From an optimization exercise on the open Yosys and OpenROAD flow, aimed at a short achievable clock period and few clock cycles; shortcuts taken in it are not production practice.
At most, simulation tests tie the RTL to the original design; equivalence was not proved.
Not every run is shown, and edits may drop behaviour that the tests do not exercise.
Function not checked in run 5: the RTL went through the layout flow alone.

$ cat config.mk
export PLATFORM = sky130hd
export DESIGN_NAME = top
export DESIGN_NICKNAME = top
export VERILOG_FILES = /design/flow/design.v
export SDC_FILE = /design/flow/constraint.sdc
export NUM_CORES = 4
export LEC_CHECK = 0
export ABC_CLOCK_PERIOD_IN_PS = 3500
export CAP_MARGIN = 20
export CELL_PAD_IN_SITES_DETAIL_PLACEMENT = 1
export CELL_PAD_IN_SITES_GLOBAL_PLACEMENT = 2
export CORE_MARGIN = 2
export CORE_UTILIZATION = 30
export PLACE_DENSITY = 0.45
export SETUP_SLACK_MARGIN = 5
export SLEW_MARGIN = 20
$ cat constraint.sdc
create_clock -name core_clock -period 12.5 [get_ports {clk}]
set_input_delay 2.5000 -clock core_clock [delete_from_list [all_inputs] [get_ports {clk}]]
set_output_delay 2.5000 -clock core_clock [all_outputs]
set_load 0.01 [all_outputs]
$ cat design.v
module control(
	input [7:0] opcode,
	output is_li,  
	output is_mov,  
	output is_ld,  
	output is_st,  
	output is_jmp,  
	output is_add,  
	output is_sub,  
	output is_and,  
	output is_or,  
	output is_halt,  
	output write_reg  
);
assign is_li = opcode == 8'h00;
assign is_mov = opcode == 8'h01;
assign is_ld = opcode == 8'h02;
assign is_st = opcode == 8'h03;
assign is_jmp = opcode == 8'h05;
assign is_add = opcode == 8'h09;
assign is_sub = opcode == 8'h0A;
assign is_and = opcode == 8'h0B;
assign is_or = opcode == 8'h0C;
assign is_halt = opcode == 8'hFF;
assign write_reg = is_li | is_mov | is_ld | is_add | is_sub | is_and | is_or;
endmodule
module memory(
	input clk,
	input [63:0] wsel,  
	input [31:0] wdata,  
	input [63:0] fsel,  
	output [31:0] fdata,  
	output fjmp,  
	output [5:0] fidx,  
	input [63:0] lsel,  
	output [31:0] ldata,  
	output [31:0] word0  
);
wire wjmp = wdata[31:24] == 8'h05;
wire [38:0] fterm [0:63];
wire [31:0] lterm [0:63];
wire [31:0] mword [0:63];
genvar i;
generate
	for (i = 0; i < 64; i = i + 1) begin : g_word
		reg [31:0] memoria;
		reg salto;
		reg [5:0] alvo;
		always @(posedge clk) begin
			if (wsel[i]) begin
				memoria <= wdata;
				salto <= wjmp;
				alvo <= wdata[7:2] + (i + 1);
			end
		end
		assign fterm[i] = {39{fsel[i]}} & {salto, alvo, memoria};
		assign lterm[i] = {32{lsel[i]}} & memoria;
		assign mword[i] = memoria;
	end
endgenerate
reg [38:0] facc;
reg [31:0] lacc;
integer k;
always @(*) begin
	facc = 39'd0;
	lacc = 32'd0;
	for (k = 0; k < 64; k = k + 1) begin
		facc = facc | fterm[k];
		lacc = lacc | lterm[k];
	end
end
assign fdata = facc[31:0];
assign fidx = facc[37:32];
assign fjmp = facc[38];
assign ldata = lacc;
assign word0 = mword[0];
endmodule
module registradores(
	input clk,
	input rst,
	input [15:0] sel1,  
	input [15:0] sel2,  
	input [15:0] wsel,  
	input [31:0] data_reg_write,  
	input enable_write,  
	output [31:0] reg_out1,
	output [31:0] reg_out2
);
reg [15:0] valido;
reg [31:0] acc1, acc2;
wire [31:0] registro [0:15];
always @(posedge clk or posedge rst) begin
	if (rst)
		valido <= 16'd0;
	else if (enable_write)
		valido <= valido | wsel;
end
genvar i;
generate
	for (i = 0; i < 16; i = i + 1) begin : g_reg
		reg [31:0] registrador;
		always @(posedge clk) begin
			if (enable_write & wsel[i])
				registrador <= data_reg_write;
		end
		assign registro[i] = registrador;
	end
endgenerate
wire [15:0] s1 = sel1 & valido;
wire [15:0] s2 = sel2 & valido;
integer k;
always @(*) begin
	acc1 = 32'd0;
	acc2 = 32'd0;
	for (k = 0; k < 16; k = k + 1) begin
		acc1 = acc1 | ({32{s1[k]}} & registro[k]);
		acc2 = acc2 | ({32{s2[k]}} & registro[k]);
	end
end
assign reg_out1 = acc1;
assign reg_out2 = acc2;
endmodule
module ula(
	input is_add,
	input is_sub,
	input is_and,
	input is_or,
	input [31:0] A,
	input [31:0] B,
	output [31:0] out
);
wire [31:0] soma = A + B;
wire [31:0] subt = A - B;
assign out = ({32{is_add}} & soma) | ({32{is_sub}} & subt) |
             ({32{is_and}} & (A & B)) | ({32{is_or}} & (A | B));
endmodule
module top(
	input clk,
	input rst,
	output wire [31:0] debug_pc,
	output wire [31:0] debug_inst,
	output wire [31:0] debug_alu_out,
	input prog_we,  
	input [5:0] prog_addr,  
	input [31:0] prog_data,  
	output wire retire,  
	output wire halted  
);
reg pw_v;
reg [5:0] pw_a;
reg [63:0] pw_sel;
reg [31:0] pw_d;
reg [1:0] pc_p;  
reg [63:0] pc_sel;  
reg fstop;  
reg [31:0] ir_d;
reg [31:0] pc_d;  
reg v_d;
reg [15:0] sa_d, sb_d;  
reg d_li, d_mov, d_ld, d_st, d_jmp, d_add, d_sub, d_and, d_or, d_halt, d_wr;
reg v_x;
reg [31:0] ir_x, pc_x, op_a, op_b;
reg [63:0] ls_x, ss_x;  
reg [15:0] wr_x;  
reg x_li, x_mov, x_ld, x_st, x_add, x_sub, x_and, x_or, x_halt, x_wr;
reg [31:0] o_pc, o_inst, o_alu;
reg o_ret, o_halt;
wire [31:0] fw, ld_data, word0;
wire f_jmp;
wire [5:0] f_idx;
wire wr_st = v_x & x_st;
wire wr_any = wr_st | pw_v;
wire [5:0] wr_a = wr_st ? op_a[7:2] : pw_a;
wire [63:0] wr_sel = ({64{wr_st}} & ss_x) | ({64{pw_v}} & pw_sel);
wire [31:0] wr_d = wr_st ? op_b : pw_d;
memory mem_inst(
	.clk(clk),
	.wsel(wr_sel),
	.wdata(wr_d),
	.fsel(pc_sel),
	.fdata(fw),
	.fjmp(f_jmp),
	.fidx(f_idx),
	.lsel(ls_x),
	.ldata(ld_data),
	.word0(word0)
);
wire f_valid = ~fstop;
wire f_hlt = fw[31:24] == 8'hFF;
wire [2:0] f_low = fw[1:0] + pc_p;
wire [63:0] f_tsel = 64'd1 << f_idx;
wire [63:0] f_jsel = f_low[2] ? {f_tsel[62:0], f_tsel[63]} : f_tsel;
wire [63:0] f_next_sel = f_jmp ? f_jsel : {pc_sel[62:0], pc_sel[63]};
wire [1:0] f_next_p = f_jmp ? f_low[1:0] : pc_p;
wire [10:0] f_flags, w0_flags;
control control_f(
	.opcode(fw[31:24]),
	.is_li(f_flags[0]), .is_mov(f_flags[1]), .is_ld(f_flags[2]), .is_st(f_flags[3]),
	.is_jmp(f_flags[4]), .is_add(f_flags[5]), .is_sub(f_flags[6]), .is_and(f_flags[7]),
	.is_or(f_flags[8]), .is_halt(f_flags[9]), .write_reg(f_flags[10])
);
control control_w0(
	.opcode(word0[31:24]),
	.is_li(w0_flags[0]), .is_mov(w0_flags[1]), .is_ld(w0_flags[2]), .is_st(w0_flags[3]),
	.is_jmp(w0_flags[4]), .is_add(w0_flags[5]), .is_sub(w0_flags[6]), .is_and(w0_flags[7]),
	.is_or(w0_flags[8]), .is_halt(w0_flags[9]), .write_reg(w0_flags[10])
);
wire [31:0] dw = rst ? word0 : fw;
wire [10:0] nf = rst ? w0_flags : f_flags;
wire [15:0] n_sa = rst ? (16'd1 << word0[23:20]) : (16'd1 << fw[23:20]);
wire [15:0] n_sb = rst ? (16'd1 << word0[19:16]) : (16'd1 << fw[19:16]);
wire w0_jmp = word0[31:24] == 8'h05;
wire w0_hlt = word0[31:24] == 8'hFF;
wire w0_stale = pw_v & (pw_a == 6'd0);
wire [7:0] pc1 = w0_jmp ? 8'd4 + word0[7:0] : 8'd4;
wire [7:0] pc_start = w0_stale ? 8'd0 : pc1;
wire hit_d = wr_any & v_d & (wr_a == pc_d[7:2]);
wire hit_f = f_valid & |(wr_sel & pc_sel);
wire [31:0] d_ext = {{16{ir_d[15]}}, ir_d[15:0]};
wire [31:0] pc_d_next = pc_d + 32'd4 + (d_jmp ? d_ext : 32'd0);
wire [31:0] rf_a, rf_b;
wire [31:0] x_res;
wire x_we = v_x & x_wr;
registradores reg_inst(
	.clk(clk),
	.rst(rst),
	.sel1(sa_d),
	.sel2(sb_d),
	.wsel(wr_x),
	.data_reg_write(x_res),
	.enable_write(x_we),
	.reg_out1(rf_a),
	.reg_out2(rf_b)
);
wire fwd_a = x_we & |(wr_x & sa_d);
wire fwd_b = x_we & |(wr_x & sb_d);
wire [31:0] d_a = fwd_a ? x_res : rf_a;
wire [31:0] d_b = fwd_b ? x_res : rf_b;
wire [31:0] alu_out;
ula ula_inst(
	.is_add(x_add), .is_sub(x_sub), .is_and(x_and), .is_or(x_or),
	.A(op_a), .B(op_b), .out(alu_out)
);
assign x_res = alu_out |
	({32{x_li}} & {{16{ir_x[15]}}, ir_x[15:0]}) |
	({32{x_mov}} & op_b) |
	({32{x_ld}} & ld_data);
always @(posedge clk) begin
	pw_v <= rst & prog_we;
	pw_a <= prog_addr;
	pw_sel <= 64'd1 << prog_addr;
	pw_d <= prog_data;
end
always @(posedge clk) begin
	if (rst) begin
		pc_p <= pc_start[1:0];
		pc_sel <= 64'd1 << pc_start[7:2];
		fstop <= ~w0_stale & w0_hlt;
		pc_d <= 32'd0;
		v_d <= ~w0_stale;
	end else if (hit_d) begin
		pc_p <= pc_d[1:0];
		pc_sel <= 64'd1 << pc_d[7:2];
		fstop <= 1'b0;
		v_d <= 1'b0;
	end else if (hit_f) begin
		v_d <= 1'b0;
		if (v_d) pc_d <= pc_d_next;
	end else begin
		if (f_valid & ~f_hlt) begin
			pc_p <= f_next_p;
			pc_sel <= f_next_sel;
		end
		if (f_valid & f_hlt) fstop <= 1'b1;
		if (v_d) pc_d <= pc_d_next;
		v_d <= f_valid;
	end
end
always @(posedge clk) begin
	if (rst | ~(hit_d | hit_f)) begin
		ir_d <= dw;
		sa_d <= n_sa;
		sb_d <= n_sb;
		{d_wr, d_halt, d_or, d_and, d_sub, d_add, d_jmp, d_st, d_ld, d_mov, d_li} <= nf;
	end
end
always @(posedge clk or posedge rst) begin
	if (rst)
		v_x <= 1'b0;
	else
		v_x <= v_d & ~hit_d;
end
always @(posedge clk) begin
	ir_x <= ir_d;
	pc_x <= pc_d;
	op_a <= d_a;
	op_b <= d_b;
	ls_x <= fwd_b ? (64'd1 << x_res[7:2]) : (64'd1 << rf_b[7:2]);
	ss_x <= fwd_a ? (64'd1 << x_res[7:2]) : (64'd1 << rf_a[7:2]);
	wr_x <= 16'd1 << ir_d[23:20];
	x_li <= d_li;
	x_mov <= d_mov;
	x_ld <= d_ld;
	x_st <= d_st;
	x_add <= d_add;
	x_sub <= d_sub;
	x_and <= d_and;
	x_or <= d_or;
	x_halt <= d_halt;
	x_wr <= d_wr;
end
always @(posedge clk) begin
	o_pc <= pc_x;
	o_inst <= ir_x;
	o_alu <= alu_out;
end
always @(posedge clk or posedge rst) begin
	if (rst) begin
		o_ret <= 1'b0;
		o_halt <= 1'b0;
	end else begin
		o_ret <= v_x & ~x_halt;
		o_halt <= o_halt | (v_x & x_halt);
	end
end
assign debug_pc = o_pc;
assign debug_inst = o_inst;
assign debug_alu_out = o_alu;
assign retire = o_ret;
assign halted = o_halt;
endmodule
$ cat flow/run.sh
#!/bin/bash
set -euo pipefail
cd "$(dirname "$0")/.."
bash standard.sh SETUP_SLACK_MARGIN=9 finish > make_finish.log 2>&1
$ cat standard.sh
#!/bin/bash
# synth_recipe.tcl (not shown) runs the flow's synth.tcl, then flattens the netlist and writes it again
# the make line also repeats each setting of config.mk as NAME=value (left out here)
make -C /OpenROAD-flow-scripts/flow DESIGN_CONFIG=/design/flow/config.mk WORK_HOME=/design/flow/orfs CLKGATE_MAP_FILE= SYNTH_SCRIPT=/design/flow/synth_recipe.tcl "${@:-finish}"
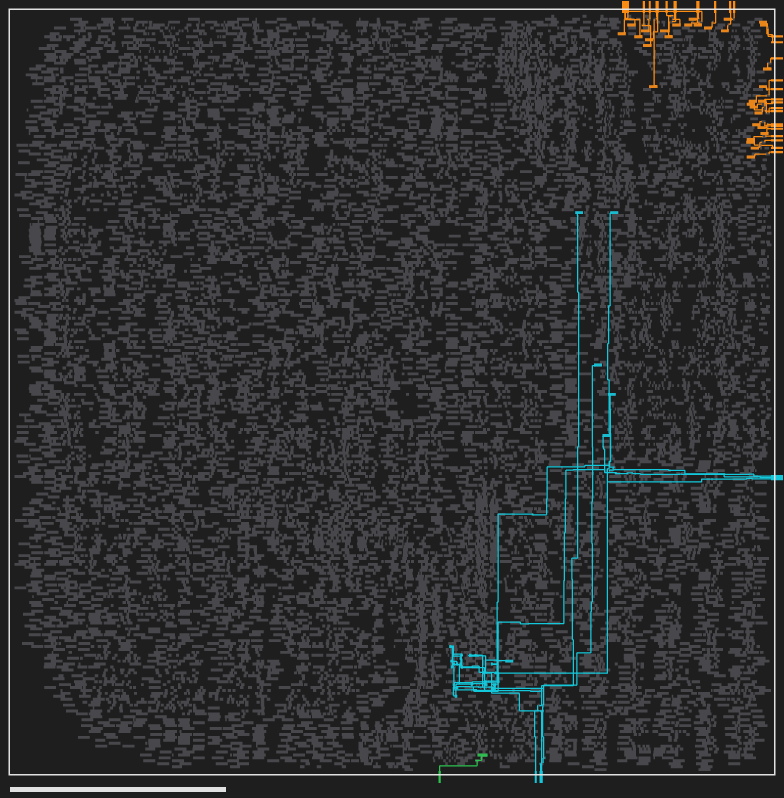
**Above:** run 1 (I/O nets highlighted).
Scale bar: 200 um.
legend:
  debug_pc:
    colour: orange
    bits: 32
    direction: output
    edge: 16 top, 16 right
    end_cells: 32
    buffers: 32
    wire: 780 um
  prog_addr:
    colour: cyan
    bits: 6
    direction: input
    edge: 3 bottom, 3 right
    end_cells: 31
    buffers: 9
    wire: 3,570 um
  halted:
    colour: green
    bits: 1
    direction: output
    edge: bottom
    end_cells: 1
    buffers: 1
    wire: 62.1 um

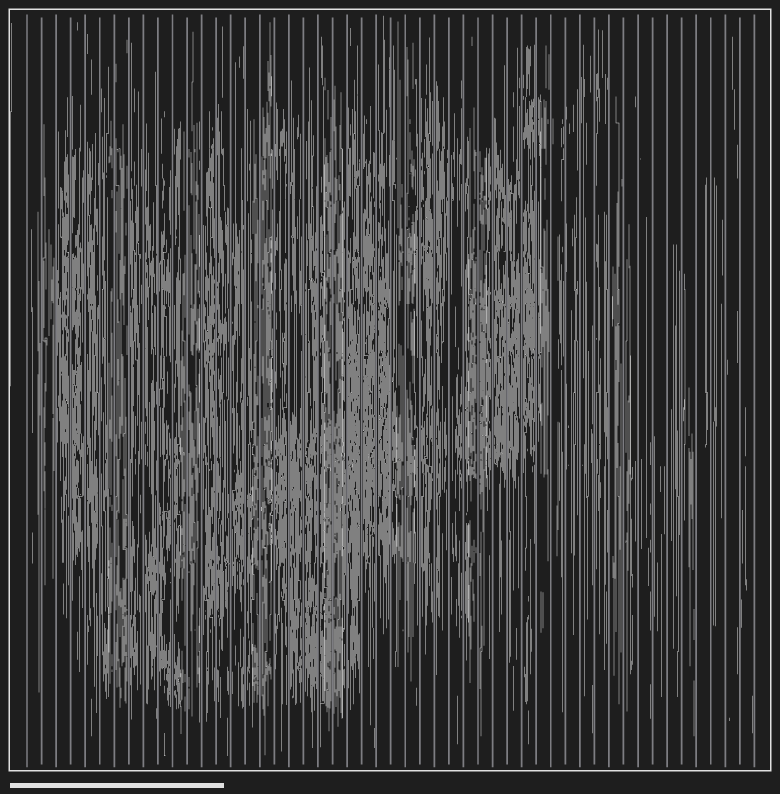
**Above:** run 1 (M4 wires).
Scale bar: 200 um. Supply wires on this layer in grey.
share of all routed wire: 10%
main direction: vertical

==> metrics.md, run 1 <==
| Metric | Value |
|---|---|
| Status | finished clean |
| Layout area overhead | 33.7% |
| Die Ht | 709 um |
| Synth warn | 3 |
| Largest stage delay, worst path | 960 ps |
| Slowest CP cell | a22oi_2 |
| Starting Density | between 30% and 40% |
| Final std cells w/o fill | 19,000 |
| Total number of vias | 148,000 |
| Ys flop type | edfxtp_1 |
| Vias per inst | approximately 7.8 |
| Clock skew | between 100 and 150 ps |
| GRT Util Overall | 48.7% |
| Most frequent cell after synthesis | edfxtp_1 |
| Vias in the first global route | 127,000 |
| Setup CP Type | flop to flop |
| FP Rows | 258 |
| Syn avg cell area | between 10 and 15 um^2 |
| Worst rel slew slack | 5.74% |
| Mapped Cells | around 10,000 |
| Synth Cell Area | 149,000 um^2 |
| CP required | 13,260 ps |
| Clk buf depth | 4 |
| Crit-path cells | buf_16 > a22o_4 > a22oi_2 > nand4_1 > nor4_4 > buf_6 > buf_6 > a21oi_4 > o21ai_4 > buf_12 > buf_16 > buf_6 > buf_16 |
| WP data arrival | 5560 ps |
| Slew @ Worst Pin | 1410 ps |
| Slew Viols, Final | 0 |
| Wirelength, routed | 1280 mm |
| Register area share after synthesis | 69.4% |
| # fillers | slightly below 50,000 |
| Synth cell types | 89 |
| Crit-path max FO | 19 |
| Die Area | 503,000 um^2 |
| Clock Pin Slew Worst Setup and Hold Paths | about 60 ps |
| Final setup viols | 0 |
| Asr flop ratio synth | 0.525% |
| Post-route ant nets | 0 |
| Hold Vio Cnt, Final | 0 |
| IO buf count | 138 |
| Seq cells post-synth | 3,620 |
| Pre-CTS setup slack | around 6600 ps |
| CTS tree | built |
| Pin count of the biggest net entering global routing | 72 |
| Setup slack after layout | 7710 ps |
| CP endpoint kind | flop |
| Leading area contributor after synthesis | edfxtp_1 |
| Global-route wire length before repair | 1550 mm |
| Fmax | 0.209 GHz |
| Min-delay worst type | flop to flop |
| Drt pass-1 iters | 13 |
| Crit share post-route | roughly two fifths |
| Unrepaired setup endpoints after global routing | true |
| Detailed Place HPWL | between 700 and 800 mm |
| Layout cells sized above 1 | 31.1% |
| Antenna violations before repair | 250 |
| Final nets | 11,900 |
| CP Launch Type | flop |
| Final min period | 4790 ps |
| Core Area | 494,000 um^2 |
| Die X | slightly above 700 um |
| Worst hold margin | between 300 and 400 ps |
| Post-synth EDFFs | 3,087 |
| Clock Latency Late Sink | 1160 ps |
| Number of I/O pins | 139 |
| H-tree Lvls | 5 |
| Wirelength per Cell | approximately 67 um |
| Number of hold buffers added after CTS | 0 |
| Synth top cells by count | edfxtp_1, a22o_1, a221oi_1 |
| DRC viols | 0 |
| Maxcap violations | 0 |
| Total grt overflow | 0 |
| Syn Nets | 10,400 |
| Final GP Congestion | a little under 1 |
| DR iter-0 viols | 32,600 |
| Root buffer cell | clkbuf_16 |
| Fin Setup TNS | 0 ps |
Testbench counts for the RTL of run 1, summed over its fixed seeds: cycles 135,323.
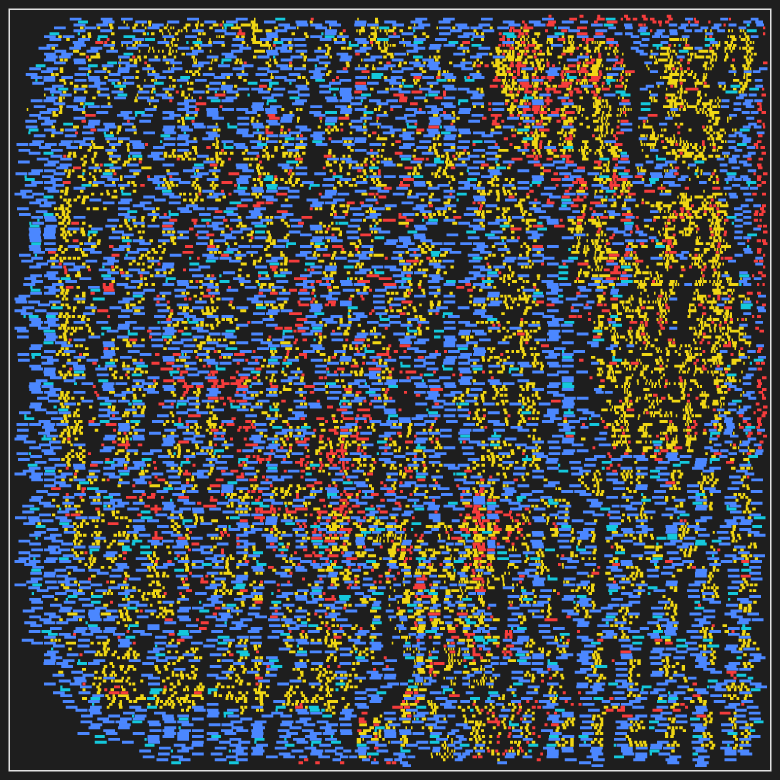
**Above:** run 1 (cell classes on the final placement).
legend:
  flops:
    colour: blue
    cells: 3,620
    share_of_their_area: 55%
  all other logic:
    colour: yellow
    cells: 5,881
    share_of_their_area: 27%
  other buffers and delay cells:
    colour: red
    cells: 1,708
    share_of_their_area: 11%
  clock drivers and dummy loads:
    colour: cyan
    cells: 780
    share_of_their_area: 7.5%

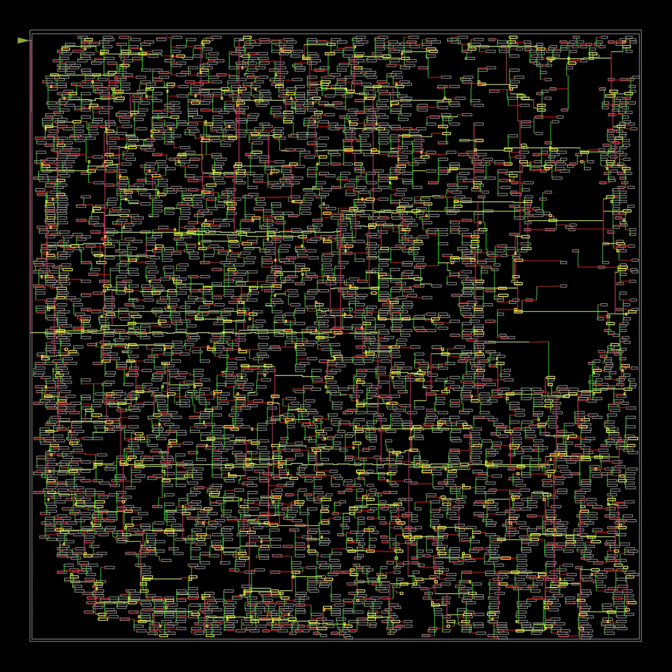
**Above:** run 1 (the clock network).
total clock buffers created by CTS: 422
CTS sink cnt: 3,620
clkbuf count: 545

run 1: per-layer routing:
layer	GRT usage, %	vias up	wire (um)
li1	-	46700	-
met1	56.7	76600	444000
met2	65.1	18300	496000
met3	26.9	6116	201000
met4	38.0	103	132000
met5	5.29	-	3630
run 1: worst max-delay path, delay by kind of cell (launching register included):
family / cells / cell delay [ps]
AND/OR/NAND/NOR: 2 / 880
AO/OA/AOI/OAI: 4 / 1600
buffers and inverters: 7 / 1290
flip-flops: 1 / 550
run 1: state kept, by name, indices dropped and copies added, names as in the netlist, 64 cells and up:
register and cells:
reg_inst.g.registrador 512, mem_inst.g_word.alvo 383, pc_sel 64, mem_inst.g_word.memoria 1986, pw_sel 64, mem_inst.g_word.salto 64
ls_x 64, ss_x 64
run 1: path summary, 6_finish.rpt:
| check | start | endpoint | slack [ps] | cells after the start |
|---|---|---|---|---|
| max in group asynchronous | rst | v_x | 9810 | 5 |
| setup / recovery | pw_v | sa_d[3] | 7710 | 13 |
| min in group asynchronous | rst | reg_inst.valido[0] | 2330 | 5 |
| hold reg to reg | ir_x[20] | o_inst[20] | 310 | 0 |
| hold / removal | ir_x[20] | o_inst[20] | 310 | 0 |
| setup reg to reg | pw_v | sa_d[3] | 7710 | 13 |
run 1: logic make-up after synthesis:
family | Yosys count | synth area share [%]
compound gates | 3686 | 20.0
flops | 3620 | 69.4
simple gates | 1583 | 5.51
buf+inv | 952 | 2.42
fa+ha+maj | 177 | 1.51
xor+xnor | 117 | 0.687
mux | 67 | 0.488
run 1: area by class of cell:
type	count	area [um^2]	area share, %
multi-input combinational	5669	50700	25.5
antenna	357	893	0.448
clock buffer	545	11600	5.82
inverter	208	928	0.466
timing repair inverter	4	30.0	0.0151
timing repair buffer	1708	20300	10.2
clock inverter	235	2610	1.31
sequential	3620	104000	52.1
tap	6630	8300	4.16
run 1: cell usage in the layout (no fill, tap or decap), drive strengths merged, types with 49 or more instances in the layout:
| master | n |
|---|---|
| clkinv | 149 |
| a22oi | 704 |
| nand3 | 165 |
| o21ai | 130 |
| diode | 357 |
| edfxtp | 3087 |
| or4 | 49 |
| buf | 1627 |
| dfxtp | 514 |
| ha | 173 |
| a221oi | 1087 |
| nand4 | 389 |
| inv | 217 |
| o22ai | 165 |
| xnor2 | 95 |
| nand2 | 359 |
| nor3 | 85 |
| a22o | 1133 |
| clkbuf | 562 |
| a21oi | 192 |
| and2 | 73 |
| nor2 | 259 |
run 1: stage by stage:
step | instance area (um^2) | util, %
5_1_grt | 199000 | 40.2
3_3_place_gp | 163000 | 32.9
4_1_cts | 192000 | 38.9
2_1_floorplan | 150000 | -
6_report | 199000 | 40.3
3_5_place_dp | 163000 | 33.0
run 1: repair_timing:
| action | in CTS | in global routing |
|---|---|---|
| pin swaps | 294 | 307 |
| setup buffers | 644 | 236 |
| setup endpoints to repair | 3346 | 1048 |
| gates resized for setup | 2117 | 686 |
| cloned | 95 | 18 |
**Run 1: hierarchy map of the flops**

Scale bar: 200 um.
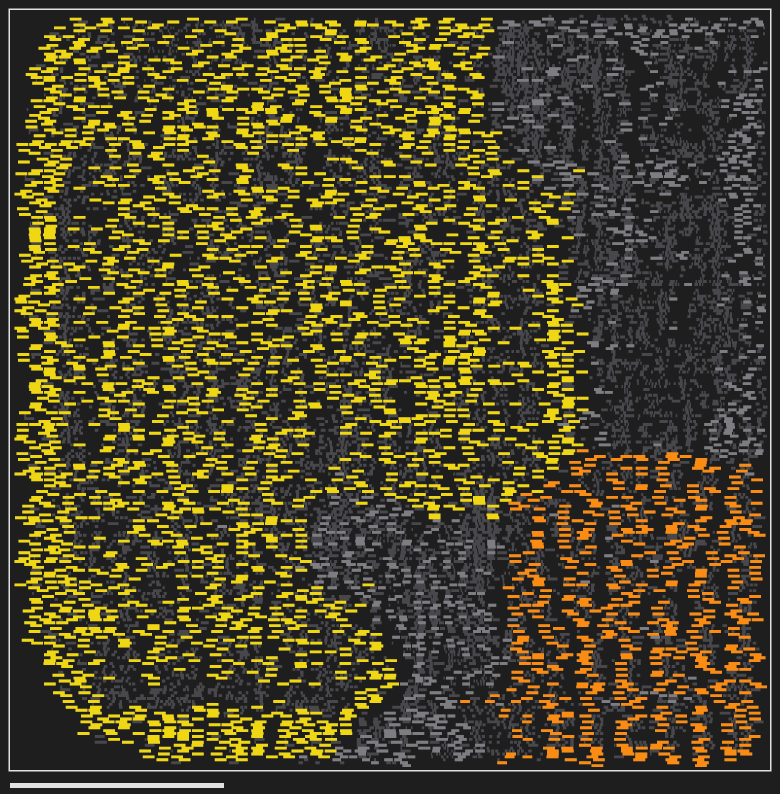

==> inputs of run 2 (changes only) <==
--- a/config.mk
+++ b/config.mk
@@ -10,7 +10,7 @@
 export CELL_PAD_IN_SITES_DETAIL_PLACEMENT = 1
 export CELL_PAD_IN_SITES_GLOBAL_PLACEMENT = 2
 export CORE_MARGIN = 2
-export CORE_UTILIZATION = 30
-export PLACE_DENSITY = 0.45
+export CORE_UTILIZATION = 36
+export PLACE_DENSITY = 0.52
 export SETUP_SLACK_MARGIN = 5
 export SLEW_MARGIN = 20
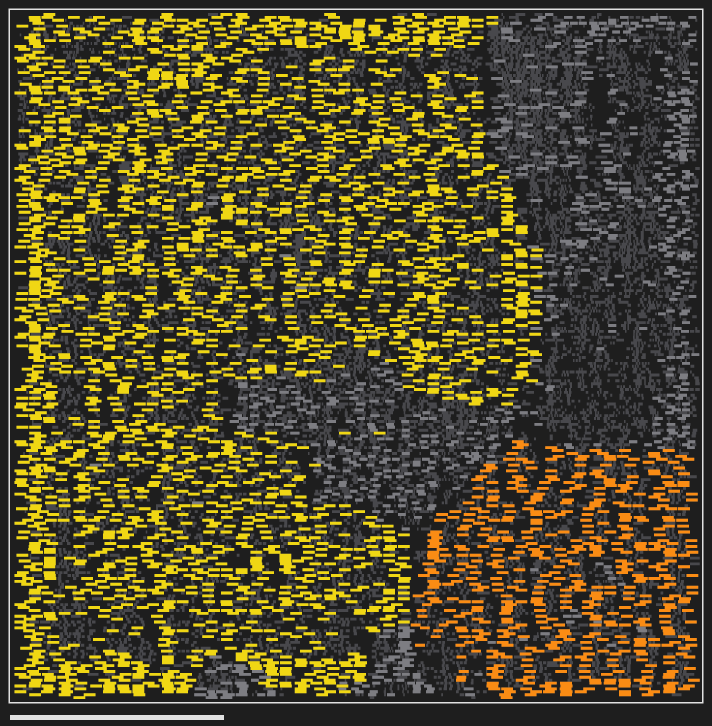
**Above:** run 2 (hierarchy map of the flops).
Scale bar: 200 um.
legend:
  mem_inst:
    colour: yellow
    sequential_cells: 2,433
  reg_inst:
    colour: orange
    sequential_cells: 528
    where: bottom right

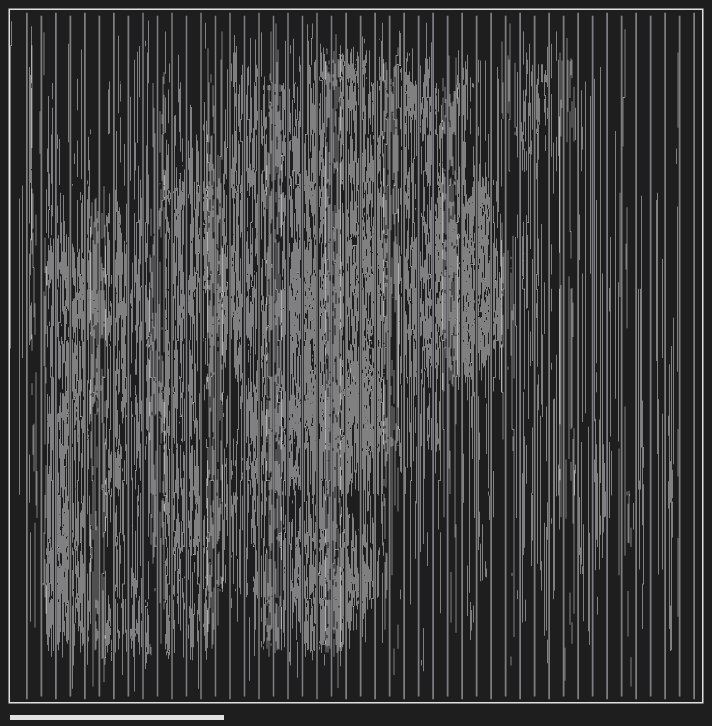
**Above:** run 2 (M4 wires).
Scale bar: 200 um. Supply wires on this layer in grey.
main direction: vertical
wire length on this layer: 125 mm
share of all routed wire: 11%

==> run 2 against run 1 <==
Effect of this change: critical path type unchanged; clock skew decreased by 7.3 ps; register-to-register slack improved by 700 ps; design area decreased by 2.4%; now fails the layout checks on antenna violations; core utilization increased by 6.8 points; die area decreased by 17%; non-clock buffer count decreased by 81; critical endpoint is now pc_sel[28]; count of clock-buffer cells in the layout decreased by 26; highest routed layer unchanged; hold slack improved by 6.1 ps; critical path depth decreased by 1; sequential cell count unchanged; via count increased by 0.51%.
==> metrics.md, run 2 <==
| Metric | Value |
|---|---|
| Status | finished with violations |
| SO Viols | antenna violations |
| CP Launch Type | flop |
| CTS tree | built |
| Synth Cell Area | 149,000 um^2 (unchanged) |
| CP endpoint kind | flop |
| Wirelength, routed | 1180 mm (-7.8%) |
| Fin Setup TNS | 0 ps (unchanged) |
| Starting Density | 36.1% (+5.9 points) |
| Total grt overflow | 0 (unchanged) |
| Leading registers by flop count | mem_inst.g_word.memoria (1986), reg_inst.g.registrador (512), mem_inst.g_word.alvo (383) |
| Slew @ Worst Pin | 1450 ps (+33.6 ps) |
| Main combinational cell family by area after synthesis | compound AO/OA/AOI/OAI gates |
| Post-synth EDFFs | 3,087 (unchanged) |
| Worst Path Buf+Inv | 6 (-1) |
| Seq cells post-synth | 3,620 (unchanged) |
| Fmax | 0.244 GHz (+17%) |
| Wirelength per Cell | 66.4 um (-1.2%) |
| GRT Util Overall | 54.1% (+5.4 points) |
| Post-route ant nets | 6 (+6) |
| IO buf count | 138 (unchanged) |
| Synth top cells by count | edfxtp_1, a22o_1, a221oi_1 |
| Slowest CP cell | or4_4 |
| Largest stage delay, worst path | 650 ps (-310 ps) |
| Layout cells sized above 1 | 29.8% (-1.3 points) |
| Detailed Place HPWL | 647 mm (-7.8%) |
| Register area share after synthesis | 69.4% (unchanged) |
| WP data arrival | 4850 ps (-710 ps) |
| Global-route wire length before repair | 1450 mm (-6.8%) |
| Adder-Cell Fraction of Synth Area | 1.51% (unchanged) |
| Xor and xnor area share after synthesis | 0.687% (unchanged) |
| Setup CP Type | flop to flop |
| Path depth of the worst reg2reg path | 12 (-1) |
| Core Area | 413,000 um^2 (-16%) |
| Worst reg2reg endpoint | pc_sel[28] |
| Maxcap violations | 0 (unchanged) |
| Drt pass-1 iters | 11 (-2) |
| Top reg by flops | mem_inst.g_word.memoria |
| Vias in the first global route | 127,000 (-0.44%) |
| Die X | 647 um (-8.7%) |
| Worst path top cell family by delay | buffers and inverters |
| Min-delay worst type | flop to flop |
| CTS sink cnt | 3,620 (unchanged) |
| Most frequent cell after synthesis | edfxtp_1 |
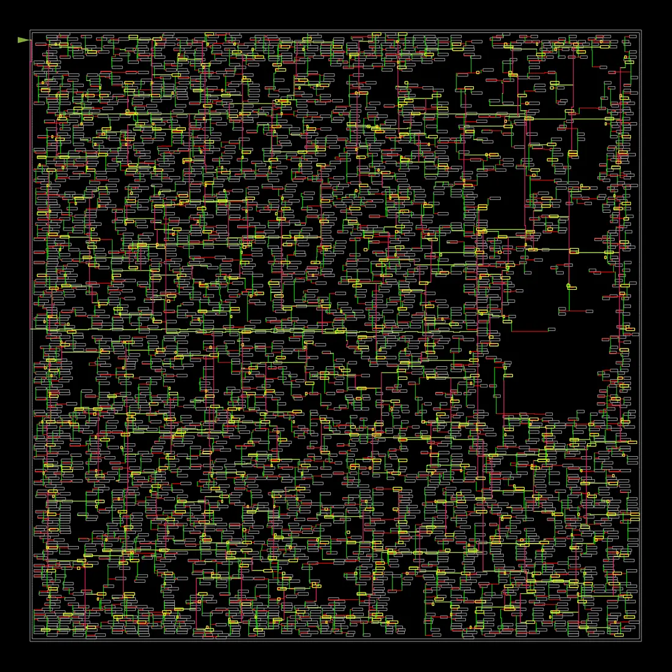
**Above:** run 2 (the clock network).
total clock buffers created by CTS: 410
Seq Cell Count: 3,620
clock skew: 116 ps
clkbuf count: 519
Clock Latency Late Sink: 1110 ps

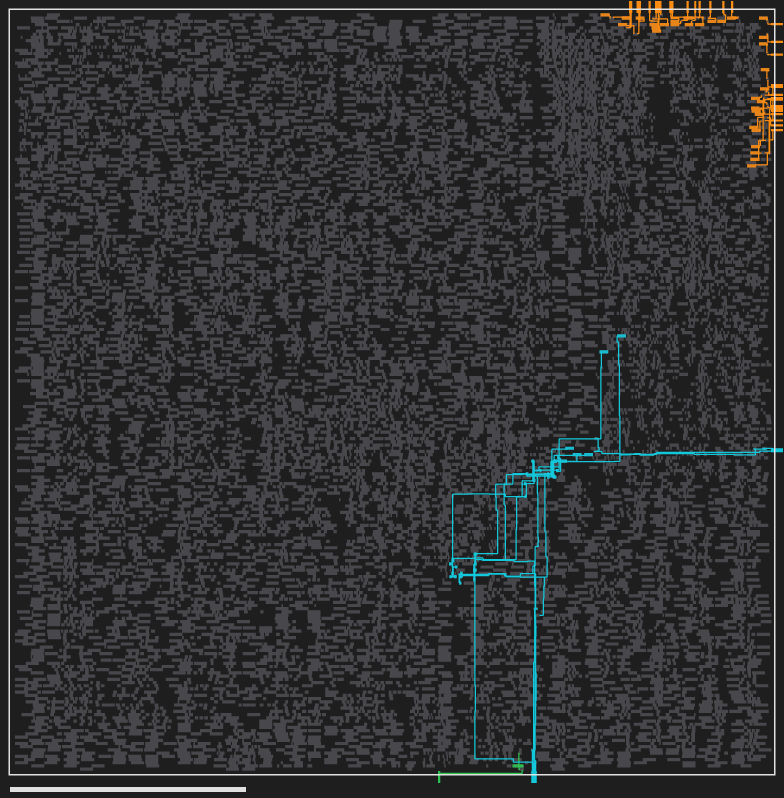
**Above:** run 2 (I/O nets highlighted).
Scale bar: 200 um.
legend:
  halted:
    colour: green
    bits: 1
    direction: output
    edge: bottom
    end_cells: 1
    buffers: 1
    wire: 92.2 um
  debug_pc:
    colour: orange
    bits: 32
    direction: output
    edge: 16 top, 16 right
    end_cells: 32
    buffers: 32
    wire: 696 um
  prog_addr:
    colour: cyan
    bits: 6
    direction: input
    edge: 4 bottom, 2 right
    end_cells: 31
    buffers: 8
    wire: 2,700 um

==> run 2: cell types whose count changed in the layout (fill, tap and decap cells not counted), moves of 15 or more <==
| cell | previous run | this run |
|---|---|---|
| o22ai_2 | 101 | 116 |
| o22ai_4 | 29 | 8 |
| clkinv_1 | 62 | 81 |
| buf_6 | 272 | 245 |
| diode_2 | 357 | 376 |
| buf_12 | 230 | 206 |
| buf_8 | 62 | 47 |
| ha_4 | 55 | 38 |
| ha_1 | 108 | 123 |
==> run 2: cell families (layout without fill, tap and decap cells) <==
family / Yosys count / count (layout)
AO/OA/AOI/OAI: 3686 / 3712
XOR/XNOR: 117 / 117
adder cells (fa/ha/maj): 177 / 177
buffers and inverters: 952 / 2586
flip-flops: 3620 / 3620
multiplexers: 67 / 67
other: 0 / 376
AND/OR/NAND/NOR: 1583 / 1590
==> run 2: cell type report <==
| cell class | count | area (um^2) |
|---|---|---|
| clock inverters | 230 | 2020 |
| fillers | 39700 | 218000 |
| multi-input cells | 5663 | 50000 |
| diodes | 376 | 941 |
| clock buffers | 519 | 11200 |
| flip-flops and latches | 3620 | 104000 |
| repair buffers | 1627 | 18600 |
| well taps | 5474 | 6850 |
| inverters | 208 | 861 |
| repair inverters | 2 | 15.0 |
==> run 2: timing repair <==
item / CTS / global route
gates resized for setup: 1976 / 608
setup buffers: 692 / 193
setup endpoints to repair: 2392 / 1128
cloned: 66 / 15
pin swaps: 363 / 275
==> run 2: per-stage QoR <==
stage / instance area (um^2) / setup slack (ps) / hold slack (ps) / std cells
floorplan: 150000 / 7940 / 310 / 10200
global placement: 161000 / 6130 / 311 / 15600
detailed placement: 161000 / 6390 / 313 / 15600
CTS: 188000 / 8430 / 326 / 17100
global route: 194000 / 8430 / 329 / 17500
finish: 194000 / 8410 / 313 / 17700
==> run 2: how the worst max path moves through the flow <==
| stage | cells past startpoint | slack, ps | endpoint |
|---|---|---|---|
| after detailed placement | 8 | 6390 | pc_p[0] |
| after CTS | 1 | 8430 | halted |
| after floorplan | 6 | 7940 | mem_inst.g_word[0].memoria[0] |
| after global routing | 1 | 8430 | halted |
| final | 12 | 8410 | pc_sel[28] |
| after global placement | 11 | 6130 | pc_p[0] |
==> run 2: layer usage <==
| metal | GRT usage (%) | part of all wire, % | up-vias |
|---|---|---|---|
| met5 | 9.61 | 0.45 | - |
| met2 | 69.8 | 38 | 19500 |
| li1 | - | - | 46500 |
| met3 | 33.7 | 18 | 6605 |
| met4 | 42.7 | 11 | 130 |
| met1 | 62.2 | 34 | 75700 |
**Run 2: cell classes on the final placement**

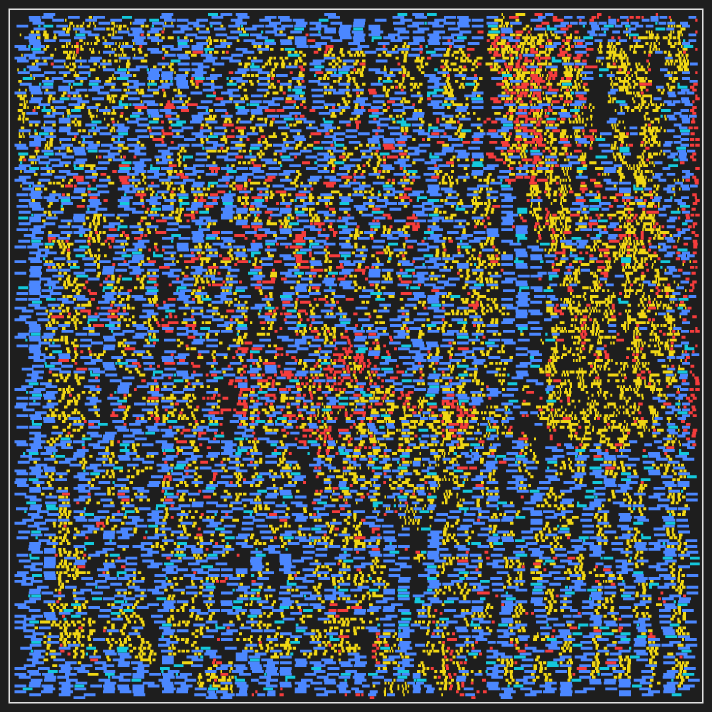

==> inputs of run 3 (changes only) <==
==> run.sh (new file) <==
#!/bin/bash
# synth_recipe.tcl (not shown) runs the flow's synth.tcl, then flattens the netlist and writes it again
# the make line also repeats each setting of config.mk as NAME=value (left out here)
make -C /OpenROAD-flow-scripts/flow DESIGN_CONFIG=/design/flow/config.mk WORK_HOME=/design/flow/orfs CLKGATE_MAP_FILE= SYNTH_SCRIPT=/design/flow/synth_recipe.tcl finish
--- a/config.mk
+++ b/config.mk
@@ -10,7 +10,7 @@
 export CELL_PAD_IN_SITES_DETAIL_PLACEMENT = 1
 export CELL_PAD_IN_SITES_GLOBAL_PLACEMENT = 2
 export CORE_MARGIN = 2
-export CORE_UTILIZATION = 36
-export PLACE_DENSITY = 0.52
+export CORE_UTILIZATION = 25
+export PLACE_DENSITY = 0.35
 export SETUP_SLACK_MARGIN = 5
 export SLEW_MARGIN = 20
removed: flow/run.sh
removed: standard.sh
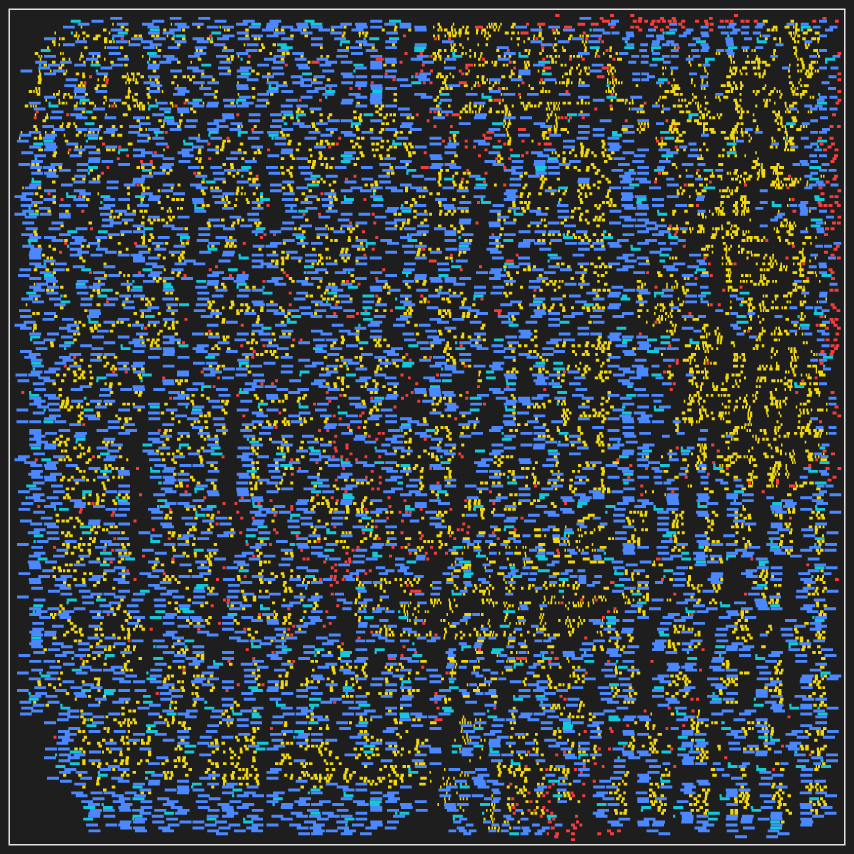
**Above:** run 3 (cell classes on the final placement).
sequential cell area share: 57.7%
Core Area: 594,000 um^2

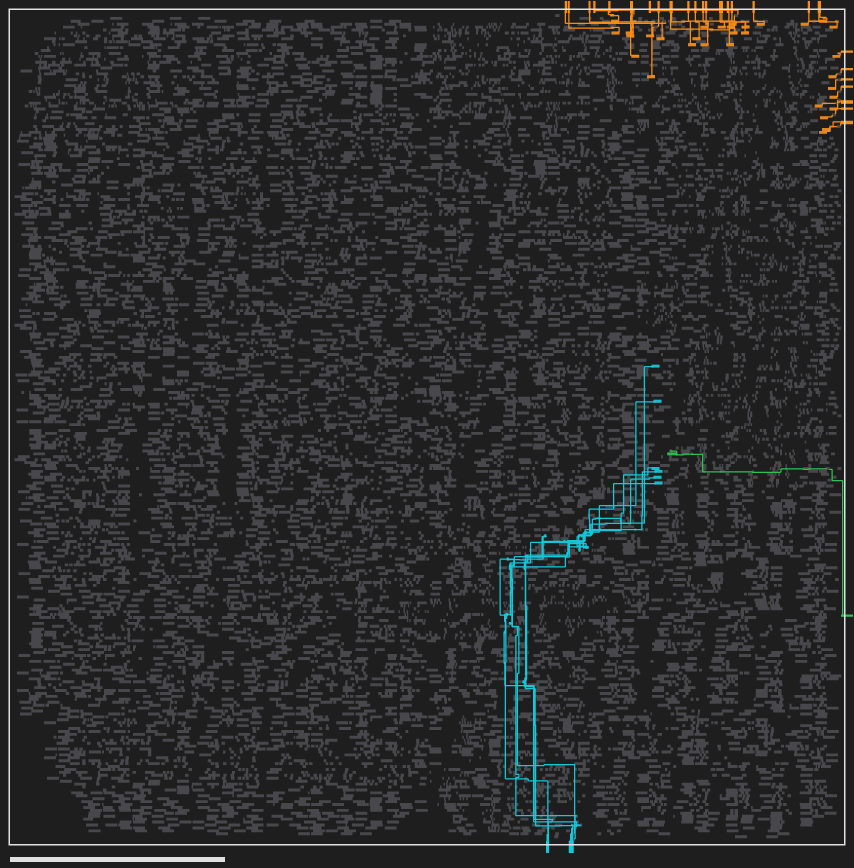
**Above:** run 3 (I/O nets highlighted).
Scale bar: 200 um.
IO buf count: 138
number of I/O pins: 139

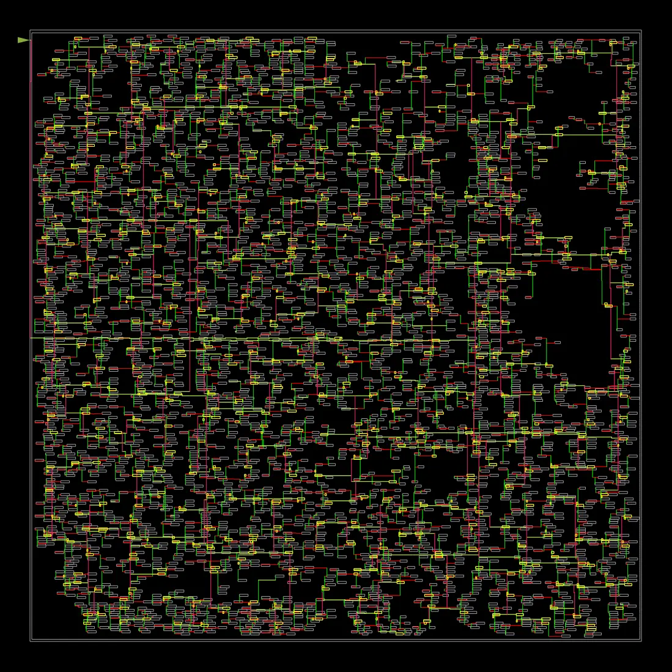
**Above:** run 3 (the clock network).
total clock buffers created by CTS: 448

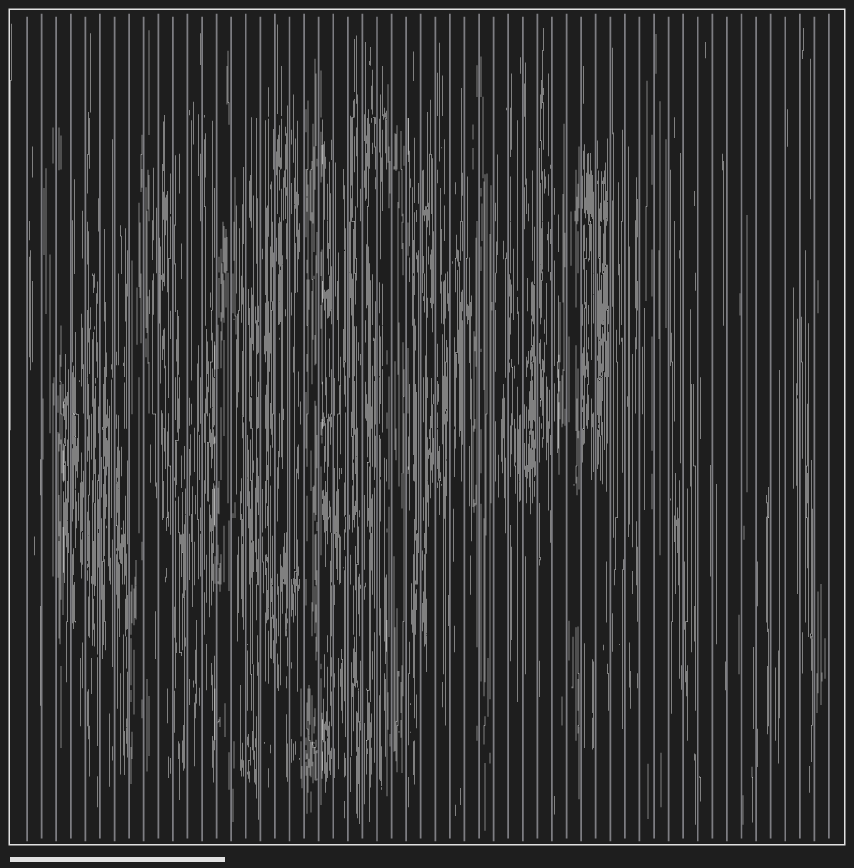
**Above:** run 3 (M4 wires).
Scale bar: 200 um. Supply wires on this layer in grey.
longest straight run: 473 um
share of all routed wire: 7.1%

==> run 3 against run 2 <==
Effect of this change: now clean on timing, DRC and antenna; setup slack got worse by 2400 ps; critical path depth is the same; routed wire length is 5.3% higher; global-route usage down 14 points; largest cell class unchanged; die area is 44% higher; core utilization shrank 17 points; non-clock buffer count fell by 833; maximum frequency shrank 37%; via count is 11% lower; final cell count grew 7.8%; count of clock-buffer cells in the layout grew 42.
==> metrics.md, run 3 <==
| Metric | Value |
|---|---|
| Status | finished clean |
| # resized after CTS | 0 (-100%) |
| Final min period | 6450 ps |
| CTS tree | built |
| CP endpoint kind | flop |
| Register area | 104,000 um^2 (-0.16%) |
| Crit-path max FO | 65 |
| Final nets | 10,900 |
| Leading registers by flop count | mem_inst.g_word.memoria (1986), reg_inst.g.registrador (512), mem_inst.g_word.alvo (383) |
| Fmax | 0.155 GHz (-37%) |
| # fillers | 61,900 (+56%) |
| Maxcap violations | 0 (unchanged) |
| Clock Latency Late Sink | 1090 ps (-20 ps) |
| Largest stage delay, worst path | 1050 ps (+400 ps) |
| Register area share after synthesis | 69.4% (unchanged) |
| FP Rows | ~280 |
| Total grt overflow | 0 (unchanged) |
| Synth area leaders | edfxtp_1, dfxtp_1, a22o_1, a221oi_1, a22oi_1 |
| Most frequent cell after synthesis | edfxtp_1 |
| CP Launch Type | flop |
| Slew @ Worst Pin | 1380 ps (-63.8 ps) |
| Detailed Place HPWL | 767 mm (+19%) |
| Fin Setup TNS | 0 ps (unchanged) |
| Final GP Congestion | roughly 0.91 |
| Post-CTS Setup Bufs | 0 (-100%) |
| Min-delay worst type | flop to flop |
| Synth Cell Area | 149,000 um^2 (unchanged) |
| Max reg flops | 1,986 |
| Starting Density | 25.1% (-11 points) |
| Setup CP Type | flop to flop |
| Die X | 776 um (+20%) |
| Clock skew | 70.8 ps (-45.6 ps) |
| Post-synth EDFFs | 3,087 (unchanged) |
| Post-route ant nets | 0 (-6) |
| Layout area overhead | 20.5% |
| Slowest CP cell | a22oi_1 |
| Wirelength per Cell | 64.9 um (-2.3%) |
| Drt pass-1 iters | 8 (-3) |
| CTS sink cnt | 3,620 (unchanged) |
| Synth top cells by count | edfxtp_1, a22o_1, a221oi_1 |
| Top reg by flops | mem_inst.g_word.memoria |
| Layout cells sized above 1 | 15.2% (-15 points) |
| WP data arrival | 7200 ps (+2350 ps) |
| Area of the multi-input gates | 43,200 um^2 (-14%) |
| Asr flop ratio synth | less than 1% |
| Mapped Cells | 10,200 |
| GRT Util Overall | 39.6% (-14 points) |
| Global-route wire length before repair | 1520 mm (+5.4%) |
| Vias per inst | 6.89 |
| Die Ht | 776 um |
| Origin of the worst min-delay path | pc_x[0] |
| Vias in the first global route | 122,000 (-3.8%) |
| Unrepaired setup endpoints after global routing | false |
| Clock Pin Slew Worst Setup and Hold Paths | 60 ps |
| Wirelength, routed | 1240 mm (+5.3%) |
| Seq cells post-synth | 3,620 (unchanged) |
-- run 3: cell count changes in the layout (fill, tap and decap cells not counted), sizes merged, moves of 21 or more --
cell,delta
a22o,-26
clkdlybuf4s50,+97
buf,-899
inv,+21
diode,-188
clkbuf,+30
-- run 3: cells by family after synthesis --
logic type      after synthesis  share of synthesized area [%]
flops                      3620                           69.4
compound gates             3686                           20.0
xor+xnor                    117                          0.687
mux                          67                          0.488
fa+ha+maj                   177                           1.51
buf+inv                     952                           2.42
simple gates               1583                           5.51
-- run 3: area by class of cell --
| cell class | count | area share, % |
|---|---|---|
| antenna | 188 | 0.262 |
| clock inverter | 265 | 1.61 |
| tap | 7837 | 5.46 |
| sequential | 3620 | 57.7 |
| multi-input combinational | 5630 | 24.1 |
| inverter | 208 | 0.438 |
| clock buffer | 561 | 6.73 |
| timing repair buffer | 794 | 3.73 |
-- run 3: layer usage --
layer  wire [um]  share of wire (%)  up-vias  global-route usage, %
met5         506              0.041        -                      0
met4       87800                7.1       60                   24.6
met3      131000                 11     3471                   10.8
met2      540000                 44    12600                   59.8
met1      480000                 39    71000                   50.5
li1            -                  -    44400                      -
-- run 3: through the flow --
step | worst slack (ps) | cells | utilization (%) | cell area, um^2 | hold slack, ps
5_1_grt | 6140 | 19000 | 30.2 | 179000 | 330
6_report | 6050 | 19100 | 30.2 | 180000 | 326
4_1_cts | 6150 | 18900 | 30.2 | 179000 | 312
3_5_place_dp | 6130 | 18100 | 27.6 | 164000 | 313
2_1_floorplan | 5560 | 10200 | - | 149000 | 310
3_3_place_gp | 6150 | 18100 | 27.6 | 164000 | 311
-- run 3: critical path, delay by kind of cell (launching register included) --
family	cells	cell delay (ps)
AO/OA/AOI/OAI	3	2020
AND/OR/NAND/NOR	5	1840
flip-flops	1	360
buffers and inverters	4	1660
-- run 3: worst paths after layout --
path                                  endpoint  depth (start not counted)  slack [ps]
max                                    pc_p[1]                         12        6050
min                                    o_pc[0]                          0         330
max reg2reg                            pc_p[1]                         12        6050
min reg2reg                            o_pc[0]                          0         330
max in group asynchronous                  v_x                          5        9100
min in group asynchronous  reg_inst.valido[14]                          5        3090
**Run 3: hierarchy map of the flops**

Scale bar: 200 um.
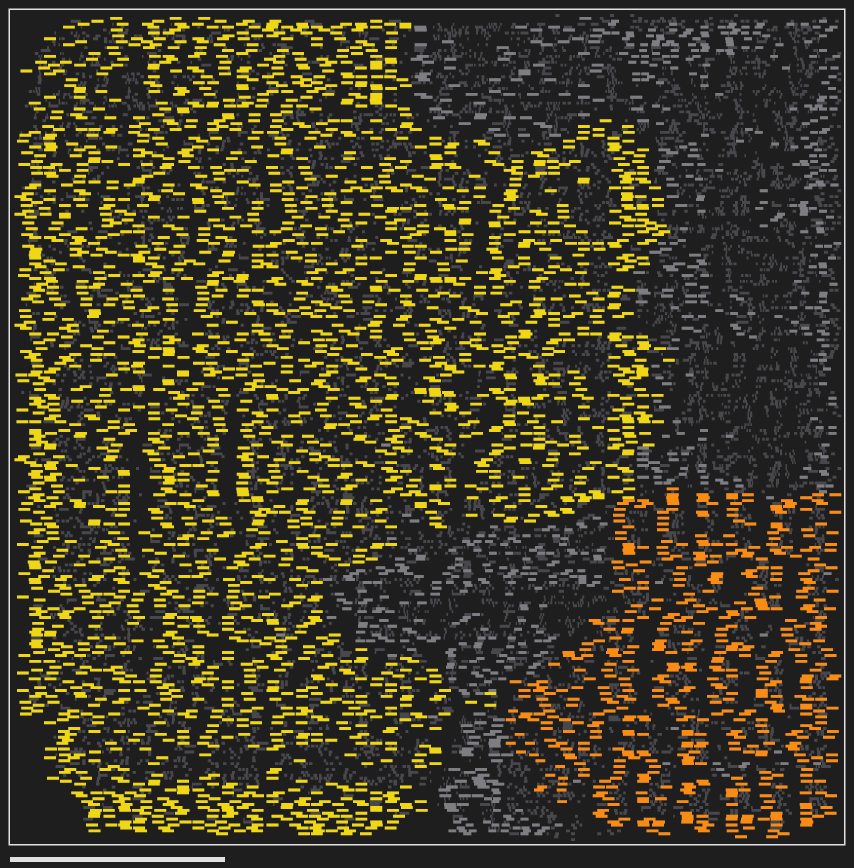

==> inputs of run 4 (changes only) <==
--- a/design.v
+++ b/design.v
@@ -152,6 +152,7 @@
 reg [31:0] pw_d;
 reg [1:0] pc_p;  
 reg [63:0] pc_sel;  
+reg [5:0] pc_w;  
 reg fstop;  
 reg [31:0] ir_d;
 reg [31:0] pc_d;  
@@ -192,6 +193,7 @@
 wire [63:0] f_jsel = f_low[2] ? {f_tsel[62:0], f_tsel[63]} : f_tsel;
 wire [63:0] f_next_sel = f_jmp ? f_jsel : {pc_sel[62:0], pc_sel[63]};
 wire [1:0] f_next_p = f_jmp ? f_low[1:0] : pc_p;
+wire [5:0] f_next_w = f_jmp ? f_idx + f_low[2] : pc_w + 6'd1;
 wire [10:0] f_flags, w0_flags;
 control control_f(
 	.opcode(fw[31:24]),
@@ -215,7 +217,7 @@
 wire [7:0] pc1 = w0_jmp ? 8'd4 + word0[7:0] : 8'd4;
 wire [7:0] pc_start = w0_stale ? 8'd0 : pc1;
 wire hit_d = wr_any & v_d & (wr_a == pc_d[7:2]);
-wire hit_f = f_valid & |(wr_sel & pc_sel);
+wire hit_f = wr_any & f_valid & (wr_a == pc_w);
 wire [31:0] d_ext = {{16{ir_d[15]}}, ir_d[15:0]};
 wire [31:0] pc_d_next = pc_d + 32'd4 + (d_jmp ? d_ext : 32'd0);
 wire [31:0] rf_a, rf_b;
@@ -254,12 +256,14 @@
 always @(posedge clk) begin
 	if (rst) begin
 		pc_p <= pc_start[1:0];
+		pc_w <= pc_start[7:2];
 		pc_sel <= 64'd1 << pc_start[7:2];
 		fstop <= ~w0_stale & w0_hlt;
 		pc_d <= 32'd0;
 		v_d <= ~w0_stale;
 	end else if (hit_d) begin
 		pc_p <= pc_d[1:0];
+		pc_w <= pc_d[7:2];
 		pc_sel <= 64'd1 << pc_d[7:2];
 		fstop <= 1'b0;
 		v_d <= 1'b0;
@@ -269,6 +273,7 @@
 	end else begin
 		if (f_valid & ~f_hlt) begin
 			pc_p <= f_next_p;
+			pc_w <= f_next_w;
 			pc_sel <= f_next_sel;
 		end
 		if (f_valid & f_hlt) fstop <= 1'b1;
==> flow/run.sh (new file) <==
#!/bin/bash
set -euo pipefail
cd "$(dirname "$0")/.."
bash standard.sh SETUP_SLACK_MARGIN=9 cts > make_cts.log 2>&1
bash standard.sh finish > make_finish.log 2>&1
==> standard.sh (new file) <==
#!/bin/bash
# synth_recipe.tcl (not shown) runs the flow's synth.tcl, then flattens the netlist and writes it again
# the make line also repeats each setting of config.mk as NAME=value (left out here)
make -C /OpenROAD-flow-scripts/flow DESIGN_CONFIG=/design/flow/config.mk WORK_HOME=/design/flow/orfs CLKGATE_MAP_FILE= SYNTH_SCRIPT=/design/flow/synth_recipe.tcl "${@:-finish}"
--- a/config.mk
+++ b/config.mk
@@ -10,7 +10,7 @@
 export CELL_PAD_IN_SITES_DETAIL_PLACEMENT = 1
 export CELL_PAD_IN_SITES_GLOBAL_PLACEMENT = 2
 export CORE_MARGIN = 2
-export CORE_UTILIZATION = 25
-export PLACE_DENSITY = 0.35
+export CORE_UTILIZATION = 30
+export PLACE_DENSITY = 0.45
 export SETUP_SLACK_MARGIN = 5
 export SLEW_MARGIN = 20
removed: run.sh
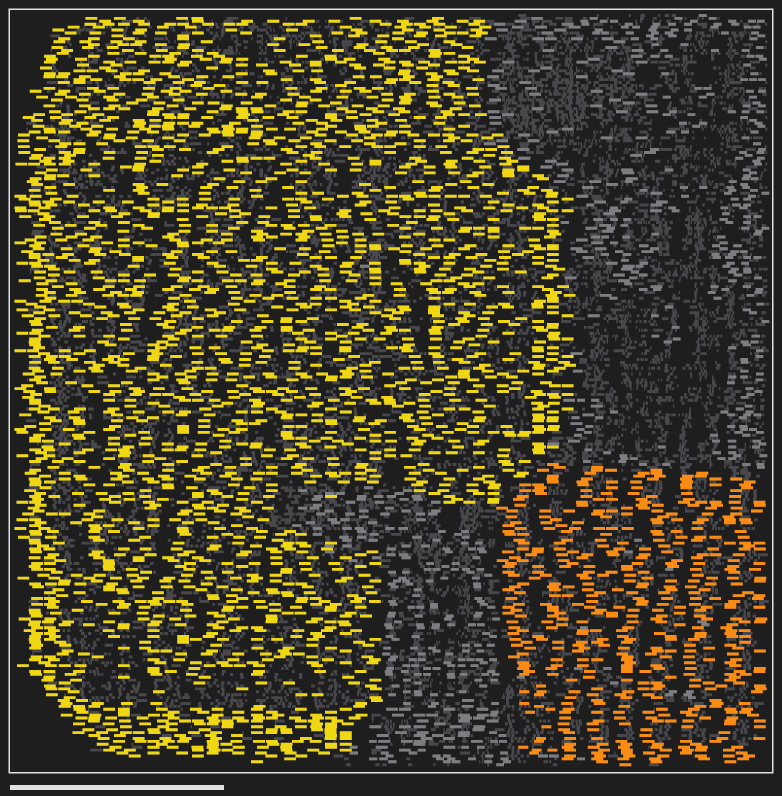
**Above:** run 4 (hierarchy map of the flops).
Scale bar: 200 um.
legend:
  reg_inst:
    colour: orange
    sequential_cells: 528
    where: bottom right
  mem_inst:
    colour: yellow
    sequential_cells: 2,433
not coloured: 665

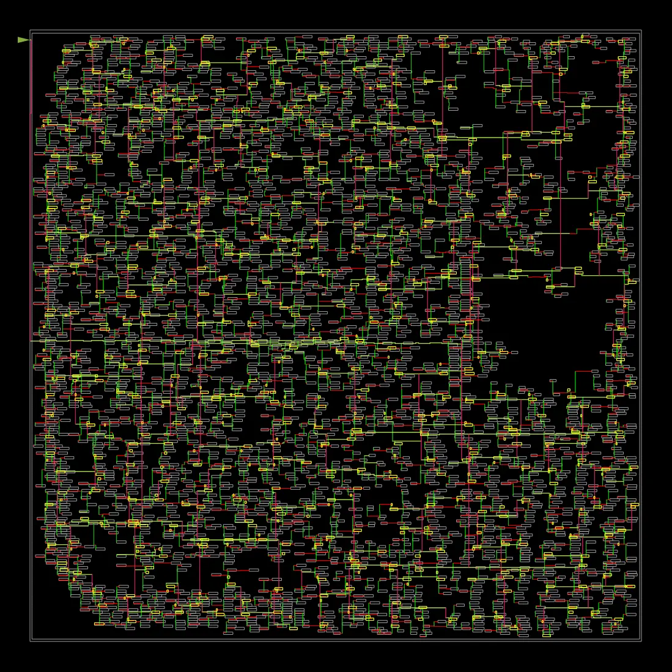
**Above:** run 4 (the clock network).
Clock Latency Late Sink: 1090 ps
clkbuf count: 566

==> run 4 against run 3 <==
Effect of this change: now fails the layout checks on antenna violations; largest cell class unchanged; routed wire length is 2.2% lower; die area down 16%; synthesized cell count grew 1.2%; design area increased by 8.5%; setup slack gained 2000 ps; count of clock-buffer cells in the layout rose by 5; core utilization grew 8.9 points; first-iteration DRC count up 15%; maximum frequency increased by 44%.
==> metrics.md, run 4 <==
| Metric | Value |
|---|---|
| Die Ht | 711 um (-8.4%) |
| Global-route wire length before repair | 1500 mm (-1.9%) |
| Maxcap violations | 0 (unchanged) |
| Slew Viols, Final | 0 |
| Pre-CTS setup slack | 6360 ps (+226 ps) |
| Syn Nets | 10,500 |
| Crit share post-route | 35.8% |
| Worst reg2reg endpoint | ls_x[19] |
| Hold Vio Cnt, Final | 0 |
| CP required | about 13,000 ps |
| Detailed Place HPWL | 681 mm (-11%) |
| Die Area | 505,000 um^2 |
| WP data arrival | 5380 ps (-1820 ps) |
| Syn avg cell area | 14.5 um^2 |
| Layout area overhead | 30.0% |
| Most frequent cells in the layout | edfxtp_1, a22o_1, a221oi_1 |
| Mapped Cells | 10,300 (+1.2%) |
| Leading registers by flop count | mem_inst.g_word.memoria (1986), reg_inst.g.registrador (512), mem_inst.g_word.alvo (383) |
| Top reg by flops | mem_inst.g_word.memoria |
| Core Area | 498,000 um^2 (-16%) |
| Worst Setup SP | ls_x[29] |
| Path depth of the worst reg2reg path | 11 (-1) |
| Clock skew | 118 ps (+47.6 ps) |
| Drt pass-1 iters | 7 (-1) |
| DR iter-0 viols | 29,800 |
| R2R Path Start | ls_x[29] |
| Unrepaired setup endpoints after global routing | false |
| H-tree Lvls | 5 |
| Status | finished with violations |
| Placed Instance Area | 164,000 um^2 (-0.38%) |
| Post-synth EDFFs | 3,093 (+0.19%) |
| Number of I/O pins | 139 (unchanged) |
| DRC viols | 0 |
| Synth area leaders | edfxtp_1, dfxtp_1, a22o_1, a221oi_1, a22oi_1 |
| Vias per inst | 7.57 (+10%) |
| Max reg flops | 1,986 (unchanged) |
| Final min period | 4480 ps (-1970 ps) |
| Number of hold buffers added after CTS | 0 |
| Vias in the first global route | 126,000 (+3.6%) |
| CTS sink cnt | 3,626 (+0.17%) |
| Clk buf depth | 4 |
| Leading area contributor after synthesis | edfxtp_1 |
| Register-to-register setup slack | 8020 ps (+1970 ps) |
| Worst Setup EP | ls_x[19] |
| Post-route ant nets | 4 (+4) |
| Synth Cell Area | 150,000 um^2 (+0.57%) |
| CTS tree | built |
| Final Cell Area | 195,000 um^2 (+8.5%) |
| Synth cell types | 95 |
| Fmax | 0.223 GHz (+44%) |
| Total clock buffers created by CTS | 428 (-4.5%) |
| Total number of vias | 142,000 |
| Seq cells post-synth | 3,626 (+0.17%) |
| Final GP Congestion | 0.965 (+5.9%) |
| Slew @ Worst Pin | 1350 ps (-30.5 ps) |
| FP Rows | 259 (-8.5%) |
| Fin Setup TNS | 0 ps (unchanged) |
| Most common cell after layout, fill and taps aside | edfxtp_1 |
| Ys flop type | edfxtp_1 |
| Worst rel slew slack | 9.78% |
| Setup CP Type | flop to flop |
| Total grt overflow | 0 (unchanged) |
| Starting Density | 30.1% (+5.0 points) |
| Antenna violations before repair | 185 |
| Register area share after synthesis | 69.1% (-0.28 points) |
| Synth top cells by count | edfxtp_1, a22o_1, a221oi_1 |
| Die X | 711 um (-8.4%) |
| IO buf count | 138 (unchanged) |
| Final nets | 11,700 (+7.3%) |
| Top cell type's share of synthesized area | 61.9% |
| Setup slack after layout | 8020 ps (+1970 ps) |
| Pin count of the biggest net entering global routing | just over 70 |
| Crit-path max FO | 15 (-77%) |
| Min-delay worst type | flop to flop |
| Synth warn | 3 |
| GRT Util Overall | 46.1% (+6.4 points) |
| Root buffer cell | clkbuf_16 |
| Most frequent cell after synthesis | edfxtp_1 |
| Wirelength per Cell | 64.7 um (-0.29%) |
| Asr flop ratio synth | 0.524% (-0.00087 points) |
| CP Launch Type | flop |
| Layout cells sized above 1 | 27.3% (+12 points) |
| Wirelength, routed | 1210 mm (-2.2%) |
| Final setup viols | 0 |
| Final Util | 39.2% (+8.9 points) |
| SO Viols | antenna violations |
| CP endpoint kind | flop |
| Clock Pin Slew Worst Setup and Hold Paths | 70 ps (about the same) |
Testbench counts for the RTL of run 4, summed over its fixed seeds: cycles 135,323.
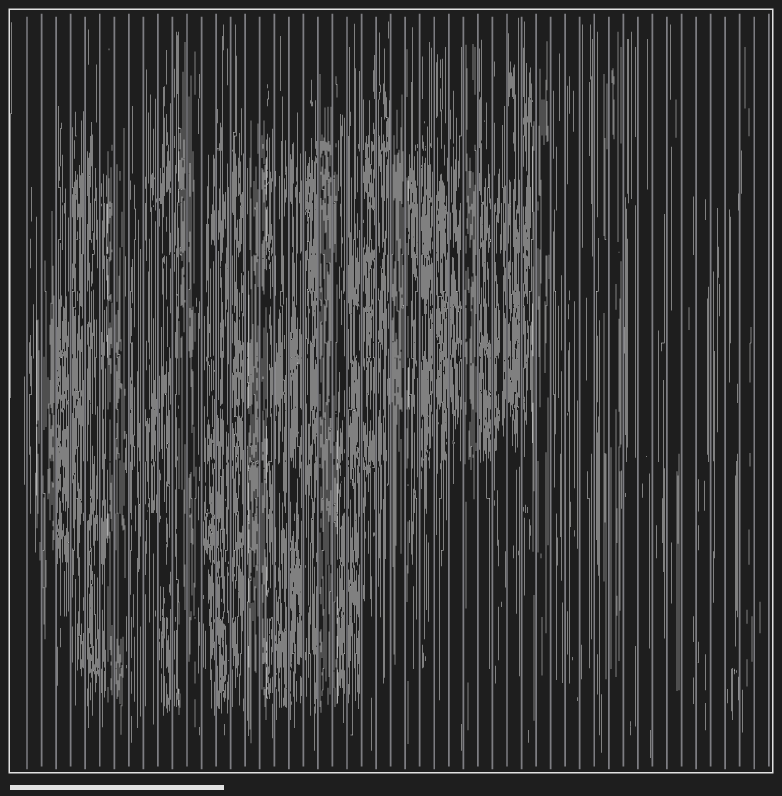
**Above:** run 4 (M4 wires).
Scale bar: 200 um. Supply wires on this layer in grey.
wire length on this layer: 115 mm
longest straight run: 387 um
share of all routed wire: 9.5%
main direction: vertical

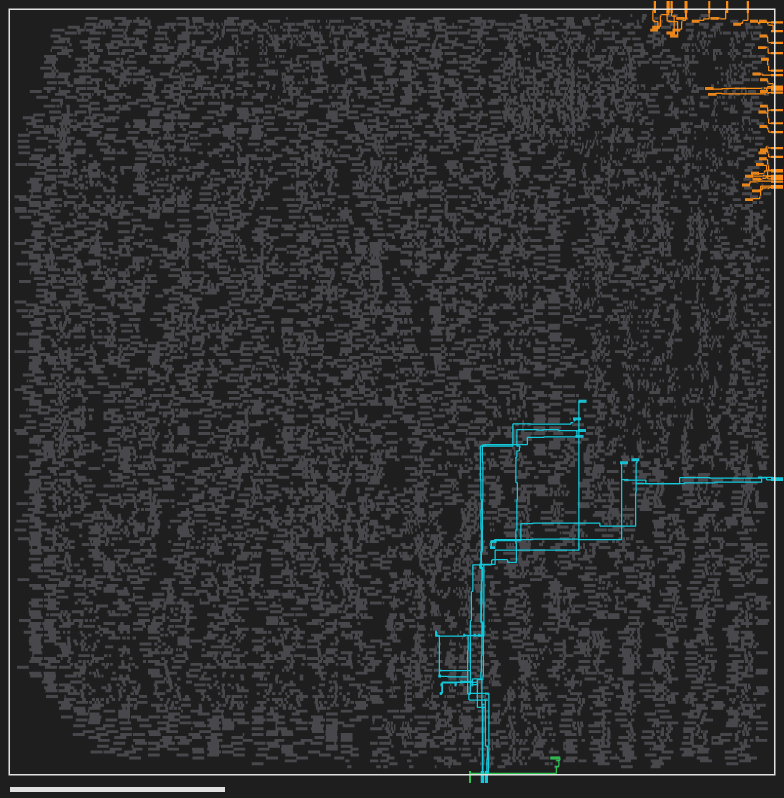
**Above:** run 4 (I/O nets highlighted).
Scale bar: 200 um.
legend:
  debug_pc:
    colour: orange
    bits: 32
    direction: output
    edge: 23 right, 9 top
    end_cells: 32
    buffers: 32
    wire: 605 um
  prog_addr:
    colour: cyan
    bits: 6
    direction: input
    edge: 4 bottom, 2 right
    end_cells: 23
    buffers: 6
    wire: 2,780 um
  halted:
    colour: green
    bits: 1
    direction: output
    edge: bottom
    end_cells: 1
    buffers: 1
    wire: 101 um

-- run 4: cell count changes in the layout (fill, tap and decap cells not counted), moves of 56 or more --
cell	change
buf_16	+99
o22ai_1	-114
dfxtp_1	-63
buf_12	+201
a221oi_1	-204
o22ai_2	+75
buf_4	+71
buf_6	+250
buf_8	+57
a221oi_2	+151
dfxtp_2	+56
clkdlybuf4s50_1	-98
-- run 4: what timing repair did --
action,4_1_cts,5_1_grt
gates resized for setup,2361,0
endpoints found under the setup margin,3723,0
setup buffers,696,0
-- run 4: logic make-up after synthesis --
group | share of synthesized area [%]
xor gates and xnor gates | 0.701
AOI/OAI and AO/OA | 19.9
buffers and inverters | 2.52
muxes | 0.440
and+or+nand+nor | 5.77
adders and majority gates | 1.51
DFF | 69.1
-- run 4: worst max-delay path, stage by stage, from the launching register on --
cell and delay [ps]:
dfxtp_4 440, buf_12 220, buf_12 200, a221oi_2 320
nand4_1 130, or4_4 740, a222oi_1 570, o211ai_4 240
buf_12 230, nand2b_4 160, or3_4 470, o22ai_4 460
-- run 4: layout make-up --
type	count	area, um^2
multi-input combinational	5758	49300
inverter	216	911
clock buffer	566	11500
timing repair inverter	6	53.8
antenna	212	531
fill	49700	303000
sequential	3626	104000
clock inverter	234	2210
timing repair buffer	1464	18000
tap	6655	8330
-- run 4: per-stage QoR --
step                cells  hold WS, ps
floorplan           10300          310
global placement    16900          310
detailed placement  16900          313
CTS                 18500          306
global route        18600          317
finish              18700          304
-- run 4: worst min path at each step --
stage              from    endpoint  slack (ps)  cells past startpoint
6_report          d_mov       x_mov         300                      0
5_1_grt           d_mov       x_mov         320                      0
4_1_cts         pc_x[4]     o_pc[4]         310                      0
3_5_place_dp   pc_x[26]    o_pc[26]         310                      0
3_3_place_gp   pc_x[22]    o_pc[22]         310                      0
2_1_floorplan  ir_x[16]  o_inst[16]         310                      0
-- run 4: metal layers --
layer / up-vias / GRT usage [%] / wire, um
li1: 46300 / - / -
met1: 74100 / 56.2 / 435000
met2: 16400 / 63.5 / 479000
met3: 5117 / 21.0 / 182000
met4: 64 / 33.9 / 115000
met5: - / 0.481 / 973
**Run 4: cell classes on the final placement**

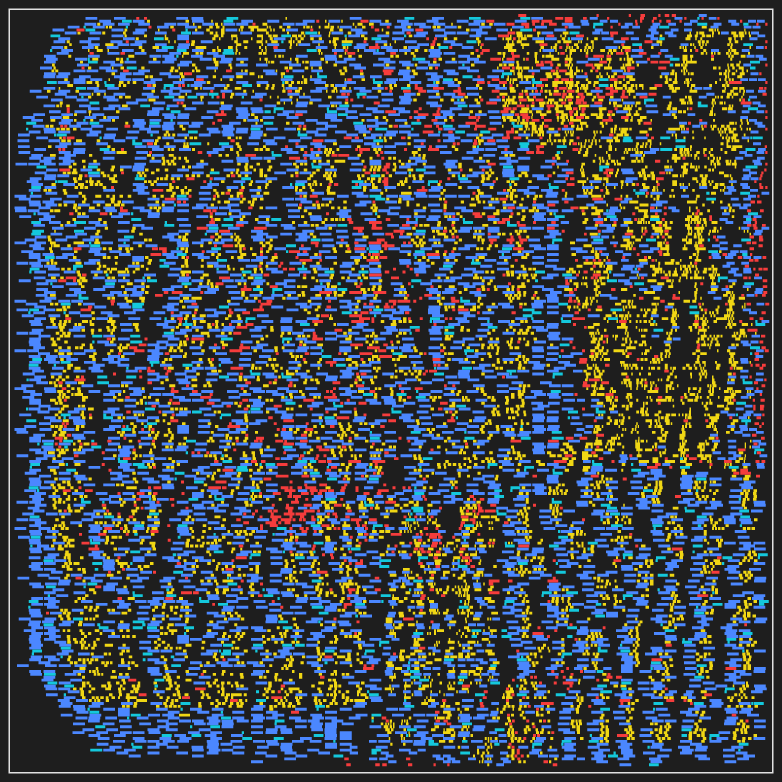

## Run 5: files that changed since run 4, shown whole
removed: flow/run.sh
removed: standard.sh
==> design.v <==
module control(
	input rst,
	input clk,
	input [7:0] opcode,  
	output reg write_enable_memory,  
	output reg write_enable_reg,  
	output reg [1:0] control_op,  
	output reg finaliza_execucao,  
	output reg jump_enable  
);
always@(*) begin
	if (rst)begin
       		write_enable_memory = 0;
        	write_enable_reg = 0;
        	control_op = 2'b00;
        	finaliza_execucao = 0;
        	jump_enable = 0;
	end
	case(opcode)
		8'h00 : begin  
			write_enable_memory = 0; 
			write_enable_reg = 1;  
			control_op = 2'b01;  
			finaliza_execucao = 0;
			jump_enable = 0;
		end
		8'h01 : begin  
			write_enable_memory = 0;
			write_enable_reg = 1;  
			control_op = 2'b10;  
			finaliza_execucao = 0;
			jump_enable = 0;
		end
		8'h02 : begin  
			write_enable_memory = 0;
			write_enable_reg = 1;  
			control_op = 2'b11;  
			finaliza_execucao = 0;
			jump_enable = 0;
		end
		8'h03 : begin  
			write_enable_memory = 1;  
			write_enable_reg = 0;
			control_op = 2'b00;  
			finaliza_execucao = 0;
			jump_enable = 0;
		end
		8'h05 : begin  
			write_enable_memory = 0; 
			write_enable_reg = 0; 
			control_op = 2'b00; 
			finaliza_execucao = 0;
			jump_enable = 1;
		end
		8'h09 : begin  
			write_enable_memory = 0;
			write_enable_reg = 1;  
			control_op = 2'b00;  
			finaliza_execucao = 0;
			jump_enable = 0;
		end
		8'h0A : begin  
			write_enable_memory = 0;
			write_enable_reg = 1;  
			control_op = 2'b00;  
			finaliza_execucao = 0;
			jump_enable = 0;
		end
		8'h0B : begin  
			write_enable_memory = 0;
			write_enable_reg = 1;  
			control_op = 2'b00;  
			finaliza_execucao = 0;
			jump_enable = 0;
		end
		8'h0C : begin  
			write_enable_memory = 0;
			write_enable_reg = 1;  
			control_op = 2'b00;  
			finaliza_execucao = 0;
			jump_enable = 0;
		end
		8'hFF : begin  
			write_enable_memory = 0;
			write_enable_reg = 0;
			control_op = 2'b00;
			finaliza_execucao = 1;  
			jump_enable = 0;
		end
		default : begin  
			write_enable_memory = 0;
			write_enable_reg = 0;
			control_op = 2'b00;
			finaliza_execucao = 0;
			jump_enable = 0;
		end
	endcase
end
endmodule
module memory(
	input clk,
	input rst,
	input [31:0] pc,  
	input write_enable,  
	output [31:0] inst,  
	input [31:0] read_data,  
	input [31:0] add_write,  
	input [31:0] data_write,  
	output [31:0] data_out,  
	input prog_we,  
	input [5:0] prog_addr,  
	input [31:0] prog_data  
);
	reg [31:0] memoria [0:63];  
always@(posedge clk) begin
	if(rst)begin
		if(prog_we)begin
			memoria[prog_addr] <= prog_data;
		end
	end
	else begin
		if(write_enable)begin
			memoria[add_write[7:2]] <= data_write;
		end
	end
end
assign inst = memoria[pc[7:2]];
assign data_out = memoria[read_data[7:2]];
endmodule
module registradores(
	input clk,
	input rst,
	input [3:0] add_reg1,  
	input [3:0] add_reg2,  
	input [3:0] add_reg_write,  
	input [31:0] data_reg_write,  
	input enable_write,  
	output [31:0] reg_out1,  
	output [31:0] reg_out2  
);
reg [31:0] registrador [15:0];
integer i;
always@(posedge clk or posedge rst)begin
	if (rst)begin
			for(i = 0; i < 16; i = i + 1)begin
				registrador[i] <= 0;
		end
	end
	else begin
		if(enable_write) begin
			registrador[add_reg_write] <= data_reg_write;
		end
	end
end
assign reg_out1 = registrador[add_reg1];
assign reg_out2 = registrador[add_reg2];
endmodule
module ula(
	input clk,
	input [7:0] opcode,
	input [31:0] A,
	input [31:0] B,
	output reg [31:0] out
);
always@(*) begin
	case(opcode)
		8'h09 : out = A + B;
		8'h0A : out = A - B;
		8'h0B : out = A & B;
		8'h0C : out = A | B;
		default: out = 0;
	endcase
end
endmodule
module top(
	input clk,
	input rst,
	output wire [31:0] debug_pc,
	output wire [31:0] debug_inst,
	output wire [31:0] debug_alu_out,
	input prog_we,  
	input [5:0] prog_addr,  
	input [31:0] prog_data,  
	output wire retire,  
	output wire halted  
);
wire [31:0] reg_out1, reg_out2;
reg [31:0] data_reg_write;
wire [31:0] inst;
reg [31:0] pc;
wire [31:0] data_load;
wire [31:0] data_store;
wire [31:0] in_A, in_B;
wire [31:0] alu_out;
wire write_enable;  
wire finaliza_execucao;  
wire enable_reg_write;  
wire [1:0] reg_write_control;  
wire jump_enable;  
wire [31:0] extend;
assign extend = {{16{inst[15]}}, inst[15:0]};
always@(*)begin
	case(reg_write_control)
		2'b00 : data_reg_write = alu_out;
		2'b01 : data_reg_write = extend;
		2'b10 : data_reg_write = reg_out2;
		2'b11 : data_reg_write = data_load;
		default : data_reg_write = 0;
	endcase
end
registradores reg_inst(
	.clk(clk),
	.rst(rst),
	.add_reg1(inst[23:20]),
	.add_reg2(inst[19:16]),
	.reg_out1(reg_out1),
	.reg_out2(reg_out2),
	.add_reg_write(inst[23:20]),
	.data_reg_write(data_reg_write),
	.enable_write(enable_reg_write)
);
memory mem_inst(
	.clk(clk),
	.rst(rst),
	.pc(pc),  
	.inst(inst),  
	.read_data(reg_out2),  
	.data_out(data_load),  
	.add_write(reg_out1),  
	.data_write(reg_out2),  
	.write_enable(write_enable & ~rst),
	.prog_we(prog_we),
	.prog_addr(prog_addr),
	.prog_data(prog_data)
 );
ula ula_inst(
	.clk(clk),
	.opcode(inst[31:24]),
	.A(reg_out1),
	.B(reg_out2),
	.out(alu_out)
);
control control_inst(
	.rst(rst),
	.clk(clk),
	.opcode(inst[31:24]),  
	.write_enable_memory(write_enable),  
	.write_enable_reg(enable_reg_write),  
	.control_op(reg_write_control),  
	.finaliza_execucao(finaliza_execucao),  
	.jump_enable(jump_enable)  
);
always @(posedge clk or posedge rst) begin
    if (rst) begin
        pc <= 0;
    end else if (finaliza_execucao) begin
        pc <= pc;  
    end else if (jump_enable) begin
        pc <= pc + 4 + extend;
    end else begin
        pc <= pc + 4;
    end
end
assign debug_pc = pc;
assign debug_inst = inst;
assign debug_alu_out = alu_out;
assign retire = ~rst & ~finaliza_execucao;
assign halted = ~rst & finaliza_execucao;
endmodule
==> run.sh <==
#!/bin/bash
# synth_recipe.tcl (not shown) runs the flow's synth.tcl, then flattens the netlist and writes it again
# the make line also repeats each setting of config.mk as NAME=value (left out here)
make -C /OpenROAD-flow-scripts/flow DESIGN_CONFIG=/design/flow/config.mk WORK_HOME=/design/flow/orfs CLKGATE_MAP_FILE= SYNTH_SCRIPT=/design/flow/synth_recipe.tcl finish
==> config.mk <==
export PLATFORM = sky130hd
export DESIGN_NAME = top
export DESIGN_NICKNAME = top
export VERILOG_FILES = /design/flow/design.v
export SDC_FILE = /design/flow/constraint.sdc
export NUM_CORES = 4
export LEC_CHECK = 0
export CAP_MARGIN = 20
export CORE_MARGIN = 2
export CORE_UTILIZATION = 40
export SETUP_SLACK_MARGIN = 0.6
export SLEW_MARGIN = 20
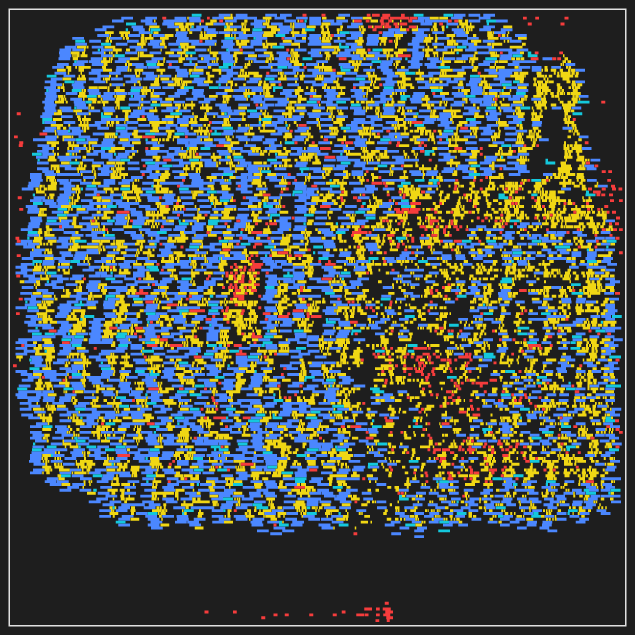
**Above:** run 5 (cell classes on the final placement).
legend:
  other buffers and delay cells:
    colour: red
    cells: 819
    share_of_their_area: 5.4%
  clock drivers and dummy loads:
    colour: cyan
    cells: 494
    share_of_their_area: 6.1%
  all other logic:
    colour: yellow
    cells: 7,312
    share_of_their_area: 37%
  flops:
    colour: blue
    cells: 2,592
    share_of_their_area: 52%

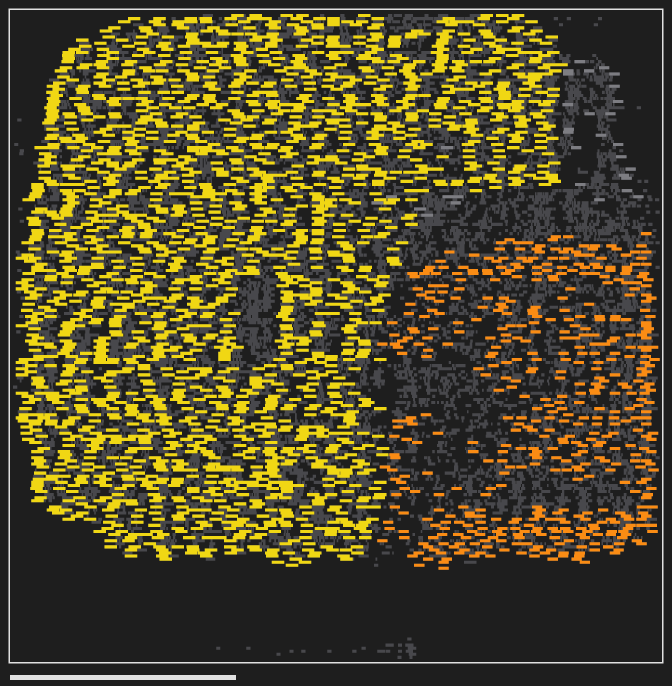
**Above:** run 5 (hierarchy map of the flops).
Scale bar: 200 um.
legend:
  reg_inst:
    colour: orange
    sequential_cells: 512
  mem_inst:
    colour: yellow
    sequential_cells: 2,048

==> run 5 against run 4 <==
Effect of this change: the run now finishes clean; routed wire length decreased by 49%; count of clock-buffer cells in the layout decreased by 194; clock skew decreased by 30 ps; sequential share of layout area shrank 3.7 points; setup slack lost 7200 ps; register-to-register slack worse by 5600 ps; die area fell by 34%; critical endpoint is now debug_alu_out[23]; largest cell class unchanged.
==> metrics.md, run 5 <==
| Metric | Value |
|---|---|
| Crit share post-route | 93.4% (+58 points) |
| Asr flop ratio synth | 21.0% (+20 points) |
| Vias in the first global route | 100,000 (-20%) |
| Final nets | 11,100 (-5.1%) |
| Final GP Congestion | 1.03 (+6.9%) |
| Seq cells post-synth | 2,592 (-29%) |
| Register area share after synthesis | 57.1% (-12 points) |
| H-tree Lvls | 5 (unchanged) |
| Fmax | 0.0857 GHz (-62%) |
| Final Util | 46.3% (+7.1 points) |
| CP endpoint kind | output pin |
| Drt pass-1 iters | 9 (+2) |
| Core Area | 327,000 um^2 (-34%) |
| Unrepaired setup endpoints after global routing | false |
| Clock Pin Slew Worst Setup and Hold Paths | 60 ps (about the same) |
| Path depth of the worst reg2reg path | 25 (+14) |
| Most used cell, CP | buf_4 |
| Layout cells sized above 1 | 19.7% (-7.6 points) |
| Total grt overflow | 0 (unchanged) |
| # fillers | 29,000 (-42%) |
| Synth cell types | 111 (+17%) |
| R2R Path Start | pc[2] |
| Top reg by flops | mem_inst.memoria |
| Leading registers by flop count | mem_inst.memoria (2048), reg_inst.registrador (512), pc (32) |
| Synth top cells by count | nand2_1, edfxtp_1, nand3_1 |
| Hold path depth | 1 (+1) |
| Clk buf depth | 4 (unchanged) |
| Root buffer cell | clkbuf_16 |
| Vias per inst | 6.89 (-9.1%) |
| Syn Nets | 10,900 (+3.1%) |
| Die Area | 333,000 um^2 (-34%) |
| Setup slack after layout | 829 ps (-7190 ps) |
| Worst reg2reg endpoint | reg_inst.registrador[10][27] |
| CTS tree | built |
| Most frequent cells in the layout | nand2_1, edfxtp_1, nand3_1 |
| WP data arrival | 9170 ps (+3790 ps) |
| Min-delay worst type | flop to flop |
| Wirelength, routed | 622 mm (-49%) |
| DR iter-0 viols | 18,400 (-38%) |
| Die Ht | 577 um (-19%) |
| Maxcap violations | 0 (unchanged) |
| Status | finished clean |
| Slowest CP cell | clkdlybuf4s50_1 |
| Slew @ Worst Pin | 1290 ps (-67.8 ps) |
| Syn avg cell area | 12.2 um^2 (-16%) |
| Pin count of the biggest net entering global routing | 158 (+120%) |
| Placed cell count | 15,000 (-11%) |
| Total number of vias | 108,000 (-24%) |
| GRT Util Overall | 36.5% (-9.6 points) |
| Origin of the worst min-delay path | pc[31] |
| Pre-CTS setup slack | 318 ps (-6040 ps) |
| Fin Setup TNS | 0 ps (unchanged) |
| Top cell type's share of synthesized area | 46.7% (-15 points) |
| Mapped Cells | 10,800 (+4.3%) |
| Slew Viols, Final | 0 (unchanged) |
| Worst hold margin | 473 ps (+169 ps) |
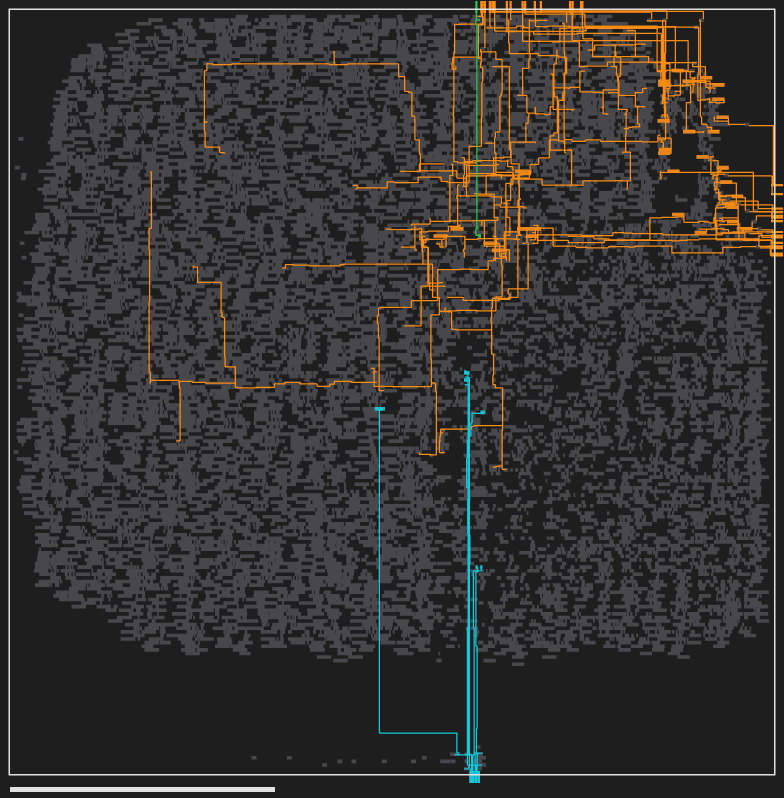
**Above:** run 5 (I/O nets highlighted).
Scale bar: 200 um.

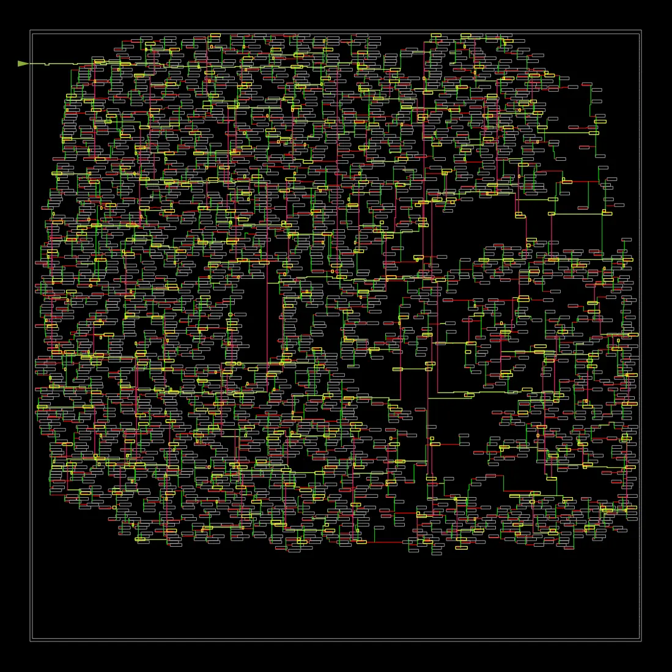
**Above:** run 5 (the clock network).
CTS sink cnt: 2,592
clock skew: 87.9 ps
Clock Latency Late Sink: 930 ps
Seq Cell Count: 2,592

==> run 5: changes by cell type after synthesis, sizes merged, moves of 628 or more <==
| cell | before | now |
|---|---|---|
| a22o | 1104 | 89 |
| nand3 | 164 | 874 |
| nand2 | 398 | 2350 |
| mux4 | 0 | 628 |
| a221oi | 1044 | 84 |
| edfxtp | 3093 | 2048 |
==> run 5: worst max-delay path by stage <==
stage / from / end / slack [ps] / depth (start not counted)
floorplan: pc[2] / debug_alu_out[31] / 1620 / 38
global placement: pc[2] / debug_alu_out[31] / 50 / 38
detailed placement: pc[2] / debug_alu_out[31] / 320 / 37
CTS: pc[2] / debug_alu_out[31] / 600 / 39
global route: pc[2] / debug_alu_out[23] / 600 / 38
finish: pc[2] / debug_alu_out[23] / 830 / 32
==> run 5: kinds of logic after synthesis <==
group	after synthesis	synth area share, %
simple gates	4028	13.4
flops	2592	57.1
compound gates	1914	9.92
mux	1107	14.6
buf+inv	947	3.56
xor+xnor	109	0.726
fa+ha+maj	68	0.658
==> run 5: critical path, delay by kind of cell (launching register included) <==
kind	cells	cell delay [ps]
AO/OA/AOI/OAI	11	2390
XOR/XNOR	1	110
adder cells (fa/ha/maj)	1	230
buffers and inverters	11	2810
flip-flops	1	440
multiplexers	4	1510
AND/OR/NAND/NOR	4	690
==> run 5: layout make-up <==
cell class	instances	area [um^2]	share of cell area, %
sequential	2592	75100	49.6
multi-input combinational	7226	53500	35.3
timing repair buffer	819	7940	5.24
clock buffer	372	7700	5.08
tap	4346	5440	3.59
clock inverter	122	1250	0.828
inverter	86	339	0.224
antenna	50	125	0.0826
==> run 5: what timing repair did <==
item,CTS,global route
hold buffers,0,0
pin swaps,17,11
gates cloned,14,0
endpoints found under the setup margin,19,10
buffers inserted,47,17
resized for setup,103,32
==> run 5: stage by stage <==
step | instance area (um^2)
4_1_cts | 151000
6_report | 151000
5_1_grt | 151000
3_3_place_gp | 140000
2_1_floorplan | 132000
3_5_place_dp | 141000
==> run 5: layer usage <==
layer  vias up  routed length, um  GRT usage, %
li1      41800                  -             -
met1     54000             215000          45.6
met2      9378             262000          52.3
met3      2372              90500          12.8
met4        42              55000          26.6
met5         -                325        0.0709

-- what the ideal ports hide --
How much do the figures lean on ideal ports? The routed layouts below were timed once more, with nothing changed but the port constraints. Step 1 (the two cells are an assumption about what drives the block):
set clk [get_ports {clk}]
set_driving_cell -lib_cell sky130_fd_sc_hd__clkbuf_16 $clk
set_driving_cell -lib_cell sky130_fd_sc_hd__buf_2 [delete_from_list [all_inputs] $clk]
Step 2, shift: input delay + t, output delay - t, t = (earliest + latest rising clock arrival at the registers) / 2. This alone moves slack from input paths to output paths. Three values: no drivers, after step 1, after step 2; two values: the first two.
| run | shift t [ns] | setup WS [ns] | hold WS [ns] | worst data-port slew with drivers (ns) | pins driven straight from the clock port |
|---|---|---|---|---|---|
| run 1 | 1.222 | 7.705 / 7.705 / 7.593 | 0.307 / 0.307 / 0.307 | 0.17 | 1 |
| run 2 | 1.175 | 8.408 / 8.346 / 7.407 | 0.313 / 0.313 / 0.313 | 0.20 | 1 |
| run 3 | 1.179 | 6.055 / 6.055 / 6.055 | 0.326 / 0.326 / 0.326 | 0.08 | 1 |
| run 4 | 1.163 | 8.021 / 8.021 / 7.382 | 0.304 / 0.304 / 0.304 | 0.23 | 1 |
| run 5 | 0.993 | 0.829 / 0.719 / 1.712 | 0.473 / 0.473 / 0.473 | 0.12 | 1 |
For run 2, which loses most, drivers alone change the setup slack by -0.062 ns; drivers and shift together by -1.001 ns.
